What follows belongs to an exercise in optimizing a design on an open flow for small area; a production flow would make more cautious choices. Where RTL was checked, it was by simulation tests only, not by an equivalence proof against the original. Not every run is shown, and edits may drop behaviour that the tests do not exercise. No functional check of the RTL was part of runs 6 and 7.

File: flow/config.mk
export PLATFORM = sky130hd
export DESIGN_NAME = mvm_uart_system
export DESIGN_NICKNAME = mvm_uart_system
export VERILOG_FILES = /design/flow/design.v
export SDC_FILE = /design/flow/constraint.sdc
export NUM_CORES = 4
export LEC_CHECK = 0
export CAP_MARGIN = 20
export CORE_MARGIN = 2
export CORE_UTILIZATION = 40
export SLEW_MARGIN = 20
File: flow/constraint.sdc
create_clock -name core_clock -period 10.0 [get_ports {clk}]
set_input_delay 2.0000 -clock core_clock [delete_from_list [all_inputs] [get_ports {clk}]]
set_output_delay 2.0000 -clock core_clock [all_outputs]
set_load 0.01 [all_outputs]
File: flow/design.v
module uart_tx #(
    parameter CLOCKS_PER_PULSE = 4,
             BITS_PER_WORD    = 8,
             W_OUT            = 256,
             STOP_BITS        = 1,
    localparam NUM_WORDS   = (W_OUT + BITS_PER_WORD - 1) / BITS_PER_WORD,
    localparam TOTAL_BITS  = BITS_PER_WORD + 1 + STOP_BITS
)(
    input  logic clk,    
    input  logic rstn,   
    input  logic s_valid,
    input  logic [W_OUT-1:0] s_data,
    output logic s_ready,
    output logic tx
);
    typedef enum logic [2:0] {
        IDLE,
        LOAD,
        START,
        DATA,
        STOP,
        WAIT
    } state_t;
    state_t state;
    logic [$clog2(CLOCKS_PER_PULSE)-1:0] clock_counter;
    logic [$clog2(BITS_PER_WORD)-1:0] bit_counter;
    logic [$clog2(NUM_WORDS)-1:0] word_counter;
    logic [W_OUT-1:0] tx_data;
    logic [BITS_PER_WORD-1:0] current_byte;
    logic [31:0] total_bytes_sent;
    always_ff @(posedge clk or negedge rstn) begin
        if (!rstn) begin
            state <= IDLE;
            clock_counter <= '0;
            bit_counter <= '0;
            word_counter <= '0;
            tx_data <= '0;
            current_byte <= '0;
            tx <= 1'b1;
            s_ready <= 1'b1;
            total_bytes_sent <= '0;
        end else begin
            case (state)
                IDLE: begin
                    tx <= 1'b1;
                    s_ready <= 1'b1;
                    if (s_valid) begin
                        state <= LOAD;
                        tx_data <= s_data;
                        word_counter <= '0;
                        s_ready <= 1'b0;
                    end
                end
                LOAD: begin
                    current_byte <= tx_data[word_counter*BITS_PER_WORD +: BITS_PER_WORD];
                    state <= START;
                    clock_counter <= '0;
                end
                START: begin
                    tx <= 1'b0;
                    if (clock_counter == CLOCKS_PER_PULSE - 1) begin
                        state <= DATA;
                        clock_counter <= '0;
                        bit_counter <= '0;
                    end else begin
                        clock_counter <= clock_counter + 1;
                    end
                end
                DATA: begin
                    tx <= current_byte[bit_counter];
                    if (clock_counter == CLOCKS_PER_PULSE - 1) begin
                        clock_counter <= '0;
                        if (bit_counter == BITS_PER_WORD - 1) begin
                            state <= STOP;
                        end else begin
                            bit_counter <= bit_counter + 1;
                        end
                    end else begin
                        clock_counter <= clock_counter + 1;
                    end
                end
                STOP: begin
                    tx <= 1'b1;
                    if (clock_counter == CLOCKS_PER_PULSE - 1) begin
                        clock_counter <= '0;
                        total_bytes_sent <= total_bytes_sent + 1;
                        if (word_counter == NUM_WORDS - 1) begin
                            state <= WAIT;
                        end else begin
                            word_counter <= word_counter + 1;
                            state <= LOAD;
                        end
                    end else begin
                        clock_counter <= clock_counter + 1;
                    end
                end
                WAIT: begin
                    tx <= 1'b1;
                    if (clock_counter == CLOCKS_PER_PULSE - 1) begin
                        state <= IDLE;
                        s_ready <= 1'b1;
                    end else begin
                        clock_counter <= clock_counter + 1;
                    end
                end
            endcase
        end
    end
endmodule
module uart_rx #(
    parameter CLOCKS_PER_PULSE = 4,
             BITS_PER_WORD    = 8,
             W_OUT            = 24,
    localparam NUM_WORDS      = (W_OUT + BITS_PER_WORD - 1) / BITS_PER_WORD,
    localparam SAMPLE_POINT   = CLOCKS_PER_PULSE/2
)(
    input  logic clk,
    input  logic rstn,
    input  logic rx,
    output logic m_valid,
    output logic [W_OUT-1:0] m_data
);
    typedef enum logic [2:0] {
        IDLE,
        START,
        DATA,
        STOP,
        ACCUMULATE
    } state_t;
    state_t state;
    logic [$clog2(CLOCKS_PER_PULSE)-1:0] clock_counter;
    logic [$clog2(BITS_PER_WORD)-1:0] bit_counter;
    logic [$clog2(NUM_WORDS)-1:0] word_counter;
    logic [BITS_PER_WORD-1:0] shift_reg;
    logic [W_OUT-1:0] data_accumulator;
    logic rx_meta, rx_sync;
    always_ff @(posedge clk) begin
        {rx_sync, rx_meta} <= {rx_meta, rx};
    end
    always_ff @(posedge clk or negedge rstn) begin
        if (!rstn) begin
            state <= IDLE;
            clock_counter <= '0;
            bit_counter <= '0;
            word_counter <= '0;
            shift_reg <= '0;
            data_accumulator <= '0;
            m_valid <= 1'b0;
            m_data <= '0;
        end else begin
            m_valid <= 1'b0;
            case (state)
                IDLE: begin
                    if (!rx_sync) begin
                        state <= START;
                        clock_counter <= '0;
                        if (word_counter == '0)
                            data_accumulator <= '0;
                    end
                end
                START: begin
                    if (clock_counter == SAMPLE_POINT) begin
                        if (!rx_sync) begin
                            state <= DATA;
                            clock_counter <= '0;
                            bit_counter <= '0;
                        end else
                            state <= IDLE;
                    end else
                        clock_counter <= clock_counter + 1;
                end
                DATA: begin
                    if (clock_counter == SAMPLE_POINT) begin
                        shift_reg <= {rx_sync, shift_reg[BITS_PER_WORD-1:1]};
                        bit_counter <= bit_counter + 1;
                        if (bit_counter == BITS_PER_WORD-1)
                            state <= STOP;
                    end
                    if (clock_counter == CLOCKS_PER_PULSE-1)
                        clock_counter <= '0;
                    else
                        clock_counter <= clock_counter + 1;
                end
                STOP: begin
                    if (clock_counter == SAMPLE_POINT) begin
                        if (rx_sync) begin
                            state <= ACCUMULATE;
                            clock_counter <= '0;
                        end else
                            state <= IDLE;   
                    end else
                        clock_counter <= clock_counter + 1;
                end
                ACCUMULATE: begin
                    data_accumulator[(word_counter*BITS_PER_WORD) +: BITS_PER_WORD] <= shift_reg;
                    word_counter <= word_counter + 1;
                    if (word_counter == NUM_WORDS-1) begin
                        state <= IDLE;
                        word_counter <= '0;
                        m_valid <= 1'b1;
                        m_data <= {shift_reg, data_accumulator[W_OUT-BITS_PER_WORD-1:0]};
                    end else
                        state <= IDLE;
                end
            endcase
        end
    end
endmodule
module skid_buffer #(
    parameter int WIDTH = 8
) (
    input  logic              clk,
    input  logic              rst_n,
    input  logic              s_valid,
    output logic              s_ready,
    input  logic [WIDTH-1:0]  s_data,
    output logic              m_valid,
    input  logic              m_ready,
    output logic [WIDTH-1:0]  m_data
);
    logic [WIDTH-1:0] pipe_data;
    logic             pipe_valid;
    logic [WIDTH-1:0] skid_data;
    logic             skid_valid;
    wire pipe_stall = m_valid && !m_ready;
    wire pipe_transfer = m_valid && m_ready;
    wire input_transfer = s_valid && s_ready;
    assign s_ready = !skid_valid;
    always_ff @(posedge clk or negedge rst_n) begin
        if (!rst_n) begin
            pipe_data <= '0;
            skid_data <= '0;
        end else begin
            if (input_transfer) begin
                pipe_data <= s_data;
            end
            if (input_transfer && pipe_stall) begin
                skid_data <= s_data;
            end
        end
    end
    always_ff @(posedge clk or negedge rst_n) begin
        if (!rst_n) begin
            pipe_valid <= 1'b0;
            skid_valid <= 1'b0;
        end else begin
            if (pipe_transfer) begin
                pipe_valid <= skid_valid ? 1'b1 : input_transfer;
            end else if (!pipe_stall) begin
                pipe_valid <= input_transfer;
            end
            if (pipe_transfer) begin
                skid_valid <= 1'b0;
            end else if (input_transfer && pipe_stall) begin
                skid_valid <= 1'b1;
            end
        end
    end
    assign m_valid = pipe_valid;
    assign m_data = pipe_data;
endmodule
module matvec_mul #(
    parameter R=8, C=8, W_X=8, W_K=8,
    localparam DEPTH = $clog2(C),
               W_M = W_X + W_K,
               W_Y = W_M + DEPTH
  )(  
    input  logic clk, cen,
    input  logic signed [R-1:0][C-1:0][W_K-1:0] k,
    input  logic signed        [C-1:0][W_X-1:0] x, 
    output logic signed        [R-1:0][W_Y-1:0] y
  );
  localparam C_PAD = 2**$clog2(C);
  logic signed [W_Y-1:0] tree [R][DEPTH+1][C_PAD];  
  logic signed [C_PAD-1:0][W_X-1:0] x_pad;
  logic signed [R-1:0][C_PAD-1:0][W_K-1:0] k_pad;      
  always_comb begin
    x_pad = '0;
    k_pad = '0;
    for (int i = 0; i < C; i++) begin
      x_pad[i] = x[i];
    end
    for (int i = 0; i < R; i++) begin
      for (int j = 0; j < C; j++) begin
        k_pad[i][j] = k[i][j];
      end
    end
  end
  genvar r, c, d, a;
  for (r=0; r<R; r=r+1) begin
    for (c=0; c<C_PAD; c=c+1)
      always_ff @(posedge clk)   
        if (cen) tree[r][0][c] <= $signed(k_pad[r][c]) * $signed(x_pad[c]);
    for (d=0; d<DEPTH; d=d+1)
      for (a=0; a<C_PAD/2**(d+1); a=a+1)
        always_ff @(posedge clk)   
          if (cen) tree[r][d+1][a] <= tree[r][d][2*a] + tree[r][d][2*a+1];
    assign y[r] = tree[r][DEPTH][0];
  end
endmodule
module axis_matvec_mul #(
    parameter R=8, C=8, W_X=8, W_K=8,
    localparam W_Y = W_X + W_K + $clog2(C)
)(
    input  logic clk, rstn,
    output logic s_axis_kx_tready,
    input  logic s_axis_kx_tvalid,
    input  logic [R*C*W_K + C*W_X -1:0] s_axis_kx_tdata,
    input  logic m_axis_y_tready,
    output logic m_axis_y_tvalid,
    output logic [R*W_Y-1:0] m_axis_y_tdata
);
    typedef enum logic [2:0] {
        IDLE,
        LOAD_DATA,
        COMPUTING,
        RESULT_READY
    } state_t;
    state_t state, next_state;
    logic [R-1:0][C-1:0][W_K-1:0] k_reg;
    logic [C-1:0][W_X-1:0] x_reg;
    logic [R*W_Y-1:0] y_reg;
    logic computing;
    logic [$clog2(C+2)-1:0] compute_counter;
    always_ff @(posedge clk or negedge rstn) begin
        if (!rstn) begin
            state <= IDLE;
        end else begin
            state <= next_state;
        end
    end
    matvec_mul #(
        .R(R), .C(C), .W_X(W_X), .W_K(W_K)
    ) MATVEC (
        .clk(clk),
        .cen(computing),
        .k(k_reg),
        .x(x_reg),
        .y(y_reg)
    );
    always_comb begin
        next_state = state;
        case (state)
            IDLE: 
                if (s_axis_kx_tvalid && s_axis_kx_tready)
                    next_state = LOAD_DATA;
            LOAD_DATA:
                next_state = COMPUTING;
            COMPUTING: 
                if (compute_counter == C+1)
                    next_state = RESULT_READY;
            RESULT_READY:
                if (m_axis_y_tready)
                    next_state = IDLE;
        endcase
    end
    always_ff @(posedge clk or negedge rstn) begin
        if (!rstn) begin
            k_reg <= '0;
            x_reg <= '0;
            computing <= 1'b0;
            compute_counter <= '0;
            m_axis_y_tvalid <= 1'b0;
            m_axis_y_tdata <= '0;
        end else begin
            case (state)
                IDLE: begin
                    compute_counter <= '0;
                    computing <= 1'b0;
                    if (s_axis_kx_tvalid && s_axis_kx_tready) begin
                        for (int r = 0; r < R; r++) begin
                            for (int c = 0; c < C; c++) begin
                                k_reg[r][c] <= s_axis_kx_tdata[(r*C + c)*W_K +: W_K];
                            end
                        end
                        for (int c = 0; c < C; c++) begin
                            x_reg[c] <= s_axis_kx_tdata[R*C*W_K + c*W_X +: W_X];
                        end
                    end
                end
                LOAD_DATA: begin
                    computing <= 1'b1;
                end
                COMPUTING: begin
                    compute_counter <= compute_counter + 1;
                    if (compute_counter == C+1) begin
                        m_axis_y_tdata <= y_reg;
                        m_axis_y_tvalid <= 1'b1;
                        computing <= 1'b0;
                    end
                end
                RESULT_READY: begin
                    if (m_axis_y_tready) begin
                        m_axis_y_tvalid <= 1'b0;
                    end
                end
            endcase
        end
    end
    assign s_axis_kx_tready = (state == IDLE);
endmodule
module mvm_uart_system #(
    parameter int CLOCKS_PER_PULSE = 16,
    parameter int BITS_PER_WORD    = 8,
    parameter int R       = 8,
    parameter int C       = 8,
    parameter int W_X     = 4,
    parameter int W_K     = 3,
    parameter int W_Y_OUT = 32,
    localparam int W_Y      = W_X + W_K + $clog2(C),
    localparam int W_BUS_KX = R*C*W_K + C*W_X,
    localparam int W_BUS_Y  = R*W_Y_OUT
)(
    input  logic clk,
    input  logic rstn,
    input  logic rx,
    output logic tx
);
    logic                  rx_valid, rx_ready;
    logic [W_BUS_KX-1:0]  rx_data;
    logic                  skid_valid, skid_ready;
    logic [W_BUS_KX-1:0]  skid_data;
    logic                  mvm_valid, mvm_ready;
    logic [R*W_Y-1:0]     mvm_data;
    logic                  tx_valid;
    logic                  tx_ready;
    logic [R*W_Y_OUT-1:0] tx_data;
    enum logic [2:0] {
        IDLE,
        RECEIVING,
        PROCESSING,
        TRANSMITTING,
        COMPLETE
    } state;
    always_ff @(posedge clk or negedge rstn) begin
        if (!rstn) begin
            state <= IDLE;
        end else begin
            case (state)
                IDLE: if (rx_valid) state <= RECEIVING;
                RECEIVING: if (skid_valid) state <= PROCESSING;
                PROCESSING: if (mvm_valid) state <= TRANSMITTING;
                TRANSMITTING: if (tx_ready && !tx_valid) state <= COMPLETE;
                COMPLETE: state <= IDLE;
            endcase
        end
    end
    uart_rx #(
        .CLOCKS_PER_PULSE (CLOCKS_PER_PULSE),
        .BITS_PER_WORD    (BITS_PER_WORD),
        .W_OUT            (W_BUS_KX)
    ) UART_RX (
        .clk     (clk),
        .rstn    (rstn),
        .rx      (rx),
        .m_valid (rx_valid),
        .m_data  (rx_data)
    );
    skid_buffer #(
        .WIDTH (W_BUS_KX)
    ) UART_TO_MVM_SKID (
        .clk     (clk),
        .rst_n    (rstn),
        .s_valid (rx_valid),
        .s_ready (rx_ready),
        .s_data  (rx_data),
        .m_valid (skid_valid),
        .m_ready (skid_ready),
        .m_data  (skid_data)
    );
    axis_matvec_mul #(
        .R   (R),
        .C   (C),
        .W_X (W_X),
        .W_K (W_K)
    ) AXIS_MVM (
        .clk                (clk),
        .rstn               (rstn),
        .s_axis_kx_tready   (skid_ready),
        .s_axis_kx_tvalid   (skid_valid),
        .s_axis_kx_tdata    (skid_data),
        .m_axis_y_tready    (tx_ready),
        .m_axis_y_tvalid    (mvm_valid),
        .m_axis_y_tdata     (mvm_data)
    );
    genvar r;
    generate
        for (r = 0; r < R; r++) begin : g_output_conversion
            logic [W_Y-1:0] y_up;
            assign y_up = mvm_data[W_Y*(r+1)-1 : W_Y*r];
            assign tx_data[W_Y_OUT*(r+1)-1 : W_Y_OUT*r] = $signed(y_up);
        end
    endgenerate
    uart_tx #(
        .CLOCKS_PER_PULSE (CLOCKS_PER_PULSE),
        .BITS_PER_WORD    (BITS_PER_WORD),
        .W_OUT            (W_BUS_Y)
    ) UART_TX (
        .clk     (clk),
        .rstn    (rstn),
        .s_ready (tx_ready),
        .s_valid (mvm_valid),
        .s_data  (tx_data),
        .tx      (tx)
    );
endmodule
File: flow/run.sh
#!/bin/bash
# synth_recipe.tcl (not shown) runs the flow's synth.tcl, then flattens the netlist and writes it again
# the make line also repeats each setting of config.mk as NAME=value (left out here)
make -C /OpenROAD-flow-scripts/flow DESIGN_CONFIG=/design/flow/config.mk WORK_HOME=/design/flow/orfs CLKGATE_MAP_FILE= SYNTH_SCRIPT=/design/flow/synth_recipe.tcl finish
Run 1, supply network:
Scale bar: 200 microns. Pins as bars on the die edge.
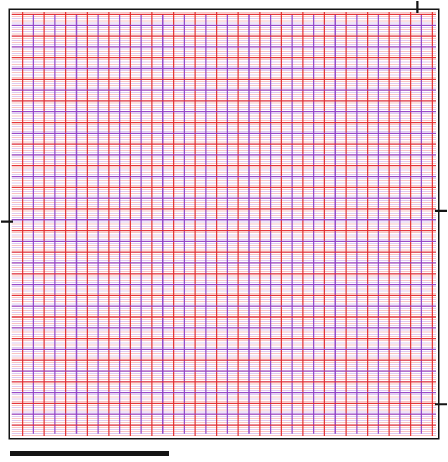
VSS -> red
VDD -> purple
signal pins = 4
rows = 196
met4 straps = 39
met1 rails = 197
met5 straps = 39

Run 1, placed cells, one color a class:
Scale bar: 200 microns.
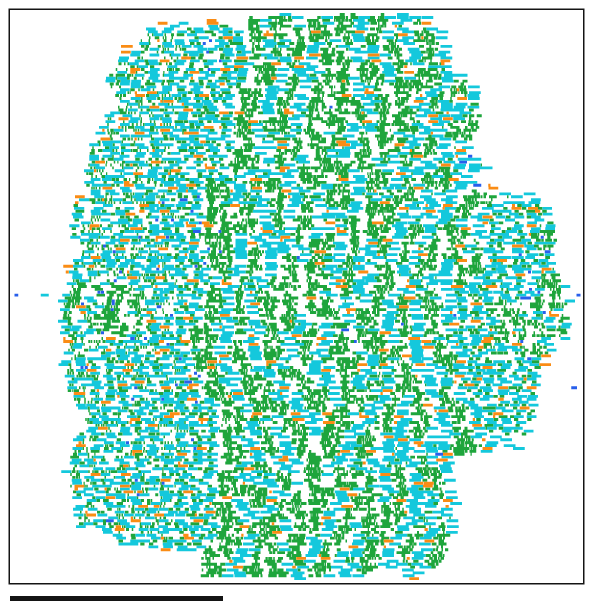
clock drivers and dummy loads -> orange  # cells 421, share of their area 6.3%
remaining buffers and delay cells -> blue  # cells 78, share of their area 0.61%
combinational and other logic -> green  # cells 7166, share of their area 45%
sequential cells -> cyan  # cells 2117, share of their area 48%
cell area after layout: 126000 sq um
row count: 196
CORE AREA: 285000 sq um
fraction of area in registers: 45.9%

==> flow_summary_export.csv, run 1 <==
group,metric,value,unit
synthesis,synthTopCellsByArea,"edfxtp_1 (26%), dfrtp_1 (24%), ha_1 (11%)",
flow_run,max-cap-violations,0,
min_path,holdCritPathClass,"reg2reg",
critical_path,crit_type,"reg2reg",
clock_tree,ctsResizeCount,0,
drt,wl_met3,11200,microns
drt,dr.pass1.iters,6,
synthesis,ys.flop_type,"dfrtp_1",
global_route,antenna_found_initial,20,
sta,finalMaxSlewViolations,0,
sta,setup_tns,0,ns
finish,post-route-util,44.4,%
global_route,use_met2,29.2,%
drt,drtIter0Drc,5121,
sta,fin_crit_sh,43.6,%
synthesis,yosys.area.top_type,"edfxtp_1",
sta,fin_skew,0.0835,ns
sta,relSlewSlack,21.6,%
synthesis,synth_edf_count,1008,
sta,worstMarginPinSlew,1.18,ns
global_route,use_met3,1.98,%
global_route,grt_util_met1,26.6,%
synthesis,synth-compound-area-share,7.97,%
drt,dr.max_layer_used,"met5",
floorplan,initial_core_util,40.2,%
synthesis,yosys-mux-area-fraction,6.50,%
synthesis,yosysWarningCount,7,
critical_path,crit_path_end_kind,"register",
synthesis,synth_top_area_share,26.5,%
status,status,"no timing/DRC/antenna violations",
synthesis,syn_inst,9560,
synthesis,synth_area,114000,sq um
clock_tree,clk_latency,0.89,ns
synthesis,avgSynthCellArea,12.0,sq um
placed_design,numPortBuffers,3,
synthesis,ys_top_cells_by_count,"nand2_1 (1312), dfrtp_1 (1105), edfxtp_1 (1008), ha_1 (972), inv_1 (811)",
sta,rsz0062_at_grt,"false",
finish,drive_gt1_share,12.0,%
sta,setup_violations,0,
placed_design,place_congestion,0.863,
finish,regMostFlops,"AXIS_MVM.MATVEC.tree",
drt,wl_met2,122000,microns
synthesis,synthAdderAreaFrac,17.2,%
sta,fin_crit,4.36,ns
floorplan,die_y,539,microns
clock_tree,cts_tree,"yes",
finish,instances_no_fill,13558,
critical_path,crit_path_start_kind,"register",
drt,route.detailed.drc,0,
critical_path,critPathRequiredTime,10.75,ns
global_route,grt_pass1_vias,69931,
clock_tree,clk_pin_slew_worst_paths,0.06,ns
clock_tree,hold_buffers,0,
synthesis,synth_cell_types,87,
clock_tree,htreeDepth,4,
finish,num-fill-cells,25693,
floorplan,die_area,290000,sq um
finish,largest_reg_flops,1008,
clock_tree,post-cts-setup-buffers,0,
clock_tree,ctsLongestPathBuffers,4,
synthesis,yosys.area_share.simple,9.91,%
finish,largest_registers,"AXIS_MVM.MATVEC.tree: 1008 flops, UART_RX.m_data: 224 flops, UART_TO_MVM_SKID.pipe_data: 224 flops",
placed_design,dp_cells,13122,
drt,ant_nets,0,
placed_design,dp.final_hpwl,196000,microns
synthesis,yosysSeqAreaShare,50.7,%
drt,vias,69695,
critical_path,crit_fanout,62,
floorplan,num_io_pins,4,
sta,timing.hold.ws,0.347,ns
clock_tree,cts_sinks,2117,
global_route,grt_max_degree,198,
drt,m1WireLength,127000,microns
finish,final_nets,10945,
sta,clock.fmax,0.230,GHz
synthesis,async_reset_ff_share,52.3,%
drt,wire_per_inst,19.8,microns
floorplan,die_w,539,microns
placed_design,dpl_cell_area,119000,sq um
sta,final-hold-violation-count,0,
synthesis,synth_top_family_by_area,"adder cells",
drt,routed_wl,269000,microns
critical_path,crit_arrival,5.11,ns
synthesis,synthXorXnorAreaFrac,4.04,%
clock_tree,numCtsBuffers,231,
synthesis,yosysMostFrequentCell,"nand2_1",
global_route,grt_pass1_wl,415000,microns
global_route,busiest_layer,"met2",
clock_tree,root_buffer,"clkbuf_16",
synthesis,synth_fp_nets,10911,
drt,vias_per_cell,5.14,
global_route,grt_usage,18.4,%
finish,area_delta_synth_final,10.6,%
synthesis,yosys_register_bits,2117,
global_route,gr-total-overflow,0,
Run 1, routed clock nets over the placement:
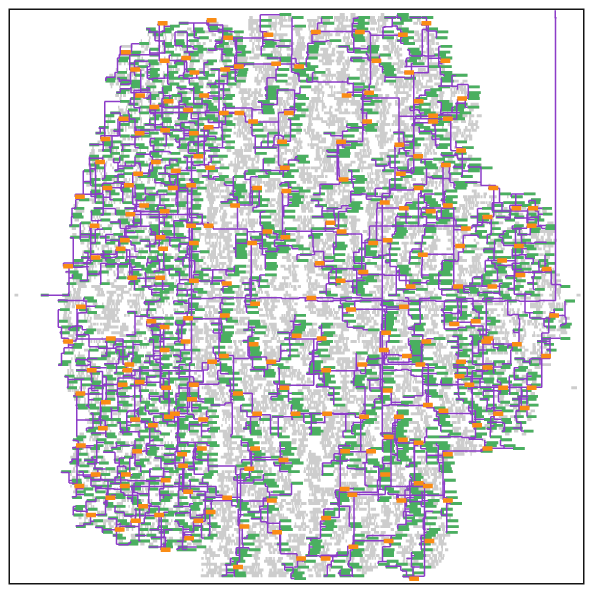
flip-flops -> green  # count 2117
clock drivers -> orange  # count 231
clock wires -> purple  # length 26.7 mm
flops lie = widely spread
routed clock nets = 232

Run 1, metal layers overlaid:
Scale bar: 200 microns.
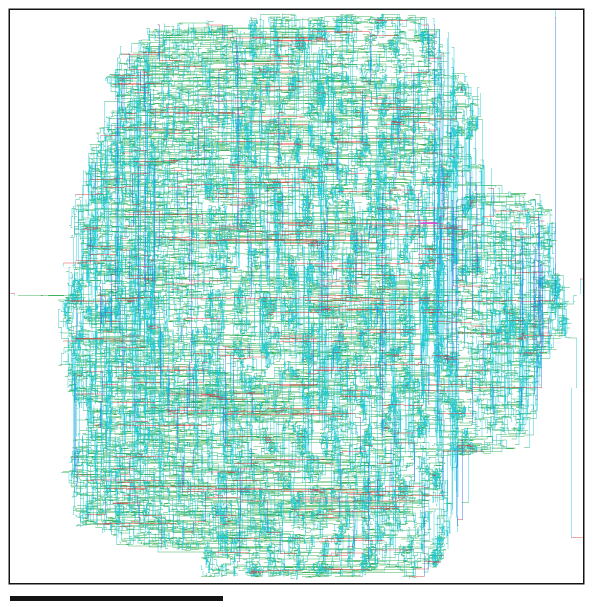
metal 3 -> red  # wire length 11200 microns
metal 5 -> magenta  # wire length 13.8 microns
metal 1 -> green  # wire length 127 mm
metal 4 -> blue  # wire length 8020 microns
metal 2 -> cyan  # wire length 122 mm

run 1: stage by stage:
stage | setup slack, ns
after global placement | 5.77
after detailed placement | 5.65
after global routing | 5.40
after CTS | 5.60
final | 5.64
after floorplan | 2.17
run 1: worst paths after layout:
kind | to | depth (start not counted) | slack (ns) | startpoint
max in group asynchronous | UART_RX.m_data[10] | 3 | 6.65 | rstn
setup reg to reg | UART_RX.data_accumulator[125] | 10 | 5.64 | UART_RX.word_counter[0]
hold / removal | UART_RX.rx_sync | 0 | 0.35 | UART_RX.rx_meta
min in group asynchronous | UART_TX.bit_counter[0] | 1 | 1.04 | rstn
setup / recovery | UART_RX.data_accumulator[125] | 10 | 5.64 | UART_RX.word_counter[0]
hold reg to reg | UART_RX.rx_sync | 0 | 0.35 | UART_RX.rx_meta
run 1: worst max-delay path, cell delays in order (launching register included):
cell     delay [ns]
dfrtp_1        0.49
inv_1          0.28
ha_1           0.35
nor3b_1        0.33
ha_1           0.26
nor2b_1        0.25
o21a_1         0.51
nand2_4        0.50
buf_4          0.54
o31a_1         0.35
a22o_1         0.30
run 1: placed cells by master, fill, tap and decap left out, types with 43 or more instances in the layout:
master	instances
buf_4	61
nand2_1	1309
nor3_1	57
nand3_1	72
mux2_2	637
o211ai_1	48
nor4_1	52
o311ai_0	43
and2_1	253
fa_1	376
clkbuf_16	238
inv_1	811
a21o_1	102
xor2_1	114
o21a_1	82
edfxtp_1	1008
nand2b_1	186
a22o_1	107
or3_1	52
a21oi_1	372
dfrtp_1	1096
ha_1	972
xnor2_1	410
nor2b_1	115
o21ai_1	118
a211o_1	58
clkbuf_1	43
nor2_1	245
o21ai_0	314
run 1: area by class of cell:
cell class	count	area [sq um]	area share, %
antenna	14	35.0	0.0277
clock buffer	309	6500	5.14
clock inverter	112	1180	0.931
inverter	812	3050	2.41
multi-input combinational	6354	52300	41.3
sequential	2117	58000	45.9
tap	3762	4710	3.72
timing repair buffer	78	741	0.586
==> run 2: a larger rewrite; changed files in full <==
==> flow/design.v <==
module mvm_uart_system (
    input  logic clk,
    input  logic rstn,
    input  logic rx,
    output logic tx
);
    localparam logic [1:0] M_RX = 2'd0, M_CMP = 2'd1, M_TX = 2'd2;
    logic [1:0] mode;
    logic [3:0] ph;      
    logic [7:0] cnt;     
    logic [1:0] bj;      
    logic [2:0] c;       
    logic [2:0] r;       
    logic       xp;      
    wire rx_mode  = (mode == M_RX);
    wire cmp_mode = (mode == M_CMP);
    wire tx_mode  = (mode == M_TX);
    wire cnt_zero = (cnt == 8'd0);
    wire [3:0] bitn = cnt[7:4];
    wire go = rx_mode  ? ~rx :
              cmp_mode ? (ph == {r[0], 3'b000}) :
                         (ph == 4'd0);
    wire last = rx_mode  ? (cnt == 8'd143) :
                cmp_mode ? (cnt == 8'd39) :
                           (cnt == 8'd159);
    wire rx_data = rx_mode & (bitn != 4'd0);
    wire rx_adv  = rx_data & (cnt[3:0] == 4'd15);
    wire wbase   = rx_data & (ph[2:0] == c);
    always_ff @(posedge clk or negedge rstn) begin
        if (!rstn) begin
            ph <= '0;
        end else begin
            ph <= ph + 4'd1;
        end
    end
    always_ff @(posedge clk or negedge rstn) begin
        if (!rstn) begin
            mode <= M_RX;
            cnt  <= '0;
            bj   <= '0;
            c    <= '0;
            r    <= '0;
            xp   <= 1'b0;
        end else begin
            if ((cnt_zero & ~go) | last)
                cnt <= '0;
            else
                cnt <= cnt + 8'd1;
            if (rx_adv) begin
                if (!xp) begin
                    if (bj == 2'd2) begin
                        bj <= '0;
                        c  <= c + 3'd1;
                        if (c == 3'd7) begin
                            r <= r + 3'd1;
                            if (r == 3'd7) xp <= 1'b1;
                        end
                    end else begin
                        bj <= bj + 2'd1;
                    end
                end else begin
                    bj <= bj + 2'd1;
                    if (bj == 2'd3) begin
                        c <= c + 3'd1;
                        if (c == 3'd7) begin
                            xp   <= 1'b0;
                            mode <= M_CMP;
                        end
                    end
                end
            end
            if (cmp_mode & last)
                mode <= M_TX;
            if (tx_mode & last) begin
                bj <= bj + 2'd1;
                if (bj == 2'd3) begin
                    r    <= r + 3'd1;
                    mode <= (r == 3'd7) ? M_RX : M_CMP;
                end
            end
        end
    end
    logic [15:0] kl [12];
    logic [7:0]  xl [4];
    logic [11:0] ktail;
    logic [3:0]  xc;
    genvar g;
    for (g = 0; g < 12; g++) begin : g_kloop
        wire we = wbase & ~xp & (ph[3] == r[0]) &
                  (r[2:1] == 2'(g / 3)) & (bj == 2'(g % 3));
        always_ff @(posedge clk)
            kl[g] <= {kl[g][14:0], we ? rx : kl[g][15]};
        assign ktail[g] = kl[g][15];
    end
    for (g = 0; g < 4; g++) begin : g_xloop
        wire we = wbase & xp & (bj == 2'(g));
        always_ff @(posedge clk)
            xl[g] <= {xl[g][6:0], we ? rx : xl[g][7]};
        assign xc[g] = xl[g][7];
    end
    logic [9:0] R;
    wire k      = ktail[{r[2:1], 2'b00} - {2'b00, r[2:1]} + {2'b00, cnt[5:4]}];
    wire acc    = cmp_mode & ~cnt[3] & k;
    wire neg    = cnt[5];
    wire [3:0] op  = acc ? (xc ^ {4{neg}}) : 4'd0;
    wire       cin = acc & neg;
    wire [7:0] cin_v = cmp_mode & cnt_zero ? 8'd0 : R[9:2];
    wire [7:0] sum   = cin_v + {{4{op[3]}}, op} + {7'd0, cin};
    wire shift = (cmp_mode & ((cnt == 8'd8) | (cnt == 8'd24))) |
                 (tx_mode & (cnt[3:0] == 4'd15) & (bitn != 4'd0) & (bitn != 4'd9));
    always_ff @(posedge clk) begin
        if (shift)
            R <= {R[9], R[9:1]};
        else
            R <= {sum, R[1:0]};
    end
    always_comb begin
        if (!tx_mode)
            tx = 1'b1;
        else if (bitn == 4'd0)
            tx = cnt_zero & ~go;
        else if (bitn == 4'd9)
            tx = 1'b1;
        else
            tx = R[0];
    end
endmodule
==> flow/config.mk <==
export PLATFORM = sky130hd
export DESIGN_NAME = mvm_uart_system
export DESIGN_NICKNAME = mvm_uart_system
export VERILOG_FILES = /design/flow/design.v
export SDC_FILE = /design/flow/constraint.sdc
export NUM_CORES = 4
export LEC_CHECK = 0
export CAP_MARGIN = 20
export CORE_MARGIN = 2
export CORE_UTILIZATION = 40
export CTS_BUF_LIST = sky130_fd_sc_hd__clkbuf_8
export CTS_CLUSTER_DIAMETER = 60
export CTS_CLUSTER_SIZE = 20
export SLEW_MARGIN = 20
Run 2, placement view:
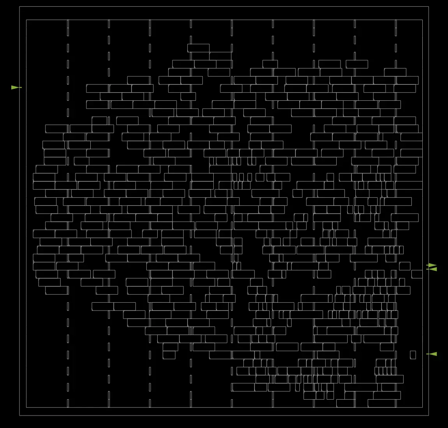
final core utilization: 44.1%
# Taps: 225

Run 2, placed cells, one color a class:
Scale bar: 50 microns.
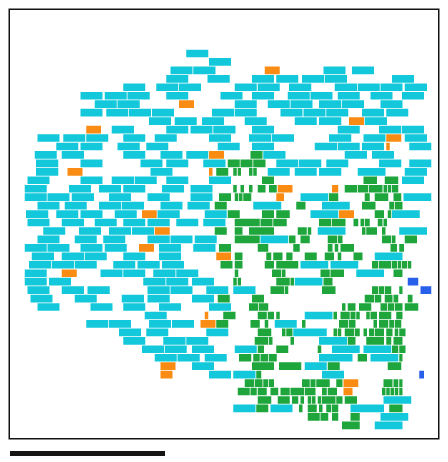
clock drivers and dummy loads -> orange  # cells 24, share of their area 3.8%
sequential cells -> cyan  # cells 257, share of their area 71%
combinational and other logic -> green  # cells 232, share of their area 24%
remaining buffers and delay cells -> blue  # cells 3, share of their area 0.34%
fraction of area in registers: 68.8%
CORE AREA: 17400 sq um
row count: 48

==> flow_summary_export.csv, run 2 <==
group,metric,value,unit
synthesis,yosysSeqAreaShare,73.9,%
drt,wire_per_inst,13.3,microns
finish,seq_area,5290,sq um
floorplan,num_io_pins,4,
sta,finalMaxSlewViolations,0,
placed_design,dpl_cell_area,7410,sq um
placed_design,dp.final_hpwl,6590,microns
global_route,gr-total-overflow,0,
global_route,antenna_found_initial,0,
global_route,grt_max_degree,24,
synthesis,synth_area,7160,sq um
critical_path,crit_fanout,14,
sta,rsz0062_at_grt,"false",
global_route,grt_pass1_wl,16600,microns
floorplan,die_area,19000,sq um
synthesis,async_reset_ff_share,8.95,%
critical_path,critPathRequiredTime,8.00,ns
min_path,holdCritPathClass,"reg2reg",
sta,setup_tns,0,ns
critical_path,crit_path_start_kind,"register",
clock_tree,hold_buffers,0,
flow_run,max-cap-violations,0,
drt,vias_per_cell,4.49,
critical_path,crit_arrival,2.91,ns
finish,n_antenna_cell,0,
synthesis,yosysWarningCount,3,
clock_tree,ctsResizeCount,0,
finish,largest_registers,"kl: 192 flops, xl: 32 flops, R: 10 flops",
drt,dr.pass1.iters,4,
status,status,"no timing/DRC/antenna violations",
synthesis,ys.flop_type,"dfxtp_1",
finish,drive_gt1_share,12.0,%
sta,worstMarginPinSlew,0.617,ns
floorplan,initial_core_util,41.1,%
drt,ant_nets,0,
finish,regMostFlops,"kl",
sta,final-hold-violation-count,0,
synthesis,synth_cell_types,51,
synthesis,yosys_register_bits,257,
sta,relSlewSlack,58.9,%
placed_design,place_congestion,0.798,
drt,drtIter0Drc,220,
finish,final_nets,538,
drt,routed_wl,9850,microns
sta,setup_violations,0,
sta,timing.hold.ws,0.312,ns
placed_design,numPortBuffers,3,
clock_tree,numCtsBuffers,17,
critical_path,crit_path_end_kind,"output port",
sta,clock.fmax,0.204,GHz
clock_tree,root_buffer,"clkbuf_8",
clock_tree,cts_sinks,257,
clock_tree,htreeDepth,1,
finish,mostFrequentLayoutCell,"dfxtp_1",
critical_path,crit_type,"reg2out",
global_route,grt_pass1_vias,3417,
synthesis,synth_fp_nets,527,
finish,final_cell_mix,"dfxtp_1 (231), mux2_2 (30), nor2_1 (28)",
sta,fin_crit,4.91,ns
finish,area_delta_synth_final,7.38,%
finish,num-fill-cells,1564,
Run 2, supply network:
Scale bar: 50 microns. Pins as bars on the die edge.
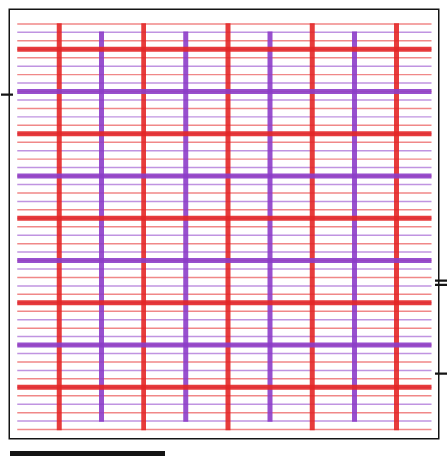
chip width: 138 microns
die height: 138 microns

Run 2, routed clock nets over the placement:
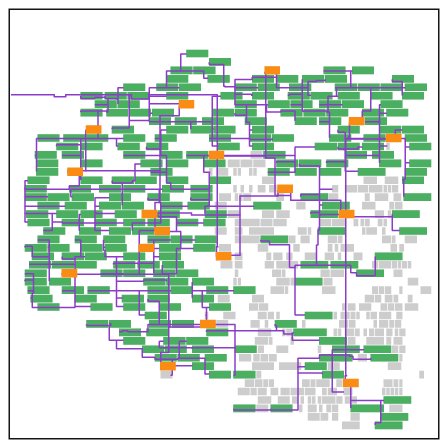
clock skew: 0.0236 ns
clk latency of the worst-skew pair: 0.51 ns

[run 2: cells by family (layout without fill, tap and decap cells)]
kind of cell | Yosys count | in the layout | share of synthesized area (%)
fa+ha+maj | 24 | 24 | 4.51
buf+inv | 27 | 43 | 1.64
mux | 35 | 35 | 5.94
xor+xnor | 26 | 26 | 3.29
flops | 257 | 257 | 73.9
simple gates | 95 | 95 | 7.13
compound gates | 36 | 36 | 3.57
[run 2: final cells by class]
class                   instances  share of cell area, %
well taps                     225                   3.66
inverters                      16                  0.782
multi-input cells             216                   22.8
repair buffers                  3                  0.326
flip-flops and latches        257                   68.8
clock buffers                  17                   3.04
clock inverters                 7                  0.586
[run 2: path summary, 6_finish.rpt]
kind	startpoint	end	slack [ns]	depth (start not counted)
max in group asynchronous	rstn	bj[0]	8.19	1
min in group asynchronous	rstn	cnt[5]	1.45	1
hold reg to reg	xl[1][2]	xl[1][3]	0.31	0
setup / recovery	cnt[5]	tx	5.09	4
hold / removal	xl[1][2]	xl[1][3]	0.31	0
setup reg to reg	r[2]	R[8]	5.53	14
[run 2: critical path, stage by stage, from the launching register on]
cell	delay, ns
dfrtp_1	0.59
or4_4	0.64
or3_1	0.39
o211ai_1	0.20
clkdlybuf4s50_1	0.56
[run 2: per-layer routing]
metal / up-vias / wire, microns / track usage, %
li1: 1671 / - / -
met1: 1601 / 5140 / 15.9
met2: 35 / 4150 / 17.4
met3: 18 / 315 / 2.35
met4: 0 / 237 / 3.68
met5: - / 0 / 0
[run 2: per-stage QoR]
step / cells / util (%) / setup slack (ns)
4_1_cts: 741 / 44.2 / 5.05
3_3_place_gp: 717 / 42.6 / 5.69
6_report: 741 / 44.1 / 5.09
5_1_grt: 741 / 44.1 / 4.92
2_1_floorplan: 500 / - / 5.83
3_5_place_dp: 717 / 42.6 / 5.57
## Run 3: what changed since run 2
--- a/flow/config.mk
+++ b/flow/config.mk
@@ -10,5 +10,2 @@
 export CORE_UTILIZATION = 40
-export CTS_BUF_LIST = sky130_fd_sc_hd__clkbuf_8
-export CTS_CLUSTER_DIAMETER = 60
-export CTS_CLUSTER_SIZE = 20
 export SLEW_MARGIN = 20
Run 3, signal routing as the flow saved it:
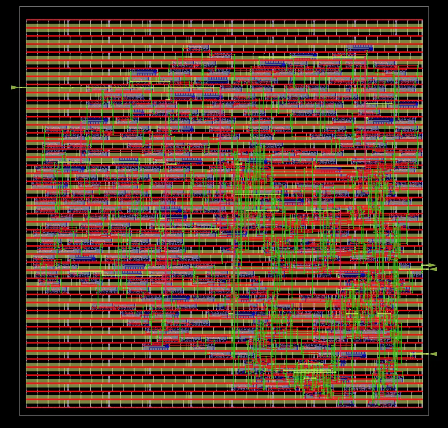
WL per Instance: 13.3 microns
WL met1: 5230 microns

Run 3, metal layers overlaid:
Scale bar: 50 microns.
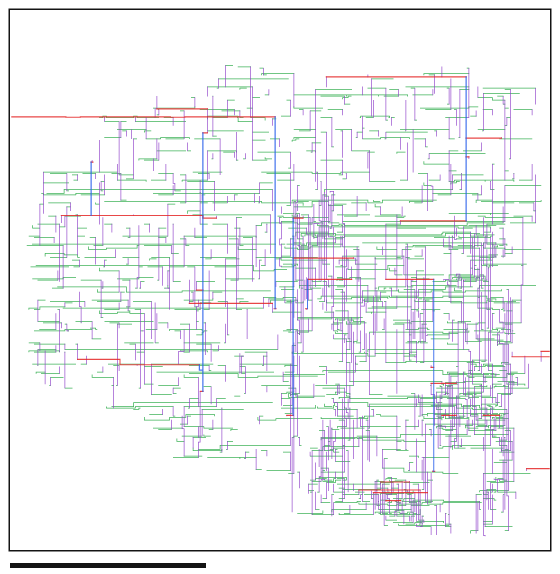
final wirelength: 10100 microns
GRT Overall Usage: 11.6%
vias: 3406

Run 3, routed clock nets over the placement:
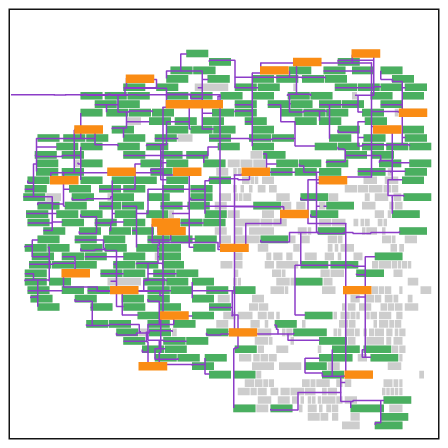
clock wires -> purple  # length 2630 microns
clock drivers -> orange  # count 25
flip-flops -> green  # count 257
routed clock nets = 26

Run 3, placed cells, one color a class:
Scale bar: 50 microns.
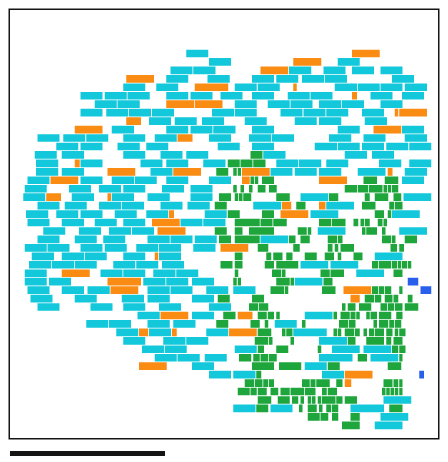
fraction of area in registers: 64.3%
final core utilization: 47.3%
cell area after layout: 8230 sq um

==> flow_summary_export.csv, run 3 <==
group,metric,value,unit
status,status,"no timing/DRC/antenna violations",
finish,instances_no_fill,763,
global_route,grt_pass1_wl,17100,microns
clock_tree,ctsLongestPathBuffers,3,
min_path,min_delay_path_depth,0,
synthesis,avgSynthCellArea,14.3,sq um
drt,dr.pass1.iters,4,
sta,worstMarginPinSlew,0.625,ns
finish,regMostFlops,"kl",
sta,finalMaxSlewViolations,0,
global_route,antenna_found_initial,0,
clock_tree,htreeDepth,1,
critical_path,crit_arrival,2.88,ns
clock_tree,cts_sinks,257,
finish,final_cell_mix,"dfxtp_1 (231), mux2_2 (30), nor2_1 (28)",
sta,fin_crit_sh,48.8,%
finish,largest_reg_flops,192,
finish,mostFrequentLayoutCell,"dfxtp_1",
global_route,grt_pass1_vias,3530,
placed_design,dp_cells,717,
sta,fin_crit,4.88,ns
finish,final_nets,546,
finish,n_antenna_cell,0,
synthesis,yosys.area.top_type,"dfxtp_1",
sta,fin_skew,0.00933,ns
drt,wl_met3,356,microns
sta,rsz0062_at_grt,"false",
critical_path,crit_path_end_kind,"output port",
drt,ant_nets,0,
sta,setup_tns,0,ns
placed_design,numPortBuffers,3,
synthesis,yosysSeqAreaShare,73.9,%
finish,area_delta_synth_final,15.0,%
clock_tree,ctsResizeCount,0,
floorplan,num_io_pins,4,
synthesis,synth_edf_count,3,
drt,vias_per_cell,4.46,
synthesis,synth_fp_nets,527,
flow_run,max-cap-violations,0,
global_route,grt_max_degree,24,
finish,drive_gt1_share,15.4,%
placed_design,place_congestion,0.798,
min_path,holdCritPathClass,"reg2reg",
clock_tree,numCtsBuffers,25,
critical_path,crit_type,"reg2out",
critical_path,timing.reg2reg.setup_slack,5.55,ns
critical_path,crit_path_start_kind,"register",
synthesis,async_reset_ff_share,8.95,%
synthesis,yosysMostFrequentCell,"dfxtp_1",
critical_path,r2r_start,"r[2]",
synthesis,yosys_register_bits,257,
sta,clock.fmax,0.205,GHz
placed_design,dpl_cell_area,7410,sq um
drt,dr.max_layer_used,"met4",
critical_path,reg2regPathDepth,14,
floorplan,coreArea,17400,sq um
synthesis,synth_top_area_share,64.6,%
critical_path,critPathRequiredTime,8.00,ns
floorplan,die_area,19000,sq um
finish,largest_registers,"kl: 192 flops, xl: 32 flops, R: 10 flops",
synthesis,synthTopCellsByArea,"dfxtp_1 (65%), dfrtp_1 (8.0%), mux2_2 (4.7%)",
floorplan,num_rows,48,
sta,relSlewSlack,58.3,%
synthesis,ys_top_cells_by_count,"dfxtp_1 (231), mux2_2 (30), nor2_1 (28), dfrtp_1 (23), ha_1 (21)",
synthesis,synth_cell_types,51,
clock_tree,root_buffer,"clkbuf_16",
drt,drtIter0Drc,227,
clock_tree,clk_latency,0.50,ns
floorplan,die_y,138,microns
clock_tree,clk_pin_slew_worst_paths,0.06,ns
synthesis,synth_area,7160,sq um
clock_tree,hold_buffers,0,
placed_design,dp.final_hpwl,6590,microns
floorplan,initial_core_util,41.1,%
sta,setup_violations,0,
drt,wl_met2,4270,microns
drt,route.detailed.drc,0,
global_route,gr-total-overflow,0,
synthesis,yosysWarningCount,3,
synthesis,syn_inst,500,
clock_tree,cts_tree,"yes",
sta,final-hold-violation-count,0,
synthesis,ys.flop_type,"dfxtp_1",
critical_path,crit_start,"cnt[5]",
min_path,worstHoldStart,"kl[8][13]",
clock_tree,post-cts-setup-buffers,0,
critical_path,crit_fanout,14,
sta,timing.hold.ws,0.317,ns
floorplan,die_w,138,microns
-- run 3: metal layers --
layer	global-route usage (%)	up-vias
li1	-	1709
met1	15.8	1630
met2	18.1	46
met3	2.72	21
met4	3.97	0
met5	0	-
-- run 3: path summary, 6_finish.rpt --
| path | end |
|---|---|
| max in group asynchronous | r[2] |
| min | kl[8][14] |
| min reg2reg | kl[8][14] |
| min in group asynchronous | cnt[1] |
| max reg2reg | R[8] |
| max | tx |
-- run 3: cell type report --
type / instances / area [sq um]
fillers: 1517 / 9180
flip-flops and latches: 257 / 5290
multi-input cells: 216 / 1750
clock buffers: 33 / 696
well taps: 225 / 282
clock inverters: 13 / 131
inverters: 16 / 60.1
repair buffers: 3 / 25.0
-- run 3: cells by family (layout without fill, tap and decap cells) --
| family | Yosys count | after routing | synth area share (%) |
|---|---|---|---|
| simple gates | 95 | 95 | 7.13 |
| compound gates | 36 | 36 | 3.57 |
| buf+inv | 27 | 65 | 1.64 |
| mux | 35 | 35 | 5.94 |
| fa+ha+maj | 24 | 24 | 4.51 |
| flops | 257 | 257 | 73.9 |
| xor+xnor | 26 | 26 | 3.29 |
-- run 3: critical path, cell delays in order (launching register included) --
cell and delay (ns):
dfrtp_1 0.58, or4_4 0.64, or3_1 0.39, o211ai_1 0.20, clkdlybuf4s50_1 0.56
-- run 3: per-stage QoR --
step	worst slack (ns)	util, %
global route	4.96	47.3
detailed placement	5.57	42.6
CTS	5.10	47.3
finish	5.12	47.3
global placement	5.69	42.6
floorplan	5.83	-
## Run 4: what changed since run 3
--- a/flow/config.mk
+++ b/flow/config.mk
@@ -10,2 +10,5 @@
 export CORE_UTILIZATION = 40
+export CTS_BUF_LIST = sky130_fd_sc_hd__clkbuf_16
+export CTS_CLUSTER_DIAMETER = 80
+export CTS_CLUSTER_SIZE = 30
 export SLEW_MARGIN = 20
==> flow_summary_export.csv, run 4 <==
group,metric,value,unit
status,status,"no timing/DRC/antenna violations",
synthesis,synth_cell_types,51,
critical_path,crit_path_start_kind,"register",
min_path,worstHoldStart,"kl[10][11]",
min_path,holdCritPathClass,"reg2reg",
placed_design,dp_cells,717,
sta,setup_violations,0,
synthesis,avgSynthCellArea,14.3,sq um
drt,routed_wl,9660,microns
sta,clock.fmax,0.207,GHz
critical_path,crit_arrival,2.84,ns
sta,fin_skew,0.0132,ns
synthesis,yosysMostFrequentCell,"dfxtp_1",
floorplan,die_y,138,microns
sta,fin_crit_sh,48.4,%
finish,largest_reg_flops,192,
clock_tree,ctsResizeCount,0,
synthesis,synth_top_area_share,64.6,%
drt,dr.pass1.iters,6,
floorplan,initial_core_util,41.1,%
sta,timing.hold.ws,0.326,ns
synthesis,async_reset_ff_share,8.95,%
sta,final-hold-violation-count,0,
drt,vias,3306,
global_route,grt_usage,11.1,%
placed_design,numPortBuffers,3,
synthesis,syn_inst,500,
clock_tree,root_buffer,"clkbuf_16",
synthesis,synth_fp_nets,527,
clock_tree,post-cts-setup-buffers,0,
floorplan,die_area,19000,sq um
global_route,antenna_found_initial,0,
finish,mostFrequentLayoutCell,"dfxtp_1",
critical_path,crit_type,"reg2out",
finish,drive_gt1_share,11.2,%
clock_tree,clk_pin_slew_worst_paths,0.10,ns
finish,final_nets,534,
critical_path,crit_fanout,14,
synthesis,yosysSeqAreaShare,73.9,%
flow_run,max-cap-violations,0,
global_route,grt_pass1_wl,16300,microns
placed_design,dp.final_hpwl,6590,microns
clock_tree,cts_sinks,257,
critical_path,crit_path_end_kind,"output port",
sta,rsz0062_at_grt,"false",
clock_tree,ctsLongestPathBuffers,3,
sta,fin_crit,4.84,ns
finish,largest_registers,"kl: 192 flops, xl: 32 flops, R: 10 flops",
drt,drtIter0Drc,338,
clock_tree,numCtsBuffers,13,
sta,relSlewSlack,58.8,%
synthesis,ys.flop_type,"dfxtp_1",
finish,regMostFlops,"kl",
synthesis,synthTopCellsByArea,"dfxtp_1 (65%), dfrtp_1 (8.0%), mux2_2 (4.7%)",
sta,setup_tns,0,ns
synthesis,synth_edf_count,3,
==> run 4: changes by cell type in the layout (fill, tap and decap cells not counted), sizes merged <==
cell,previous run,this run
bufinv,2,0
clkinvlp,1,0
clkinv,6,4
clkbuf,33,13
inv,20,17
==> run 4: cells by family after synthesis <==
kind of cell	count (synthesis)	share of synthesized area, %
XOR/XNOR	26	3.29
AO/OA/AOI/OAI	36	3.57
adder cells (fa/ha/maj)	24	4.51
flip-flops	257	73.9
multiplexers	35	5.94
buffers and inverters	27	1.64
AND/OR/NAND/NOR	95	7.13
==> run 4: worst max-delay path by stage <==
stage / endpoint / slack, ns / cells past startpoint / start
floorplan: R[8] / 5.83 / 15 / r[2]
global placement: tx / 5.69 / 4 / cnt[5]
detailed placement: R[8] / 5.57 / 14 / r[2]
CTS: tx / 5.14 / 4 / cnt[5]
global route: tx / 5.00 / 4 / cnt[5]
finish: tx / 5.16 / 4 / cnt[5]
==> run 4: layout make-up <==
type                    count  area, sq um
repair buffers              3         25.0
clock buffers              13          325
inverters                  16         60.1
well taps                 225          282
multi-input cells         216         1750
flip-flops and latches    257         5290
clock inverters             5         58.8
fillers                  1549         9630
==> run 4: per-layer routing <==
metal	track usage, %	wire (microns)
met5	0	0
met4	3.06	236
met3	2.24	301
met2	17.5	4150
met1	15.5	4970
==> run 4: stage by stage <==
step                worst slack (ns)
global route                    5.00
CTS                             5.14
finish                          5.16
detailed placement              5.57
floorplan                       5.83
global placement                5.69
==> run 4: critical path, cell delays in order, from the launching register on <==
cell and delay (ns):
dfrtp_1 0.59, or4_4 0.64, or3_1 0.39, o211ai_1 0.20
clkdlybuf4s50_1 0.56
Run 4, placed cells, one color a class:
Scale bar: 50 microns.
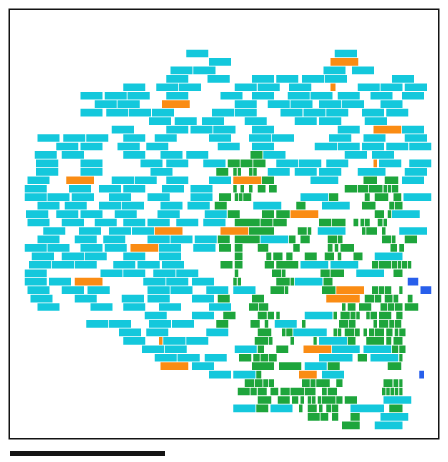
cell area after layout: 7790 sq um
fraction of area in registers: 67.9%
final core utilization: 44.7%

Run 4, routed clock nets over the placement:
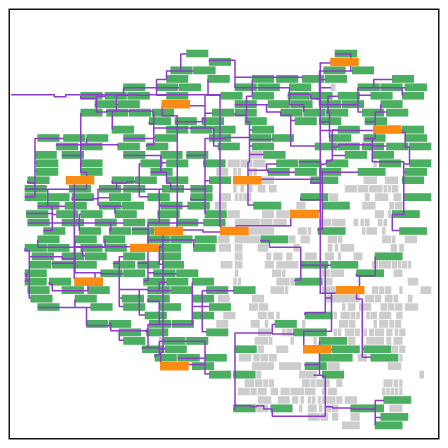
clock drivers -> orange  # count 13
clock wires -> purple  # length 2240 microns
flip-flops -> green  # count 257
routed clock nets = 14

Run 4, placement view:
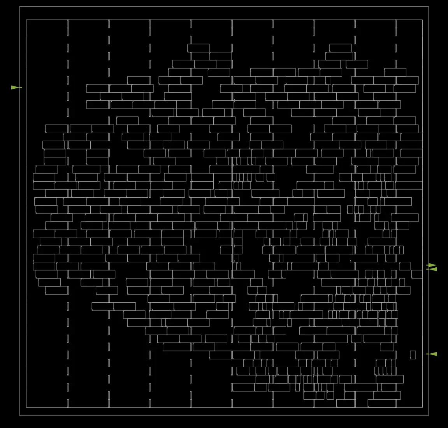
Layout fillers: 1549
sequential cell count: 257
fin cells: 735

Run 4, signal routing as the flow saved it:
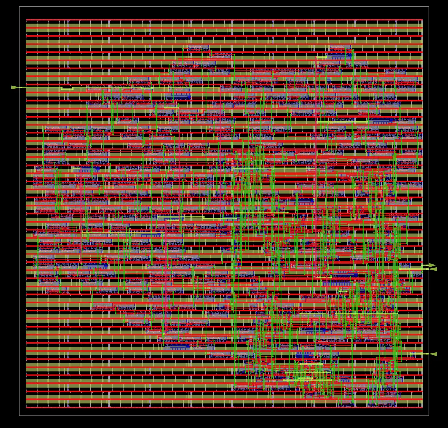
WL per Instance: 13.1 microns
uppermost routed layer: met4
met2 routed WL: 4150 microns

## Run 5: what changed since run 4
--- a/flow/config.mk
+++ b/flow/config.mk
@@ -9,6 +9,6 @@
 export CORE_MARGIN = 2
-export CORE_UTILIZATION = 40
-export CTS_BUF_LIST = sky130_fd_sc_hd__clkbuf_16
-export CTS_CLUSTER_DIAMETER = 80
-export CTS_CLUSTER_SIZE = 30
+export CORE_UTILIZATION = 65
+export CTS_BUF_LIST = sky130_fd_sc_hd__clkbuf_4
+export CTS_CLUSTER_DIAMETER = 40
+export CTS_CLUSTER_SIZE = 10
 export SLEW_MARGIN = 20
Run 5, placement view:
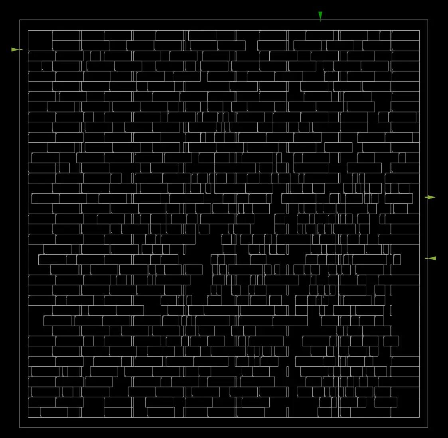
fraction of area in registers: 69.1%
CORE AREA: 10800 sq um
row count: 38

Run 5, routed clock nets over the placement:
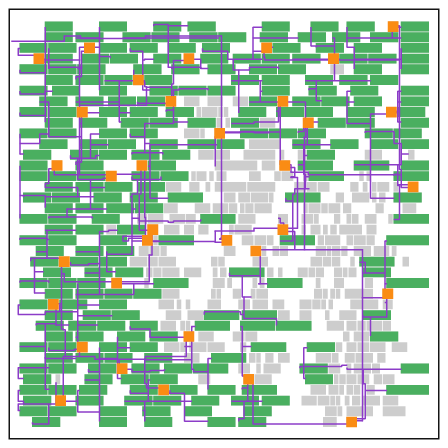
clock wires -> purple  # length 2440 microns
clock drivers -> orange  # count 34
flip-flops -> green  # count 257
flops lie = widely spread
clk latency of the worst-skew pair: 0.57 ns
clock skew: 0.0173 ns

Run 5, placed cells, one color a class:
Scale bar: 20 microns.
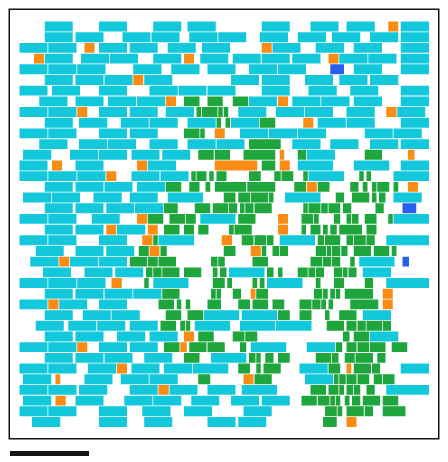
cell area after layout: 7650 sq um
final core utilization: 70.9%

Run 5, supply network:
Scale bar: 20 microns. Pins as bars on the die edge.
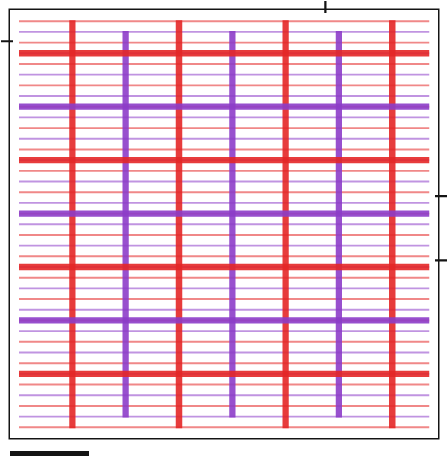
die height: 109 microns
chip width: 109 microns

==> flow_summary_export.csv, run 5 <==
group,metric,value,unit
drt,vias,3420,
synthesis,synthTopCellsByArea,"dfxtp_1 (65%), dfrtp_1 (8.0%), mux2_2 (4.7%)",
synthesis,synth_area,7160,sq um
drt,m1WireLength,4940,microns
critical_path,crit_type,"reg2out",
flow_run,max-cap-violations,0,
clock_tree,ctsResizeCount,0,
drt,wl_met2,4600,microns
sta,setup_violations,0,
drt,routed_wl,10100,microns
synthesis,syn_inst,500,
sta,final-hold-violation-count,0,
clock_tree,ctsLongestPathBuffers,3,
clock_tree,numCtsBuffers,34,
critical_path,cp_slowest_stage_delay,0.64,ns
synthesis,synth_fp_nets,527,
critical_path,crit_path_start_kind,"register",
global_route,grt_pass1_wl,16700,microns
synthesis,avgSynthCellArea,14.3,sq um
sta,finalMaxSlewViolations,0,
finish,area_delta_synth_final,6.96,%
min_path,holdCritPathClass,"reg2reg",
synthesis,synth_top_area_share,64.6,%
critical_path,worst-path-buf-inv,1,
finish,final_nets,555,
global_route,grt_usage,18.3,%
finish,largest_registers,"kl: 192 flops, xl: 32 flops, R: 10 flops",
finish,regMostFlops,"kl",
floorplan,num_io_pins,4,
clock_tree,root_buffer,"clkbuf_4",
placed_design,numPortBuffers,3,
finish,n_antenna_cell,0,
synthesis,yosys.area.top_type,"dfxtp_1",
placed_design,dpl_cell_area,7300,sq um
sta,clock.fmax,0.201,GHz
finish,final_cell_mix,"dfxtp_1 (231), clkbuf_4 (39), mux2_2 (30)",
sta,fin_crit_sh,49.8,%
global_route,antenna_found_initial,0,
status,status,"no timing/DRC/antenna violations",
critical_path,crit_chain,"or4_4 > or3_1 > o211ai_1 > clkdlybuf4s50_1",
synthesis,yosysWarningCount,3,
drt,dr.max_layer_used,"met4",
synthesis,synth_edf_count,3,
sta,relSlewSlack,60.3,%
clock_tree,hold_buffers,0,
clock_tree,post-cts-setup-buffers,0,
sta,timing.hold.ws,0.326,ns
critical_path,critPathRequiredTime,8.00,ns
drt,wire_per_inst,14.8,microns
synthesis,synth_cell_types,51,
drt,drtIter0Drc,115,
synthesis,yosys_register_bits,257,
sta,worst_slack,5.02,ns
clock_tree,clk_pin_slew_worst_paths,0.09,ns
drt,dr.pass1.iters,4,
critical_path,slowest_stage,"or4_4",
clock_tree,htreeDepth,2,
clock_tree,cts_tree,"yes",
synthesis,ys_top_cells_by_count,"dfxtp_1 (231), mux2_2 (30), nor2_1 (28), dfrtp_1 (23), ha_1 (21)",
finish,largest_reg_flops,192,
global_route,grt_pass1_vias,3551,
synthesis,yosysMostFrequentCell,"dfxtp_1",
floorplan,die_area,11900,sq um
global_route,grt_max_degree,24,
drt,wl_met3,362,microns
sta,worstMarginPinSlew,0.593,ns
placed_design,place_congestion,0.752,
placed_design,dp.final_hpwl,6540,microns
global_route,gr-total-overflow,0,
critical_path,critPathTopFamily,"simple AND/OR/NAND/NOR gates",
drt,ant_nets,0,
synthesis,yosysSeqAreaShare,73.9,%
critical_path,crit_arrival,2.98,ns
critical_path,crit_fanout,14,
sta,fin_crit,4.98,ns
finish,mostFrequentLayoutCell,"dfxtp_1",
synthesis,ys.flop_type,"dfxtp_1",
critical_path,crit_path_end_kind,"output port",
sta,setup_tns,0,ns
drt,route.detailed.drc,0,
floorplan,initial_core_util,66.3,%
placed_design,post-place-ws,5.58,ns
drt,vias_per_cell,5.04,
sta,rsz0062_at_grt,"false",
finish,drive_gt1_share,15.8,%
synthesis,async_reset_ff_share,8.95,%
clock_tree,cts_sinks,257,
-- run 5: cell counts after synthesis --
Identical to the previous run, type by type.
-- run 5: final timing paths --
check                           startpoint          to  slack (ns)  cells past startpoint
worst max-delay path                cnt[5]          tx        5.02                      4
worst min-delay path            kl[10][14]  kl[10][15]        0.33                      0
worst max register to register        r[2]        R[8]        5.58                     14
worst min register to register  kl[10][14]  kl[10][15]        0.33                      0
max in group asynchronous             rstn       ph[1]        8.23                      1
min in group asynchronous             rstn      cnt[2]        1.40                      1
-- run 5: layer usage --
layer  up-vias  GRT usage, %
li1       1724             -
met1      1640          24.7
met2        43          28.2
met3        13          4.54
met4         0          7.88
met5         -             0
-- run 5: stage by stage --
| step | cells |
|---|---|
| 2_1_floorplan | 500 |
| 3_3_place_gp | 632 |
| 3_5_place_dp | 632 |
| 4_1_cts | 679 |
| 5_1_grt | 679 |
| 6_report | 679 |
-- run 5: final cells by class --
class / count / area [sq um]
inverters: 16 / 60.1
repair buffers: 3 / 25.0
fillers: 734 / 3140
clock inverters: 8 / 62.6
clock buffers: 39 / 293
multi-input cells: 216 / 1750
flip-flops and latches: 257 / 5290
well taps: 140 / 175
-- run 5: worst register-to-register path, cell delays in order, from the launching register on --
cell,delay (ns)
dfrtp_1,0.59
inv_1,0.15
fa_1,0.66
mux4_2,0.52
mux2i_1,0.15
o32ai_1,0.13
nand2_1,0.14
nor2_1,0.08
fa_1,0.48
fa_1,0.44
a21o_1,0.18
a21oi_1,0.26
or4b_2,0.18
o2111ai_1,0.10
mux2_2,0.27
-- run 5: cell families (layout without fill, tap and decap cells) --
logic type | Yosys count | after routing | share of synthesized area, %
AO/OA/AOI/OAI | 36 | 36 | 3.57
XOR/XNOR | 26 | 26 | 3.29
adder cells (fa/ha/maj) | 24 | 24 | 4.51
buffers and inverters | 27 | 66 | 1.64
flip-flops | 257 | 257 | 73.9
multiplexers | 35 | 35 | 5.94
AND/OR/NAND/NOR | 95 | 95 | 7.13
Run 5, metal layers overlaid:
Scale bar: 20 microns.
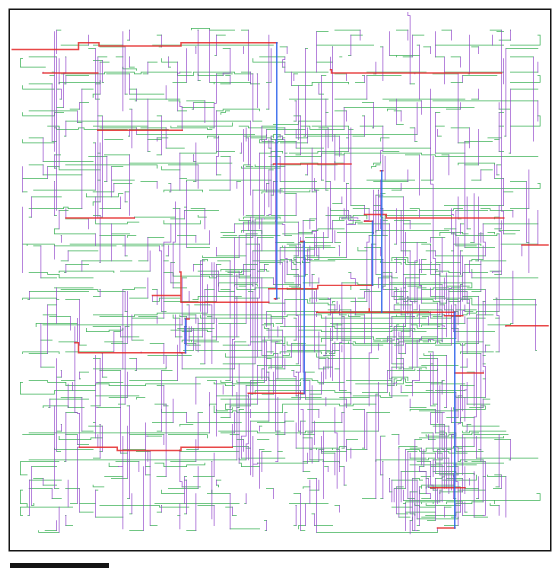

## Run 6: what changed since run 5
--- a/flow/design.v
+++ b/flow/design.v
@@ -20,7 +20,6 @@
     wire go = rx_mode  ? ~rx :
-              cmp_mode ? (ph == {r[0], 3'b000}) :
-                         (ph == 4'd0);
-    wire last = rx_mode  ? (cnt == 8'd143) :
-                cmp_mode ? (cnt == 8'd39) :
-                           (cnt == 8'd159);
+              cmp_mode ? ((ph[2:0] == 3'd0) & (ph[3] == r[0])) :
+                         1'b1;
+    wire last = (cnt[3:0] == 4'd15) &
+                (bitn == (rx_mode ? 4'd8 : cmp_mode ? 4'd2 : 4'd9));
     wire rx_data = rx_mode & (bitn != 4'd0);
@@ -101,3 +100,11 @@
     logic [9:0] R;
-    wire k      = ktail[{r[2:1], 2'b00} - {2'b00, r[2:1]} + {2'b00, cnt[5:4]}];
+    logic [2:0] krow;
+    always_comb
+        case (r[2:1])
+            2'd0: krow = ktail[2:0];
+            2'd1: krow = ktail[5:3];
+            2'd2: krow = ktail[8:6];
+            default: krow = ktail[11:9];
+        endcase
+    wire k      = cnt[5] ? krow[2] : cnt[4] ? krow[1] : krow[0];
     wire acc    = cmp_mode & ~cnt[3] & k;
@@ -108,3 +115,3 @@
     wire [7:0] sum   = cin_v + {{4{op[3]}}, op} + {7'd0, cin};
-    wire shift = (cmp_mode & ((cnt == 8'd8) | (cnt == 8'd24))) |
+    wire shift = (cmp_mode & (cnt[3:0] == 4'd8) & ~cnt[5]) |
                  (tx_mode & (cnt[3:0] == 4'd15) & (bitn != 4'd0) & (bitn != 4'd9));
@@ -116,12 +123,3 @@
     end
-    always_comb begin
-        if (!tx_mode)
-            tx = 1'b1;
-        else if (bitn == 4'd0)
-            tx = cnt_zero & ~go;
-        else if (bitn == 4'd9)
-            tx = 1'b1;
-        else
-            tx = R[0];
-    end
+    assign tx = ~tx_mode | (bitn == 4'd9) | ((bitn != 4'd0) & R[0]);
 endmodule
--- a/flow/config.mk
+++ b/flow/config.mk
@@ -9,6 +9,6 @@
 export CORE_MARGIN = 2
-export CORE_UTILIZATION = 65
-export CTS_BUF_LIST = sky130_fd_sc_hd__clkbuf_4
-export CTS_CLUSTER_DIAMETER = 40
-export CTS_CLUSTER_SIZE = 10
+export CORE_UTILIZATION = 40
+export CTS_BUF_LIST = sky130_fd_sc_hd__clkbuf_8
+export CTS_CLUSTER_DIAMETER = 60
+export CTS_CLUSTER_SIZE = 20
 export SLEW_MARGIN = 20
Run 6, metal layers overlaid:
Scale bar: 50 microns.
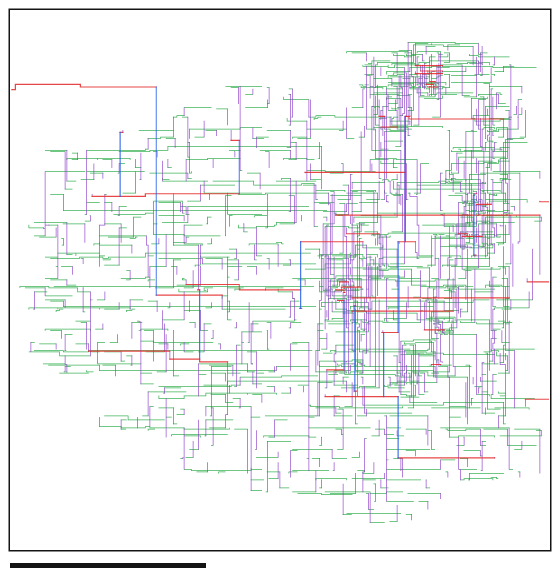
metal 4 -> blue  # wire length 260 microns
metal 1 -> green  # wire length 4920 microns
metal 2 -> purple  # wire length 4210 microns
metal 3 -> red  # wire length 489 microns
vias: 3407
final wirelength: 9880 microns

Run 6, signal routing as the flow saved it:
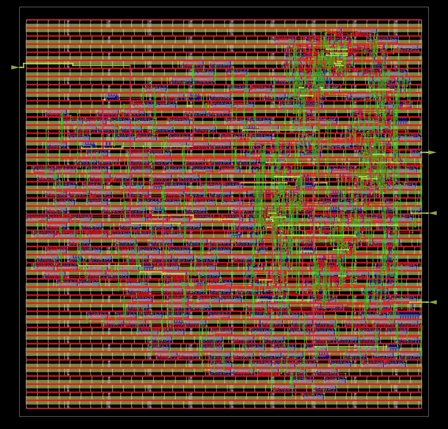
GRT Overall Usage: 11.2%
WL per Instance: 13.3 microns
met2 routed WL: 4210 microns
metal3 WL: 488 microns
WL met1: 4920 microns

==> flow_summary_export.csv, run 6 <==
group,metric,value,unit
clock_tree,cts_sinks,257,
clock_tree,clk_pin_slew_worst_paths,0.11,ns
synthesis,synth_fp_nets,528,
finish,largest_reg_flops,192,
synthesis,synthTopCellsByArea,"dfxtp_1 (65%), dfrtp_1 (8.1%), ha_1 (3.3%)",
global_route,busiest_layer,"met2",
finish,area_delta_synth_final,8.04,%
synthesis,synth_edf_count,3,
drt,dr.pass1.iters,4,
finish,num-fill-cells,1554,
critical_path,crit_path_end_kind,"output port",
sta,timing.hold.ws,0.319,ns
synthesis,yosysMostFrequentCell,"dfxtp_1",
floorplan,coreArea,17400,sq um
drt,drtIter0Drc,184,
sta,final-hold-violation-count,0,
clock_tree,root_buffer,"clkbuf_8",
finish,seq_area,5290,sq um
global_route,use_met2,16.8,%
placed_design,post-place-ws,6.17,ns
finish,n_antenna_cell,0,
sta,fin_crit,4.31,ns
clock_tree,numCtsBuffers,18,
sta,clock.fmax,0.232,GHz
status,status,"no timing/DRC/antenna violations",
clock_tree,hold_buffers,0,
synthesis,yosysSeqAreaShare,74.1,%
global_route,grt_pass1_vias,3372,
sta,relSlewSlack,58.9,%
min_path,holdCritPathClass,"reg2reg",
min_path,worstHoldStart,"kl[7][14]",
flow_run,max-cap-violations,0,
drt,route.detailed.drc,0,
placed_design,place_congestion,0.819,
global_route,grt_util_met1,15.2,%
clock_tree,cts_tree,"yes",
sta,rsz0062_at_grt,"false",
critical_path,crit_path_start_kind,"register",
clock_tree,htreeDepth,1,
synthesis,synth_cell_types,58,
global_route,use_met3,2.98,%
critical_path,r2r_start,"cnt[5]",
floorplan,die_w,138,microns
finish,drive_gt1_share,11.2,%
synthesis,ys_top_cells_by_count,"dfxtp_1 (231), dfrtp_1 (23), nor2_1 (22), mux2_2 (20), ha_1 (19)",
critical_path,crit_type,"reg2out",
sta,fin_skew,0.0182,ns
floorplan,num_io_pins,4,
min_path,min_delay_path_depth,0,
finish,regMostFlops,"kl",
min_path,holdPathEnd,"kl[7][15]",
drt,vias_per_cell,4.57,
clock_tree,ctsResizeCount,0,
placed_design,numPortBuffers,3,
finish,largest_registers,"kl: 192 flops, xl: 32 flops, R: 10 flops",
finish,mostFrequentLayoutCell,"dfxtp_1",
synthesis,yosysWarningCount,3,
synthesis,yosys_register_bits,257,
synthesis,synth_area,7140,sq um
sta,fin_crit_sh,43.1,%
critical_path,critPathRequiredTime,8.00,ns
placed_design,dp.final_hpwl,6520,microns
sta,worst_slack,5.69,ns
synthesis,avgSynthCellArea,14.2,sq um
synthesis,ys.flop_type,"dfxtp_1",
global_route,grt_pass1_wl,16500,microns
synthesis,yosys.area.top_type,"dfxtp_1",
sta,finalMaxSlewViolations,0,
floorplan,die_area,18900,sq um
critical_path,timing.reg2reg.setup_slack,6.42,ns
finish,final_nets,538,
clock_tree,ctsLongestPathBuffers,3,
sta,setup_tns,0,ns
finish,multi_input_area,1730,sq um
sta,setup_violations,0,
critical_path,r2r_end,"R[8]",
Run 6, placed cells, one color a class:
Scale bar: 50 microns.
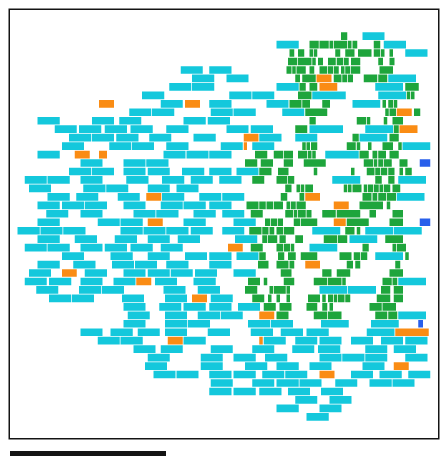
sequential cells -> cyan  # cells 257, share of their area 71%
combinational and other logic -> green  # cells 234, share of their area 24%
remaining buffers and delay cells -> blue  # cells 3, share of their area 0.34%
clock drivers and dummy loads -> orange  # cells 26, share of their area 4.7%

Run 6, placement view:
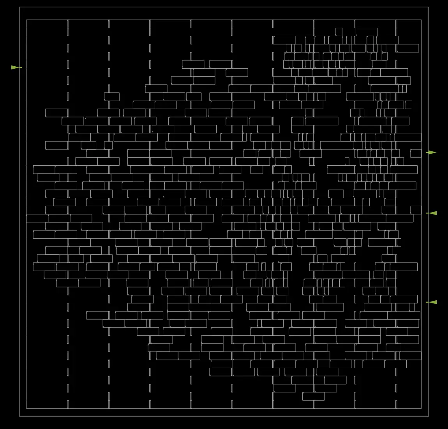
final core utilization: 44.4%
row count: 48

-- run 6: cell type report --
class	instances	share of cell area [%]
clock buffer	19	3.39
clock inverter	7	1.15
inverter	11	0.535
multi-input combinational	223	22.4
sequential	257	68.6
tap	225	3.65
timing repair buffer	3	0.324
-- run 6: worst max path at each step --
stage	start	end	slack, ns	depth (start not counted)
6_report	cnt[5]	tx	5.69	4
5_1_grt	cnt[5]	tx	5.58	4
4_1_cts	cnt[5]	tx	5.66	4
3_3_place_gp	rx	cnt[5]	6.25	5
2_1_floorplan	cnt[5]	tx	6.68	5
3_5_place_dp	rx	cnt[7]	6.17	5
-- run 6: worst max-delay path: stages (launching register included) --
cell	delay (ns)
dfrtp_1	0.62
or3_1	0.45
a21oi_1	0.16
o21bai_1	0.10
clkdlybuf4s50_1	0.48
-- run 6: layer usage --
layer  wire length, microns  up-vias
met5                      0        -
met2                   4210       74
met1                   4920     1612
li1                       -     1695
met3                    488       26
met4                    259        0
-- run 6: kinds of logic after synthesis --
logic type,synth area share [%]
AO/OA/AOI/OAI,4.36
buffers and inverters,1.73
AND/OR/NAND/NOR,8.46
flip-flops,74.1
multiplexers,4.15
XOR/XNOR,3.29
adder cells (fa/ha/maj),3.89
-- run 6: per-stage QoR --
step	std cells	utilization, %	area, sq um
2_1_floorplan	504	-	7140
3_3_place_gp	719	42.5	7370
3_5_place_dp	719	42.5	7370
4_1_cts	745	44.5	7720
5_1_grt	745	44.4	7710
6_report	745	44.4	7710
## Run 7: what changed since run 6
==> flow/flow/run.sh (new file) <==
#!/bin/bash
# Own layout flow: the standard ORFS flow (standard.sh) with two changes:
#  - Yosys's technology mapping uses an area-oriented ABC script (flow/abc_area.script)
#    in place of ORFS's speed script; registers and names are untouched.
#  - clock tree synthesis uses mid-size clock buffers and no dummy loads.
# Each tool's full output goes to logs in this folder (standard.log, and ORFS's own
# per-step logs under orfs/logs/).
set -euo pipefail
W=$PWD
S=$W/scripts_area
rm -rf "$S"
cp -r "$FLOW_HOME/scripts" "$S"
cp "$W/flow/abc_area.script" "$S/abc_speed.script"
CTS="-sink_clustering_enable -repair_clock_nets -dont_use_dummy_load -buf_list sky130_fd_sc_hd__clkbuf_8 -sink_clustering_size 20 -sink_clustering_max_diameter 60"
bash "$W/standard.sh" "SCRIPTS_DIR=$S" "CTS_ARGS=$CTS" finish > "$W/standard.log" 2>&1
==> flow/flow/abc_area.script (new file) <==
&get -n
&st
&dch
&nf -R 1000
&put
topo
dnsize -c
==> flow/standard.sh (new file) <==
#!/bin/bash
# synth_recipe.tcl (not shown) runs the flow's synth.tcl, then flattens the netlist and writes it again
# the make line also repeats each setting of config.mk as NAME=value (left out here)
make -C /OpenROAD-flow-scripts/flow DESIGN_CONFIG=/design/flow/config.mk WORK_HOME=/design/flow/orfs CLKGATE_MAP_FILE= SYNTH_SCRIPT=/design/flow/synth_recipe.tcl "${@:-finish}"
--- a/flow/config.mk
+++ b/flow/config.mk
@@ -10,5 +10,2 @@
 export CORE_UTILIZATION = 40
-export CTS_BUF_LIST = sky130_fd_sc_hd__clkbuf_8
-export CTS_CLUSTER_DIAMETER = 60
-export CTS_CLUSTER_SIZE = 20
 export SLEW_MARGIN = 20
removed: flow/run.sh
==> flow_summary_export.csv, run 7 <==
group,metric,value,unit
flow_run,max-cap-violations,0,
global_route,grt_pass1_wl,15000,microns
clock_tree,numCtsBuffers,18,
sta,finalMaxSlewViolations,0,
synthesis,yosys_register_bits,257,
floorplan,initial_core_util,40.8,%
sta,worstMarginPinSlew,1.02,ns
sta,fin_crit,4.39,ns
sta,setup_tns,0,ns
drt,drtIter0Drc,93,
clock_tree,cts_sinks,257,
synthesis,yosysWarningCount,3,
drt,dr.pass1.iters,4,
finish,area_delta_synth_final,8.20,%
floorplan,die_area,18000,sq um
clock_tree,cts_tree,"yes",
finish,num-fill-cells,1529,
critical_path,crit_type,"reg2out",
clock_tree,ctsResizeCount,0,
floorplan,die_y,134,microns
critical_path,r2r_end,"R[8]",
synthesis,synth_area,6770,sq um
synthesis,yosys.area.top_type,"dfxtp_1",
critical_path,r2r_start,"cnt[5]",
finish,drive_gt1_share,4.12,%
clock_tree,root_buffer,"clkbuf_8",
sta,relSlewSlack,32.0,%
finish,largest_registers,"kl: 192 flops, xl: 32 flops, R: 10 flops",
critical_path,crit_fanout,14,
critical_path,crit_path_end_kind,"output port",
critical_path,critPathRequiredTime,8.00,ns
floorplan,coreArea,16600,sq um
clock_tree,htreeDepth,1,
sta,fin_skew,0.0361,ns
drt,routed_wl,8920,microns
finish,n_antenna_cell,0,
critical_path,cp_slowest_stage_delay,0.67,ns
critical_path,crit_arrival,2.39,ns
floorplan,num_io_pins,4,
drt,ant_nets,0,
sta,setup_violations,0,
synthesis,synth_fp_nets,488,
finish,largest_reg_flops,192,
global_route,antenna_found_initial,0,
synthesis,synth_top_area_share,68.3,%
critical_path,timing.reg2reg.setup_slack,6.09,ns
synthesis,synth_cell_types,39,
finish,final_nets,511,
sta,fin_crit_sh,43.9,%
drt,vias_per_cell,4.48,
finish,seq_area,5290,sq um
placed_design,place_congestion,0.762,
min_path,min_delay_path_depth,0,
global_route,gr-total-overflow,0,
sta,final-hold-violation-count,0,
floorplan,num_rows,47,
drt,wire_per_inst,12.7,microns
synthesis,yosysMostFrequentCell,"dfxtp_1",
critical_path,reg2regPathDepth,11,
clock_tree,post-cts-setup-buffers,0,
clock_tree,ctsLongestPathBuffers,3,
drt,route.detailed.drc,0,
critical_path,crit_chain,"or4_1 > a21o_1 > clkdlybuf4s50_1",
synthesis,synthTopCellsByArea,"dfxtp_1 (68%), dfrtp_1 (8.5%), mux2_1 (4.0%)",
min_path,worstHoldStart,"xl[3][2]",
global_route,grt_pass1_vias,3094,
synthesis,ys_top_cells_by_count,"dfxtp_1 (231), mux2_1 (24), dfrtp_1 (23), nor2_1 (23), nand2_1 (22)",
min_path,holdCritPathClass,"reg2reg",
synthesis,ys.flop_type,"dfxtp_1",
synthesis,syn_inst,464,
clock_tree,clk_latency,0.51,ns
synthesis,yosysSeqAreaShare,78.1,%
critical_path,slowest_stage,"or4_1",
min_path,holdPathEnd,"xl[3][3]",
status,status,"no timing/DRC/antenna violations",
sta,clock.fmax,0.228,GHz
==> run 7: changes by cell type after synthesis, sizes merged, moves of 6 or more <==
cell    delta
o21ai     -12
clkinv    +11
inv       -11
buf        -8
a21oi      +6
nand4      -6
==> run 7: kinds of logic after synthesis <==
| group | synth area share [%] |
|---|---|
| mux | 3.99 |
| buf+inv | 0.610 |
| xor+xnor | 2.97 |
| fa+ha+maj | 4.10 |
| flops | 78.1 |
| simple gates | 6.41 |
| compound gates | 3.79 |
==> run 7: area by class of cell <==
class,count,area share [%]
clock buffers,18,3.38
flip-flops and latches,257,72.2
multi-input cells,196,19.8
repair buffers,3,0.342
inverters,11,0.564
well taps,220,3.76
==> run 7: how the worst max path moves through the flow <==
stage | from | to | slack (ns) | cells after the start
3_5_place_dp | rx | cnt[3] | 5.78 | 4
5_1_grt | cnt[5] | tx | 5.50 | 3
6_report | cnt[5] | tx | 5.61 | 3
3_3_place_gp | rx | cnt[5] | 5.90 | 4
2_1_floorplan | cnt[5] | R[8] | 6.46 | 11
4_1_cts | cnt[5] | tx | 5.61 | 3
==> run 7: metal layers <==
metal  global-route usage (%)  share of wire [%]  up-vias
met4                     4.09                2.8        0
li1                         -                  -     1577
met1                     14.5                 50     1519
met3                     2.72                4.5       20
met5                        0                  0        -
met2                     16.0                 43       41
==> run 7: through the flow <==
step                hold slack (ns)  area (sq um)  worst slack [ns]  instances
floorplan                     0.310          6770              6.46        464
global placement              0.310          7080              5.90        687
detailed placement            0.312          7080              5.78        687
CTS                           0.325          7320              5.61        705
global route                  0.337          7330              5.50        705
finish                        0.328          7330              5.61        705
==> run 7: worst max-delay path, delay by kind of cell, from the launching register on <==
kind                   cells  cell delay [ns]
AOI/OAI and AO/OA          1             0.22
buffers and inverters      1             0.47
DFF                        1             0.55
and+or+nand+nor            1             0.67
Run 7, routed clock nets over the placement:
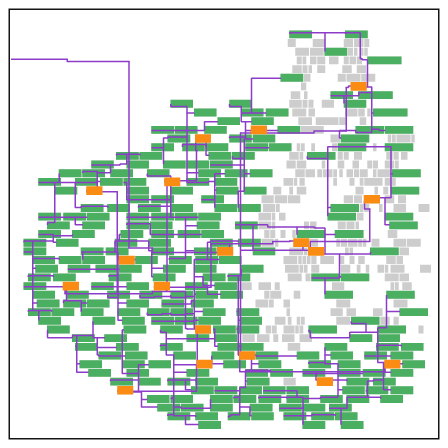
clock drivers -> orange  # count 18
flip-flops -> green  # count 257
clock wires -> purple  # length 2340 microns
routed clock nets = 19

Run 7, signal routing as the flow saved it:
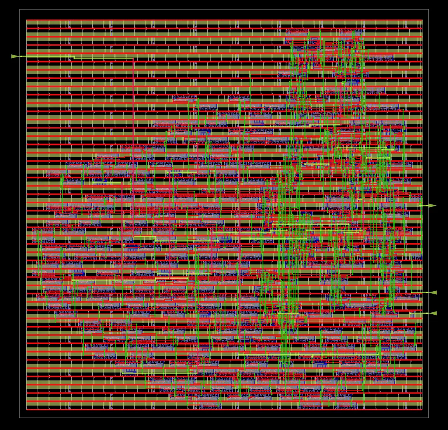
GRT Overall Usage: 10.5%
met2 routed WL: 3830 microns
vias: 3157

Run 7, supply network:
Scale bar: 50 microns. Pins as bars on the die edge.
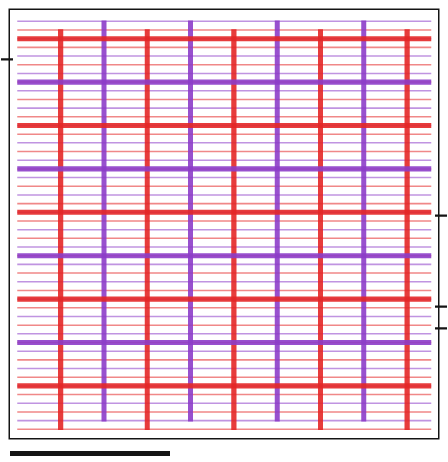
VSS -> red
VDD -> purple
rows = 47
met4 straps = 9
signal pins = 4
met5 straps = 9
met1 rails = 48

Run 7, placement view:
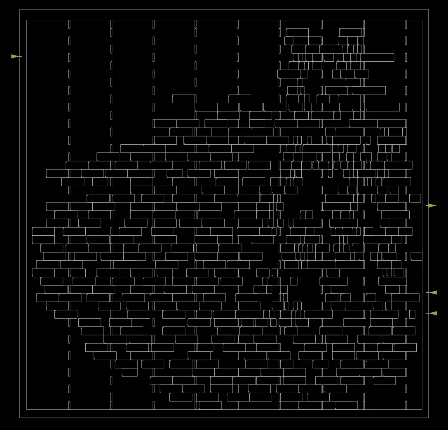
final core utilization: 44.2%
fin cells: 705

## Run 8: what changed since run 7
--- a/flow/design.v
+++ b/flow/design.v
@@ -6,3 +6,3 @@
 );
-    localparam logic [1:0] M_RX = 2'd0, M_CMP = 2'd1, M_TX = 2'd2;
+    localparam logic [1:0] M_RXK = 2'd0, M_RXX = 2'd1, M_CMP = 2'd2, M_TX = 2'd3;
     logic [1:0] mode;
@@ -13,4 +13,4 @@
     logic [2:0] r;       
-    logic       xp;      
-    wire rx_mode  = (mode == M_RX);
+    wire rx_mode  = ~mode[1];
+    wire xp       = (mode == M_RXX);
     wire cmp_mode = (mode == M_CMP);
@@ -36,3 +36,3 @@
         if (!rstn) begin
-            mode <= M_RX;
+            mode <= M_RXK;
             cnt  <= '0;
@@ -41,3 +41,2 @@
             r    <= '0;
-            xp   <= 1'b0;
         end else begin
@@ -54,3 +53,3 @@
                             r <= r + 3'd1;
-                            if (r == 3'd7) xp <= 1'b1;
+                            if (r == 3'd7) mode <= M_RXX;
                         end
@@ -63,6 +62,3 @@
                         c <= c + 3'd1;
-                        if (c == 3'd7) begin
-                            xp   <= 1'b0;
-                            mode <= M_CMP;
-                        end
+                        if (c == 3'd7) mode <= M_CMP;
                     end
@@ -76,3 +72,3 @@
                     r    <= r + 3'd1;
-                    mode <= (r == 3'd7) ? M_RX : M_CMP;
+                    mode <= (r == 3'd7) ? M_RXK : M_CMP;
                 end
@@ -114,3 +110,10 @@
     wire [7:0] cin_v = cmp_mode & cnt_zero ? 8'd0 : R[9:2];
-    wire [7:0] sum   = cin_v + {{4{op[3]}}, op} + {7'd0, cin};
+    wire [7:0] opx = {{4{op[3]}}, op};
+    logic [8:0] cy;
+    logic [7:0] sum;
+    assign cy[0] = cin;
+    for (genvar i = 0; i < 8; i++) begin : g_fa
+        assign sum[i]  = cin_v[i] ^ opx[i] ^ cy[i];
+        assign cy[i+1] = (cin_v[i] & opx[i]) | (cin_v[i] & cy[i]) | (opx[i] & cy[i]);
+    end
     wire shift = (cmp_mode & (cnt[3:0] == 4'd8) & ~cnt[5]) |
--- a/flow/flow/run.sh
+++ b/flow/flow/run.sh
@@ -13,3 +13,3 @@
 cp "$W/flow/abc_area.script" "$S/abc_speed.script"
-CTS="-sink_clustering_enable -repair_clock_nets -dont_use_dummy_load -buf_list sky130_fd_sc_hd__clkbuf_8 -sink_clustering_size 20 -sink_clustering_max_diameter 60"
+CTS=$(cat "$W/flow/cts_args")
 bash "$W/standard.sh" "SCRIPTS_DIR=$S" "CTS_ARGS=$CTS" finish > "$W/standard.log" 2>&1
==> flow/flow/cts_args (new file) <==
-sink_clustering_enable -repair_clock_nets -dont_use_dummy_load -buf_list sky130_fd_sc_hd__clkbuf_4 sky130_fd_sc_hd__clkbuf_8 -sink_clustering_size 22 -sink_clustering_max_diameter 50
==> flow_summary_export.csv, run 8 <==
group,metric,value,unit
status,status,"aborted with a tool error",
status,stop_stage,"clock tree synthesis (4_1_cts)",
status,stop_error,"[ERROR STA-0564] clock_tree_synthesis positional arguments not supported.",
synthesis,ys.flop_type,"dfxtp_1",
placed_design,numPortBuffers,3,
synthesis,yosys.area.top_type,"dfxtp_1",
synthesis,yosysWarningCount,3,
synthesis,yosysMostFrequentCell,"dfxtp_1",
floorplan,die_w,133,microns
floorplan,num_io_pins,4,
synthesis,synth_cell_types,38,
synthesis,yosysSeqAreaShare,78.9,%
synthesis,synth_fp_nets,472,
floorplan,num_rows,47,
synthesis,ys_top_cells_by_count,"dfxtp_1 (231), nand2_1 (30), mux2_1 (26), nor2_1 (23), dfrtp_1 (22)",
placed_design,dp.final_hpwl,5720,microns
synthesis,async_reset_ff_share,8.59,%
synthesis,synth_edf_count,3,
synthesis,synth_area,6680,sq um
floorplan,die_y,133,microns
synthesis,synth_top_area_share,69.3,%
floorplan,initial_core_util,40.5,%
synthesis,syn_inst,449,
synthesis,synthTopCellsByArea,"dfxtp_1 (69%), dfrtp_1 (8.2%), mux2_1 (4.4%)",
synthesis,yosys_register_bits,256,
synthesis,avgSynthCellArea,14.9,sq um
placed_design,place_congestion,0.822,
## run 8: cells by family after synthesis
| family | count (synthesis) | share of synthesized area, % |
|---|---|---|
| XOR/XNOR | 18 | 2.36 |
| flip-flops | 256 | 78.9 |
| AO/OA/AOI/OAI | 30 | 3.00 |
| AND/OR/NAND/NOR | 86 | 6.02 |
| buffers and inverters | 12 | 0.675 |
| adder cells (fa/ha/maj) | 20 | 4.54 |
| multiplexers | 27 | 4.54 |
## run 8: worst max-delay path by stage
stage,end,depth (start not counted)
global placement,R[9],18
floorplan,R[9],18
detailed placement,R[9],18
## run 8: stage by stage
stage                     area (sq um)  instances  worst slack (ns)  hold slack [ns]
after floorplan                   6680        449              5.37            0.310
after global placement            6980        672              5.11            0.310
after detailed placement          6980        672              4.95            0.312
## Run 9: what changed since run 8
==> flow/flow/cts_args (replaced) <==
-sink_clustering_enable -repair_clock_nets -dont_use_dummy_load -buf_list sky130_fd_sc_hd__clkbuf_8 -sink_clustering_size 23 -sink_clustering_max_diameter 50
==> flow_summary_export.csv, run 9 <==
group,metric,value,unit
critical_path,critPathRequiredTime,10.20,ns
floorplan,die_w,133,microns
synthesis,yosys.area.top_type,"dfxtp_1",
critical_path,reg2regPathDepth,18,
global_route,grt_pass1_vias,2985,
clock_tree,root_buffer,"clkbuf_8",
finish,mostFrequentLayoutCell,"dfxtp_1",
sta,setup_tns,0,ns
critical_path,crit_path_end_kind,"register",
placed_design,numPortBuffers,3,
sta,worstMarginPinSlew,0.978,ns
critical_path,crit_arrival,5.22,ns
drt,route.detailed.drc,0,
synthesis,yosys_register_bits,256,
drt,ant_nets,0,
synthesis,avgSynthCellArea,14.9,sq um
drt,vias,3012,
synthesis,synthTopCellsByArea,"dfxtp_1 (69%), dfrtp_1 (8.2%), mux2_1 (4.4%)",
critical_path,crit_path_start_kind,"register",
critical_path,timing.reg2reg.setup_slack,4.99,ns
sta,fin_crit,5.01,ns
sta,finalMaxSlewViolations,0,
clock_tree,post-cts-setup-buffers,0,
sta,rsz0062_at_grt,"false",
floorplan,initial_core_util,40.5,%
sta,worst_slack,4.99,ns
synthesis,yosysMostFrequentCell,"dfxtp_1",
synthesis,async_reset_ff_share,8.59,%
critical_path,critPathMostFrequentCell,"fa_1",
sta,fin_crit_sh,50.1,%
finish,drive_gt1_share,4.45,%
finish,area_delta_synth_final,8.62,%
finish,largest_reg_flops,192,
critical_path,cp_slowest_stage_delay,0.50,ns
clock_tree,hold_buffers,0,
global_route,antenna_found_initial,0,
synthesis,synth_top_area_share,69.3,%
synthesis,synth_edf_count,3,
finish,final_cell_mix,"dfxtp_1 (231), nand2_1 (30), mux2_1 (26)",
placed_design,dp_cells,672,
min_path,holdCritPathClass,"reg2reg",
drt,vias_per_cell,4.35,
synthesis,synth_area,6680,sq um
clock_tree,ctsLongestPathBuffers,3,
clock_tree,cts_sinks,256,
critical_path,crit_fanout,10,
synthesis,synth_fp_nets,472,
sta,relSlewSlack,33.9,%
global_route,grt_max_degree,24,
drt,routed_wl,8600,microns
synthesis,syn_inst,449,
min_path,min_delay_path_depth,0,
synthesis,synth_cell_types,38,
sta,setup_violations,0,
min_path,holdPathEnd,"kl[8][5]",
critical_path,worst-path-buf-inv,2,
critical_path,crit_chain,"nor2_1 > a222oi_1 > a21oi_1 > nor2_1 > a21oi_1 > o21ai_0 > clkinv_1 > nand2_1 > fa_1 > clkinv_1 > fa_1 > fa_1 > fa_1 > fa_1 > fa_1 > fa_1 > xor2_1 > xnor2_1",
finish,final_nets,497,
finish,regMostFlops,"kl",
placed_design,place_congestion,0.822,
sta,final-hold-violation-count,0,
drt,dr.pass1.iters,4,
global_route,grt_pass1_wl,14300,microns
floorplan,num_io_pins,4,
sta,clock.fmax,0.199,GHz
global_route,grt_usage,10.0,%
critical_path,critPathTopFamily,"adder cells",
floorplan,die_area,17700,sq um
synthesis,yosysWarningCount,3,
clock_tree,numCtsBuffers,20,
placed_design,dp.final_hpwl,5720,microns
drt,drtIter0Drc,163,
critical_path,slowest_stage,"dfrtp_1",
global_route,gr-total-overflow,0,
clock_tree,ctsResizeCount,0,
clock_tree,htreeDepth,1,
floorplan,die_y,133,microns
synthesis,yosysSeqAreaShare,78.9,%
drt,wire_per_inst,12.4,microns
critical_path,r2r_start,"r[2]",
clock_tree,clk_pin_slew_worst_paths,0.12,ns
min_path,worstHoldStart,"kl[8][4]",
critical_path,r2r_end,"R[9]",
flow_run,max-cap-violations,0,
synthesis,ys.flop_type,"dfxtp_1",
critical_path,crit_type,"reg2reg",
synthesis,ys_top_cells_by_count,"dfxtp_1 (231), nand2_1 (30), mux2_1 (26), nor2_1 (23), dfrtp_1 (22)",
finish,largest_registers,"kl: 192 flops, xl: 32 flops, R: 10 flops",
clock_tree,cts_tree,"yes",
finish,n_antenna_cell,0,
placed_design,post-place-ws,4.95,ns
status,status,"no timing/DRC/antenna violations",
==> run 9: routing by layer <==
metal | wire (microns) | vias up | share of wire [%] | track usage [%]
li1 | - | 1511 | - | -
met1 | 4450 | 1442 | 52 | 14.2
met2 | 3610 | 37 | 42 | 14.7
met3 | 291 | 22 | 3.4 | 2.55
met4 | 242 | 0 | 2.8 | 4.14
met5 | 0 | - | 0 | 0
==> run 9: how the worst max path moves through the flow <==
| stage | slack, ns | to | cells past startpoint | start |
|---|---|---|---|---|
| final | 4.99 | R[9] | 18 | r[2] |
| after global routing | 4.63 | R[9] | 18 | r[2] |
| after CTS | 4.95 | R[9] | 18 | r[2] |
| after detailed placement | 4.95 | R[9] | 18 | r[2] |
| after global placement | 5.11 | R[9] | 18 | r[2] |
| after floorplan | 5.37 | R[9] | 18 | r[2] |
==> run 9: logic make-up after synthesis <==
group | after synthesis | share of synthesized area (%)
flops | 256 | 78.9
mux | 27 | 4.54
xor+xnor | 18 | 2.36
buf+inv | 12 | 0.675
fa+ha+maj | 20 | 4.54
compound gates | 30 | 3.00
simple gates | 86 | 6.02
==> run 9: layout make-up <==
type	instances	area, sq um
clock buffers	20	275
multi-input cells	181	1370
flip-flops and latches	256	5270
repair buffers	3	25.0
well taps	220	275
inverters	12	45.0
fillers	1482	9220
==> run 9: metrics by stage <==
step	area [sq um]	hold slack [ns]
after global routing	7250	0.277
final	7250	0.275
after global placement	6980	0.310
after floorplan	6680	0.310
after detailed placement	6980	0.312
after CTS	7260	0.277
==> run 9: worst reg2reg max path: stages (launching register included) <==
cell and delay (ns):
dfrtp_1 0.50, nor2_1 0.12, a222oi_1 0.39, a21oi_1 0.12, nor2_1 0.09, a21oi_1 0.05
o21ai_0 0.36, clkinv_1 0.15, nand2_1 0.11, fa_1 0.18, clkinv_1 0.07, fa_1 0.37
fa_1 0.39, fa_1 0.38, fa_1 0.39, fa_1 0.38, fa_1 0.38, xor2_1 0.18
xnor2_1 0.12
Run 9, routed clock nets over the placement:
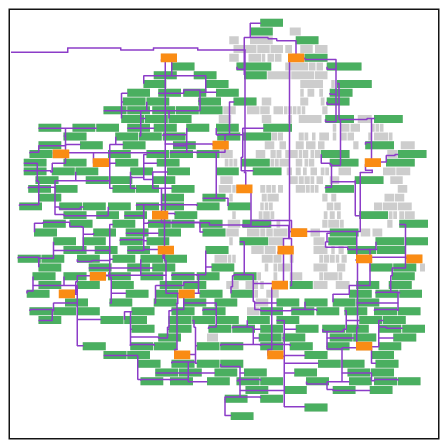
clock wires -> purple  # length 2310 microns
flip-flops -> green  # count 256
clock drivers -> orange  # count 20
routed clock nets = 21
clk latency of the worst-skew pair: 0.51 ns
clock skew: 0.0705 ns

Run 9, placed cells, one color a class:
Scale bar: 50 microns.
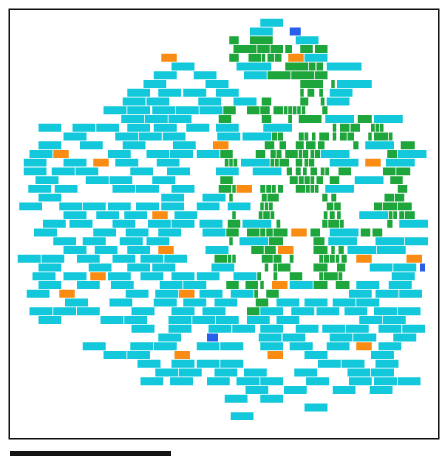
fraction of area in registers: 72.6%
row count: 47
final core utilization: 44.0%
CORE AREA: 16500 sq um
cell area after layout: 7250 sq um

Run 9, supply network:
Scale bar: 50 microns. Pins as bars on the die edge.
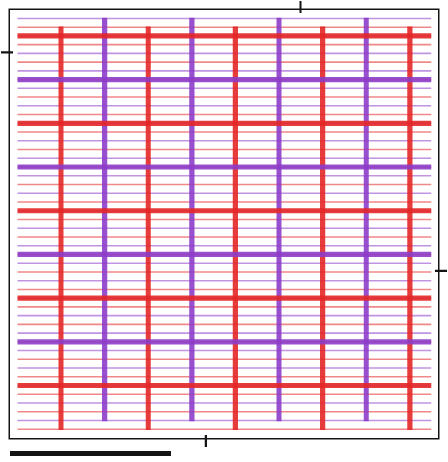
VDD -> purple
VSS -> red
signal pins = 4
rows = 47
met5 straps = 9

Run 9, placement view:
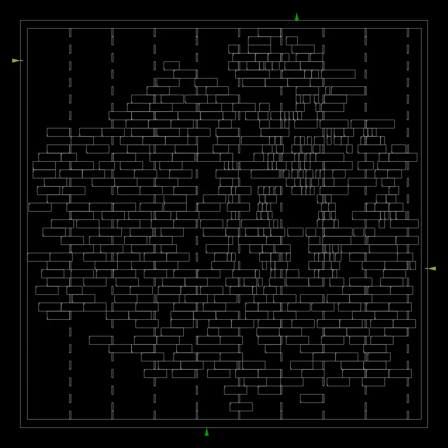
# Taps: 220
sequential cell count: 256
fin cells: 692

## Run 10: what changed since run 9
--- a/flow/config.mk
+++ b/flow/config.mk
@@ -9,3 +9,3 @@
 export CORE_MARGIN = 2
-export CORE_UTILIZATION = 40
+export CORE_UTILIZATION = 60
 export SLEW_MARGIN = 20
Run 10, placed cells, one color a class:
Scale bar: 20 microns.
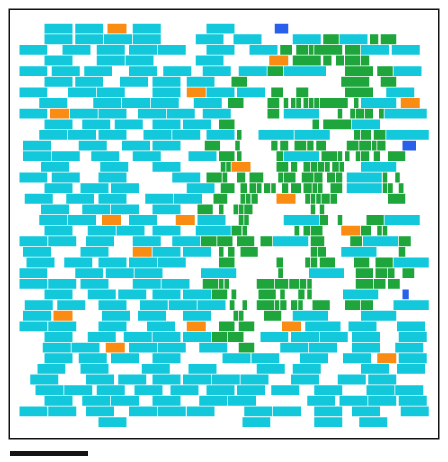
combinational and other logic -> green  # cells 193, share of their area 20%
sequential cells -> cyan  # cells 256, share of their area 76%
clock drivers -> orange  # cells 16, share of their area 3.2%
remaining buffers and delay cells -> blue  # cells 3, share of their area 0.36%
CORE AREA: 10800 sq um
cell area after layout: 7100 sq um
row count: 38
fraction of area in registers: 74.2%
final core utilization: 65.5%

Run 10, signal routing as the flow saved it:
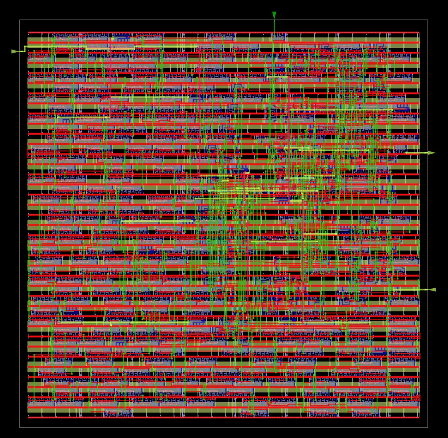
vias: 2951
met2 routed WL: 3740 microns
final wirelength: 8680 microns
GRT Overall Usage: 15.6%

Run 10, placement view:
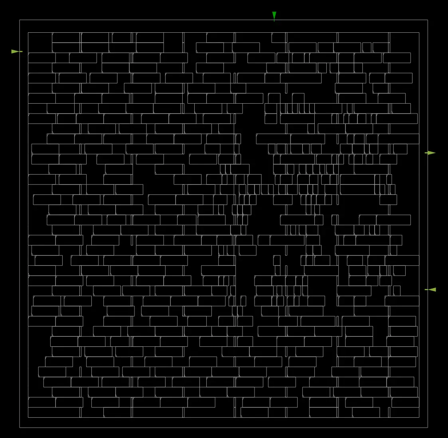
# Taps: 140
fin cells: 608
Layout fillers: 804

Run 10, supply network:
Scale bar: 20 microns. Pins as bars on the die edge.
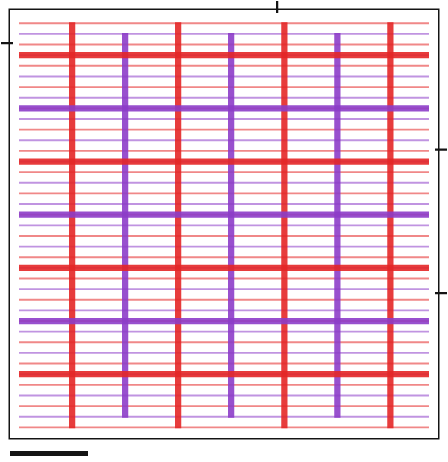
chip width: 109 microns
die height: 109 microns

==> flow_summary_export.csv, run 10 <==
group,metric,value,unit
synthesis,yosys_register_bits,256,
synthesis,synth_cell_types,38,
sta,worstMarginPinSlew,1.04,ns
drt,ant_nets,0,
global_route,grt_pass1_wl,14400,microns
critical_path,crit_fanout,10,
finish,regMostFlops,"kl",
critical_path,slowest_stage,"dfrtp_1",
synthesis,synth_top_family_by_area,"simple AND/OR/NAND/NOR gates",
sta,rsz0062_at_grt,"false",
drt,drtIter0Drc,186,
sta,fin_crit,5.16,ns
clock_tree,post-cts-setup-buffers,0,
placed_design,post-place-ws,4.97,ns
sta,fin_crit_sh,51.6,%
finish,drive_gt1_share,3.63,%
critical_path,crit_chain,"nor2_1 > a222oi_1 > nand2_1 > o21ai_0 > a21oi_1 > o21ai_0 > clkinv_1 > nand2_1 > fa_1 > clkinv_1 > fa_1 > fa_1 > fa_1 > fa_1 > fa_1 > fa_1 > xor2_1 > xnor2_1",
global_route,antenna_found_initial,0,
finish,n_antenna_cell,0,
placed_design,place_congestion,0.880,
synthesis,synth_edf_count,3,
finish,mostFrequentLayoutCell,"dfxtp_1",
floorplan,num_io_pins,4,
clock_tree,cts_sinks,256,
sta,finalMaxSlewViolations,0,
sta,clock.fmax,0.194,GHz
synthesis,synthTopCellsByArea,"dfxtp_1 (69%), dfrtp_1 (8.2%), mux2_1 (4.4%)",
sta,worst_slack,4.84,ns
sta,timing.hold.ws,0.329,ns
floorplan,die_area,12000,sq um
flow_run,max-cap-violations,0,
finish,largest_registers,"kl: 192 flops, xl: 32 flops, R: 10 flops",
critical_path,crit_path_start_kind,"register",
sta,setup_tns,0,ns
synthesis,yosys.area.top_type,"dfxtp_1",
synthesis,async_reset_ff_share,8.59,%
critical_path,critPathRequiredTime,10.17,ns
critical_path,critPathTopFamily,"adder cells",
synthesis,yosys-mux-area-fraction,4.54,%
synthesis,syn_inst,449,
finish,area_delta_synth_final,6.30,%
critical_path,cp_slowest_stage_delay,0.53,ns
sta,final-hold-violation-count,0,
synthesis,synthAdderAreaFrac,4.54,%
synthesis,avgSynthCellArea,14.9,sq um
global_route,grt_pass1_vias,2950,
synthesis,yosysSeqAreaShare,78.9,%
critical_path,critPathMostFrequentCell,"fa_1",
synthesis,ys_top_cells_by_count,"dfxtp_1 (231), nand2_1 (30), mux2_1 (26), nor2_1 (23), dfrtp_1 (22)",
clock_tree,ctsResizeCount,0,
finish,largest_reg_flops,192,
placed_design,dp.final_hpwl,5810,microns
global_route,gr-total-overflow,0,
min_path,holdCritPathClass,"reg2reg",
synthesis,synth_fp_nets,472,
finish,final_nets,493,
synthesis,ys.flop_type,"dfxtp_1",
status,status,"no timing/DRC/antenna violations",
critical_path,crit_arrival,5.33,ns
drt,wire_per_inst,14.3,microns
clock_tree,ctsLongestPathBuffers,3,
critical_path,worst-path-buf-inv,2,
synthesis,yosysMostFrequentCell,"dfxtp_1",
clock_tree,htreeDepth,1,
clock_tree,cts_tree,"yes",
synthesis,yosysWarningCount,3,
sta,setup_violations,0,
drt,vias_per_cell,4.85,
sta,relSlewSlack,29.6,%
clock_tree,clk_pin_slew_worst_paths,0.12,ns
critical_path,crit_path_end_kind,"register",
critical_path,crit_type,"reg2reg",
drt,route.detailed.drc,0,
floorplan,initial_core_util,61.6,%
clock_tree,root_buffer,"clkbuf_8",
synthesis,synth_top_area_share,69.3,%
clock_tree,hold_buffers,0,
synthesis,synth_area,6680,sq um
placed_design,numPortBuffers,3,
sta,fin_skew,0.0684,ns
synthesis,synthXorXnorAreaFrac,2.36,%
synthesis,yosys.area_share.simple,6.02,%
global_route,grt_max_degree,24,
drt,dr.pass1.iters,4,
clock_tree,numCtsBuffers,16,
clock_tree,clk_latency,0.50,ns
synthesis,synth-compound-area-share,3.00,%
finish,final_cell_mix,"dfxtp_1 (231), nand2_1 (30), mux2_1 (26)",
==> run 10: cell counts after synthesis <==
Identical to the previous run, type by type.
==> run 10: stage by stage <==
step,instances,cell area [sq um],util (%)
after floorplan,449,6680,-
after global placement,592,6880,63.5
after detailed placement,592,6880,63.5
after CTS,608,7100,65.5
after global routing,608,7100,65.5
final,608,7100,65.5
==> run 10: cell families after synthesis <==
family | after synthesis
multiplexers | 27
AND/OR/NAND/NOR | 86
AO/OA/AOI/OAI | 30
buffers and inverters | 12
adder cells (fa/ha/maj) | 20
flip-flops | 256
XOR/XNOR | 18
==> run 10: worst paths after layout <==
kind | depth (start not counted) | end | slack [ns] | start
max | 18 | R[9] | 4.84 | r[2]
min | 0 | xl[3][7] | 0.33 | xl[3][6]
max reg2reg | 18 | R[9] | 4.84 | r[2]
min reg2reg | 0 | xl[3][7] | 0.33 | xl[3][6]
max in group asynchronous | 1 | cnt[2] | 8.11 | rstn
min in group asynchronous | 1 | r[2] | 1.46 | rstn
==> run 10: layer usage <==
| layer | wire length (microns) | share of wire, % | up-vias | global-route usage, % |
|---|---|---|---|---|
| met2 | 3740 | 43 | 44 | 24.1 |
| met4 | 154 | 1.8 | 0 | 4.52 |
| li1 | - | - | 1507 | - |
| met3 | 358 | 4.1 | 15 | 3.32 |
| met1 | 4430 | 51 | 1385 | 22.5 |
| met5 | 0 | 0 | - | 0 |
==> run 10: area by class of cell <==
cell class	count	area, sq um	area share, %
Timing Repair Buffer	3	25.0	0.353
Inverter	12	45.0	0.635
Clock buffer	16	220	3.10
Tap cell	140	175	2.47
Multi-Input combinational cell	181	1370	19.2
Sequential cell	256	5270	74.2
==> run 10: worst reg2reg max path, delay by kind of cell (launching register included) <==
kind / cells / cell delay (ns)
flops: 1 / 0.53
fa+ha+maj: 7 / 2.54
buf+inv: 2 / 0.23
compound gates: 4 / 0.90
xor+xnor: 2 / 0.30
simple gates: 3 / 0.32
## Run 11: what changed since run 10
==> flow/flow/abc_area.script (replaced) <==
&get -n
&st
&deepsyn -T 30
&dch
&nf -R 1000
&put
topo
dnsize -c
==> flow_summary_export.csv, run 11 <==
group,metric,value,unit
status,status,"no timing/DRC/antenna violations",
sta,setup_violations,0,
synthesis,yosys_register_bits,256,
synthesis,yosys.area.top_type,"dfxtp_1",
min_path,worstHoldStart,"kl[8][13]",
min_path,holdCritPathClass,"reg2reg",
synthesis,yosysMostFrequentCell,"dfxtp_1",
global_route,grt_max_degree,24,
global_route,grt_pass1_vias,2988,
finish,final_cell_mix,"dfxtp_1 (231), o21ai_0 (27), nand2_1 (22), dfrtp_1 (22), nor2_1 (17)",
sta,finalMaxSlewViolations,0,
critical_path,critPathRequiredTime,10.22,ns
synthesis,yosysWarningCount,3,
placed_design,place_congestion,0.801,
critical_path,worst-path-buf-inv,1,
critical_path,critPathTopFamily,"adder cells",
clock_tree,cts_sinks,256,
drt,route.detailed.drc,0,
synthesis,synth_fp_nets,470,
clock_tree,numCtsBuffers,16,
global_route,grt_pass1_wl,14400,microns
floorplan,die_area,11800,sq um
synthesis,synthTopCellsByArea,"dfxtp_1 (70%), dfrtp_1 (8.4%), ha_1 (2.5%)",
critical_path,crit_path_end_kind,"register",
clock_tree,hold_buffers,0,
placed_design,post-place-ws,5.20,ns
synthesis,yosysSeqAreaShare,79.9,%
critical_path,crit_path_start_kind,"register",
finish,regMostFlops,"kl",
clock_tree,post-cts-setup-buffers,0,
min_path,min_delay_path_depth,0,
floorplan,num_rows,38,
sta,worstMarginPinSlew,0.673,ns
global_route,gr-total-overflow,0,
finish,final_nets,491,
global_route,antenna_found_initial,0,
sta,fin_crit_sh,48.2,%
critical_path,r2r_end,"R[9]",
drt,drtIter0Drc,160,
critical_path,crit_chain,"and2_0 > a222oi_1 > nand3_1 > nand3b_1 > a21oi_1 > a21oi_1 > fa_1 > clkinv_1 > fa_1 > fa_1 > fa_1 > fa_1 > fa_1 > fa_1 > xor2_1 > xnor2_1",
critical_path,critPathMostFrequentCell,"fa_1",
critical_path,r2r_start,"r[2]",
drt,vias_per_cell,4.92,
sta,rsz0062_at_grt,"false",
sta,worst_slack,5.18,ns
synthesis,synth_edf_count,3,
flow_run,max-cap-violations,0,
critical_path,timing.reg2reg.setup_slack,5.18,ns
clock_tree,htreeDepth,1,
floorplan,initial_core_util,61.0,%
finish,largest_reg_flops,192,
clock_tree,root_buffer,"clkbuf_8",
critical_path,reg2regPathDepth,16,
synthesis,avgSynthCellArea,14.7,sq um
finish,area_delta_synth_final,6.38,%
finish,n_antenna_cell,0,
synthesis,synth_cell_types,35,
finish,mostFrequentLayoutCell,"dfxtp_1",
finish,drive_gt1_share,3.65,%
critical_path,slowest_stage,"dfrtp_1",
sta,relSlewSlack,54.8,%
floorplan,num_io_pins,4,
critical_path,crit_type,"reg2reg",
drt,ant_nets,0,
synthesis,synth_top_area_share,70.2,%
synthesis,syn_inst,447,
min_path,holdPathEnd,"kl[8][14]",
run 11: cell count changes after synthesis, sizes merged, moves of 4 or more:
cell / change
xnor2: -4
mux2: -12
nor2: -6
nand2: -8
nand3: +5
o21ai: +20
run 11: final cells by class:
cell class                      count  area [sq um]  share of cell area [%]
Sequential cell                   256          5270                    75.1
Multi-Input combinational cell    180          1280                    18.3
Clock buffer                       16           220                    3.14
Tap cell                          140           175                    2.50
Inverter                           11          41.3                   0.589
Timing Repair Buffer                3          25.0                   0.357
run 11: worst max-delay path by stage:
stage	start	end	slack (ns)	depth (start not counted)
2_1_floorplan	r[2]	R[9]	5.50	16
3_3_place_gp	r[2]	R[9]	5.35	16
3_5_place_dp	r[2]	R[9]	5.20	16
4_1_cts	r[2]	R[9]	5.16	16
5_1_grt	r[2]	R[9]	4.85	16
6_report	r[2]	R[9]	5.18	16
run 11: logic make-up after synthesis:
group,Yosys count,synth area share [%]
flops,256,79.9
simple gates,83,6.14
compound gates,49,4.45
fa+ha+maj,20,4.60
xor+xnor,14,1.86
mux,14,2.39
buf+inv,11,0.627
run 11: per-stage QoR:
stage	instance area, sq um	instances	util [%]
floorplan	6590	447	-
global placement	6790	590	62.9
detailed placement	6790	590	62.9
CTS	7010	606	65.0
global route	7010	606	64.9
finish	7010	606	64.9
run 11: layer usage:
layer  GRT usage, %  share of wire [%]  vias to the layer above
met3           3.53                4.4                       16
met5              0                  0                        -
met2           23.8                 43                       43
met1           22.3                 51                     1411
li1               -                  -                     1510
met4           4.58                1.7                        0
Run 11, placement view:
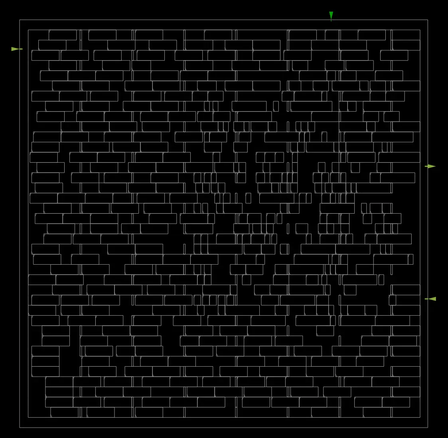
Layout fillers: 797
fin cells: 606
CORE AREA: 10800 sq um
final core utilization: 64.9%
fraction of area in registers: 75.1%

Run 11, supply network:
Scale bar: 20 microns. Pins as bars on the die edge.
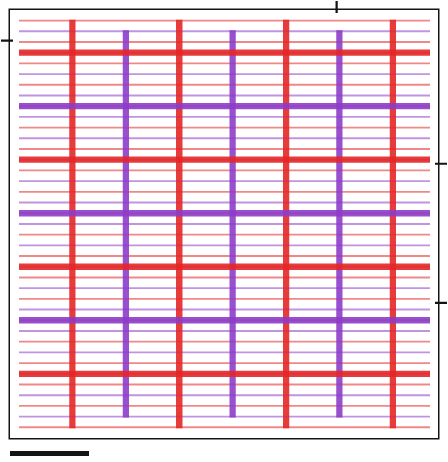
VSS -> red
VDD -> purple
signal pins = 4
rows = 38
met1 rails = 39
met5 straps = 7
met4 straps = 7
chip width: 109 microns
die height: 109 microns

Run 11, routed clock nets over the placement:
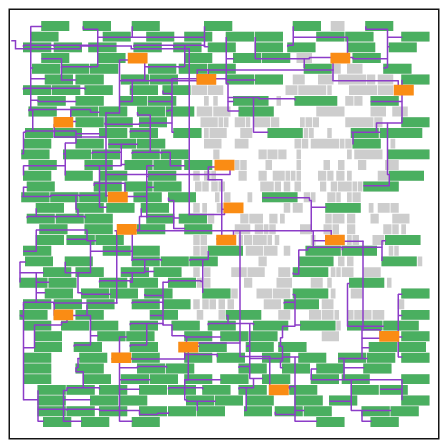
clock wires -> purple  # length 2130 microns
clock drivers -> orange  # count 16
flip-flops -> green  # count 256
routed clock nets = 17
flops lie = widely spread

Run 11, metal layers overlaid:
Scale bar: 20 microns.
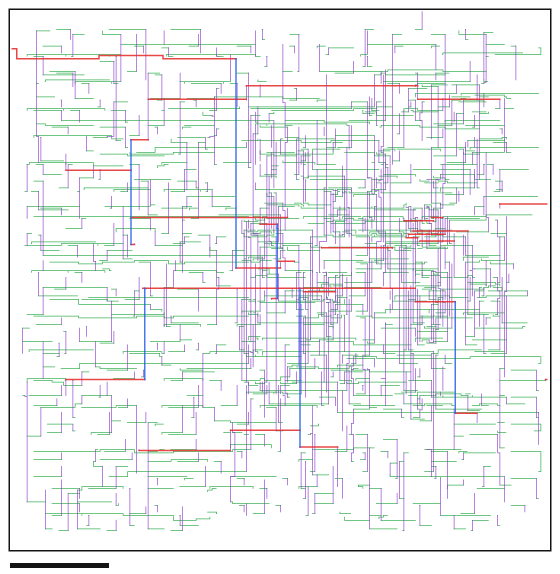
vias: 2980
WL per Instance: 14.2 microns
GRT Overall Usage: 15.5%
final wirelength: 8590 microns


==> screenshots <==
Signal routing as the flow saved it.
Plate I
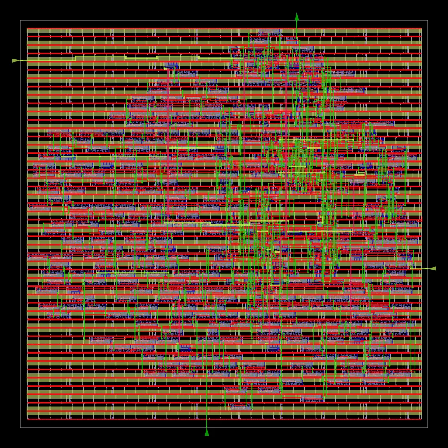
Plate II
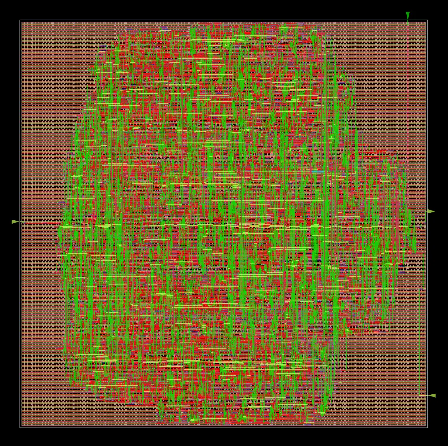
Plate III
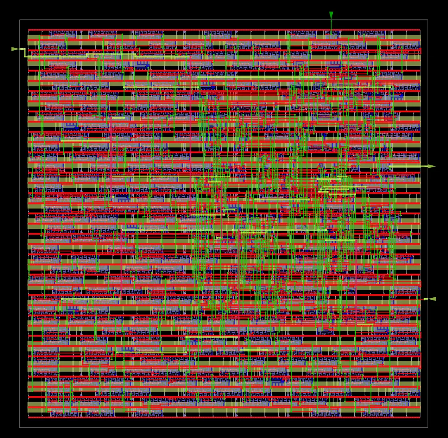
Plate IV
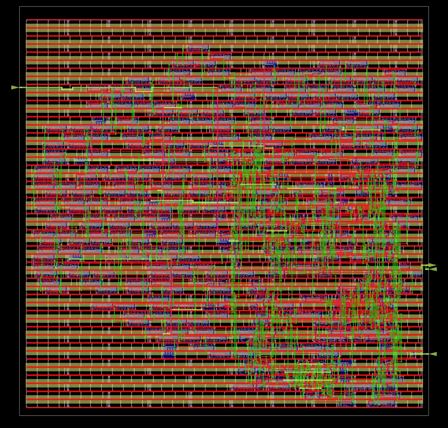
Plate V
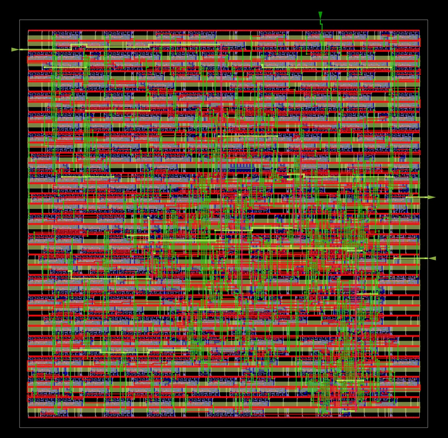
Run 1 is Plate II.
Run 2 is Plate IV.
Run 11 is Plate III.
Run 9 is Plate I.
Run 5 is Plate V.
The one with the most wire per cell is Plate II.


==> layout pictures side by side <==
Metal layers overlaid.
picture 1
Scale bar: 50 microns.
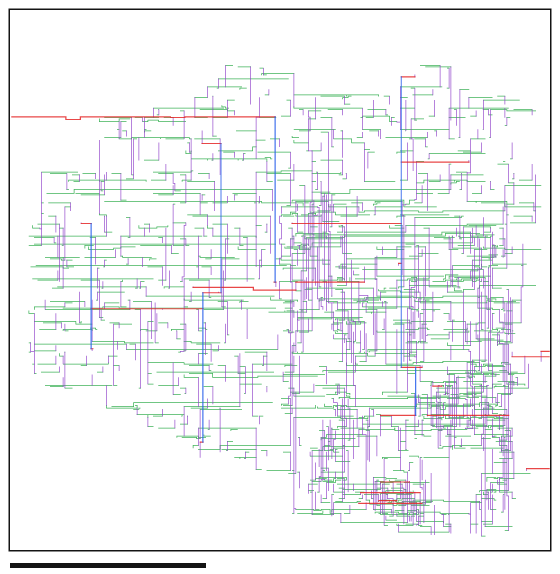
picture 2
Scale bar: 20 microns.
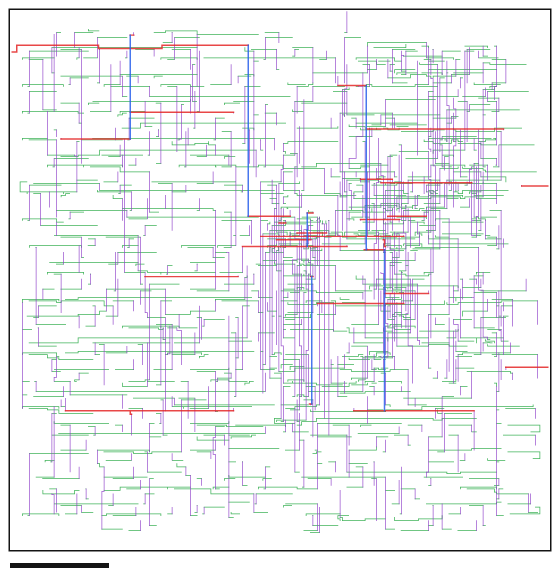
picture 3
Scale bar: 50 microns.
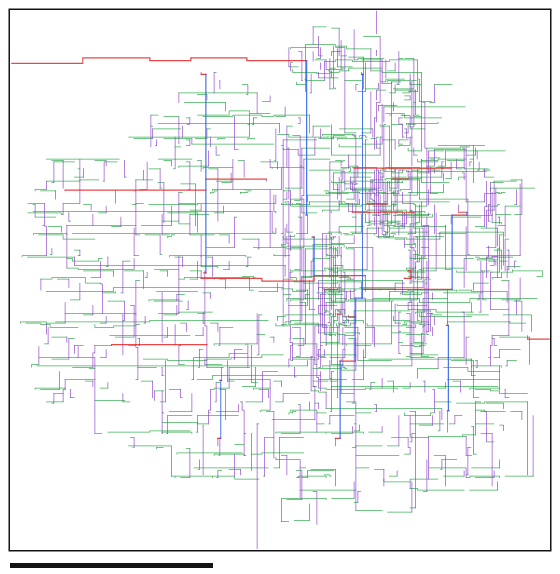
picture 1: run 4
picture 3: run 9
picture 2: run 10
- smallest die: picture 2

Key to picture 1:
metal 3 -> red  # wire length 302 microns
metal 4 -> blue  # wire length 237 microns
metal 1 -> green  # wire length 4970 microns
metal 2 -> purple  # wire length 4150 microns

## what the ideal ports hide
Ports are ideal in the flow. The routed layouts listed here were re-timed in OpenROAD. Step 1, drivers: a clkbuf_16 drives clk and a buf_2 each remaining input, both assumed. Step 2, shift: input delay + t, output delay - t, t = (earliest + latest rising clock arrival at the registers) / 2. This alone moves slack from input paths to output paths. a / b / c = ideal ports / drivers / drivers and shift; a / b = the first two.
run	shift t [ns]	setup WS [ns]	hold WS [ns]	worst register clock-pin slew, ns	cell pins on the clock port's net
run 1	0.956	5.644 / 5.644 / 5.644	0.347 / 0.347 / 0.347	0.07 / 0.07	1
run 2	0.539	5.094 / 5.058 / 5.531	0.312 / 0.312 / 0.312	0.12 / 0.12	1
run 3	0.540	5.123 / 5.083 / 5.549	0.317 / 0.317 / 0.317	0.06 / 0.06	1
run 4	0.497	5.162 / 5.123 / 5.554	0.326 / 0.326 / 0.326	0.10 / 0.10	1
run 5	0.591	5.020 / 4.987 / 5.578	0.326 / 0.326 / 0.326	0.10 / 0.10	1
run 6	0.538	5.689 / 5.653 / 6.192	0.319 / 0.319 / 0.319	0.11 / 0.11	1
run 7	0.524	5.614 / 5.579 / 6.088	0.328 / 0.328 / 0.328	0.11 / 0.11	1
run 9	0.514	4.987 / 4.987 / 4.987	0.275 / 0.275 / 0.275	0.12 / 0.12	1
run 10	0.495	4.838 / 4.838 / 4.838	0.329 / 0.329 / 0.329	0.12 / 0.12	1
run 11	0.502	5.180 / 5.180 / 5.180	0.314 / 0.314 / 0.314	0.12 / 0.12	1
After both steps every run listed still meets setup and hold.
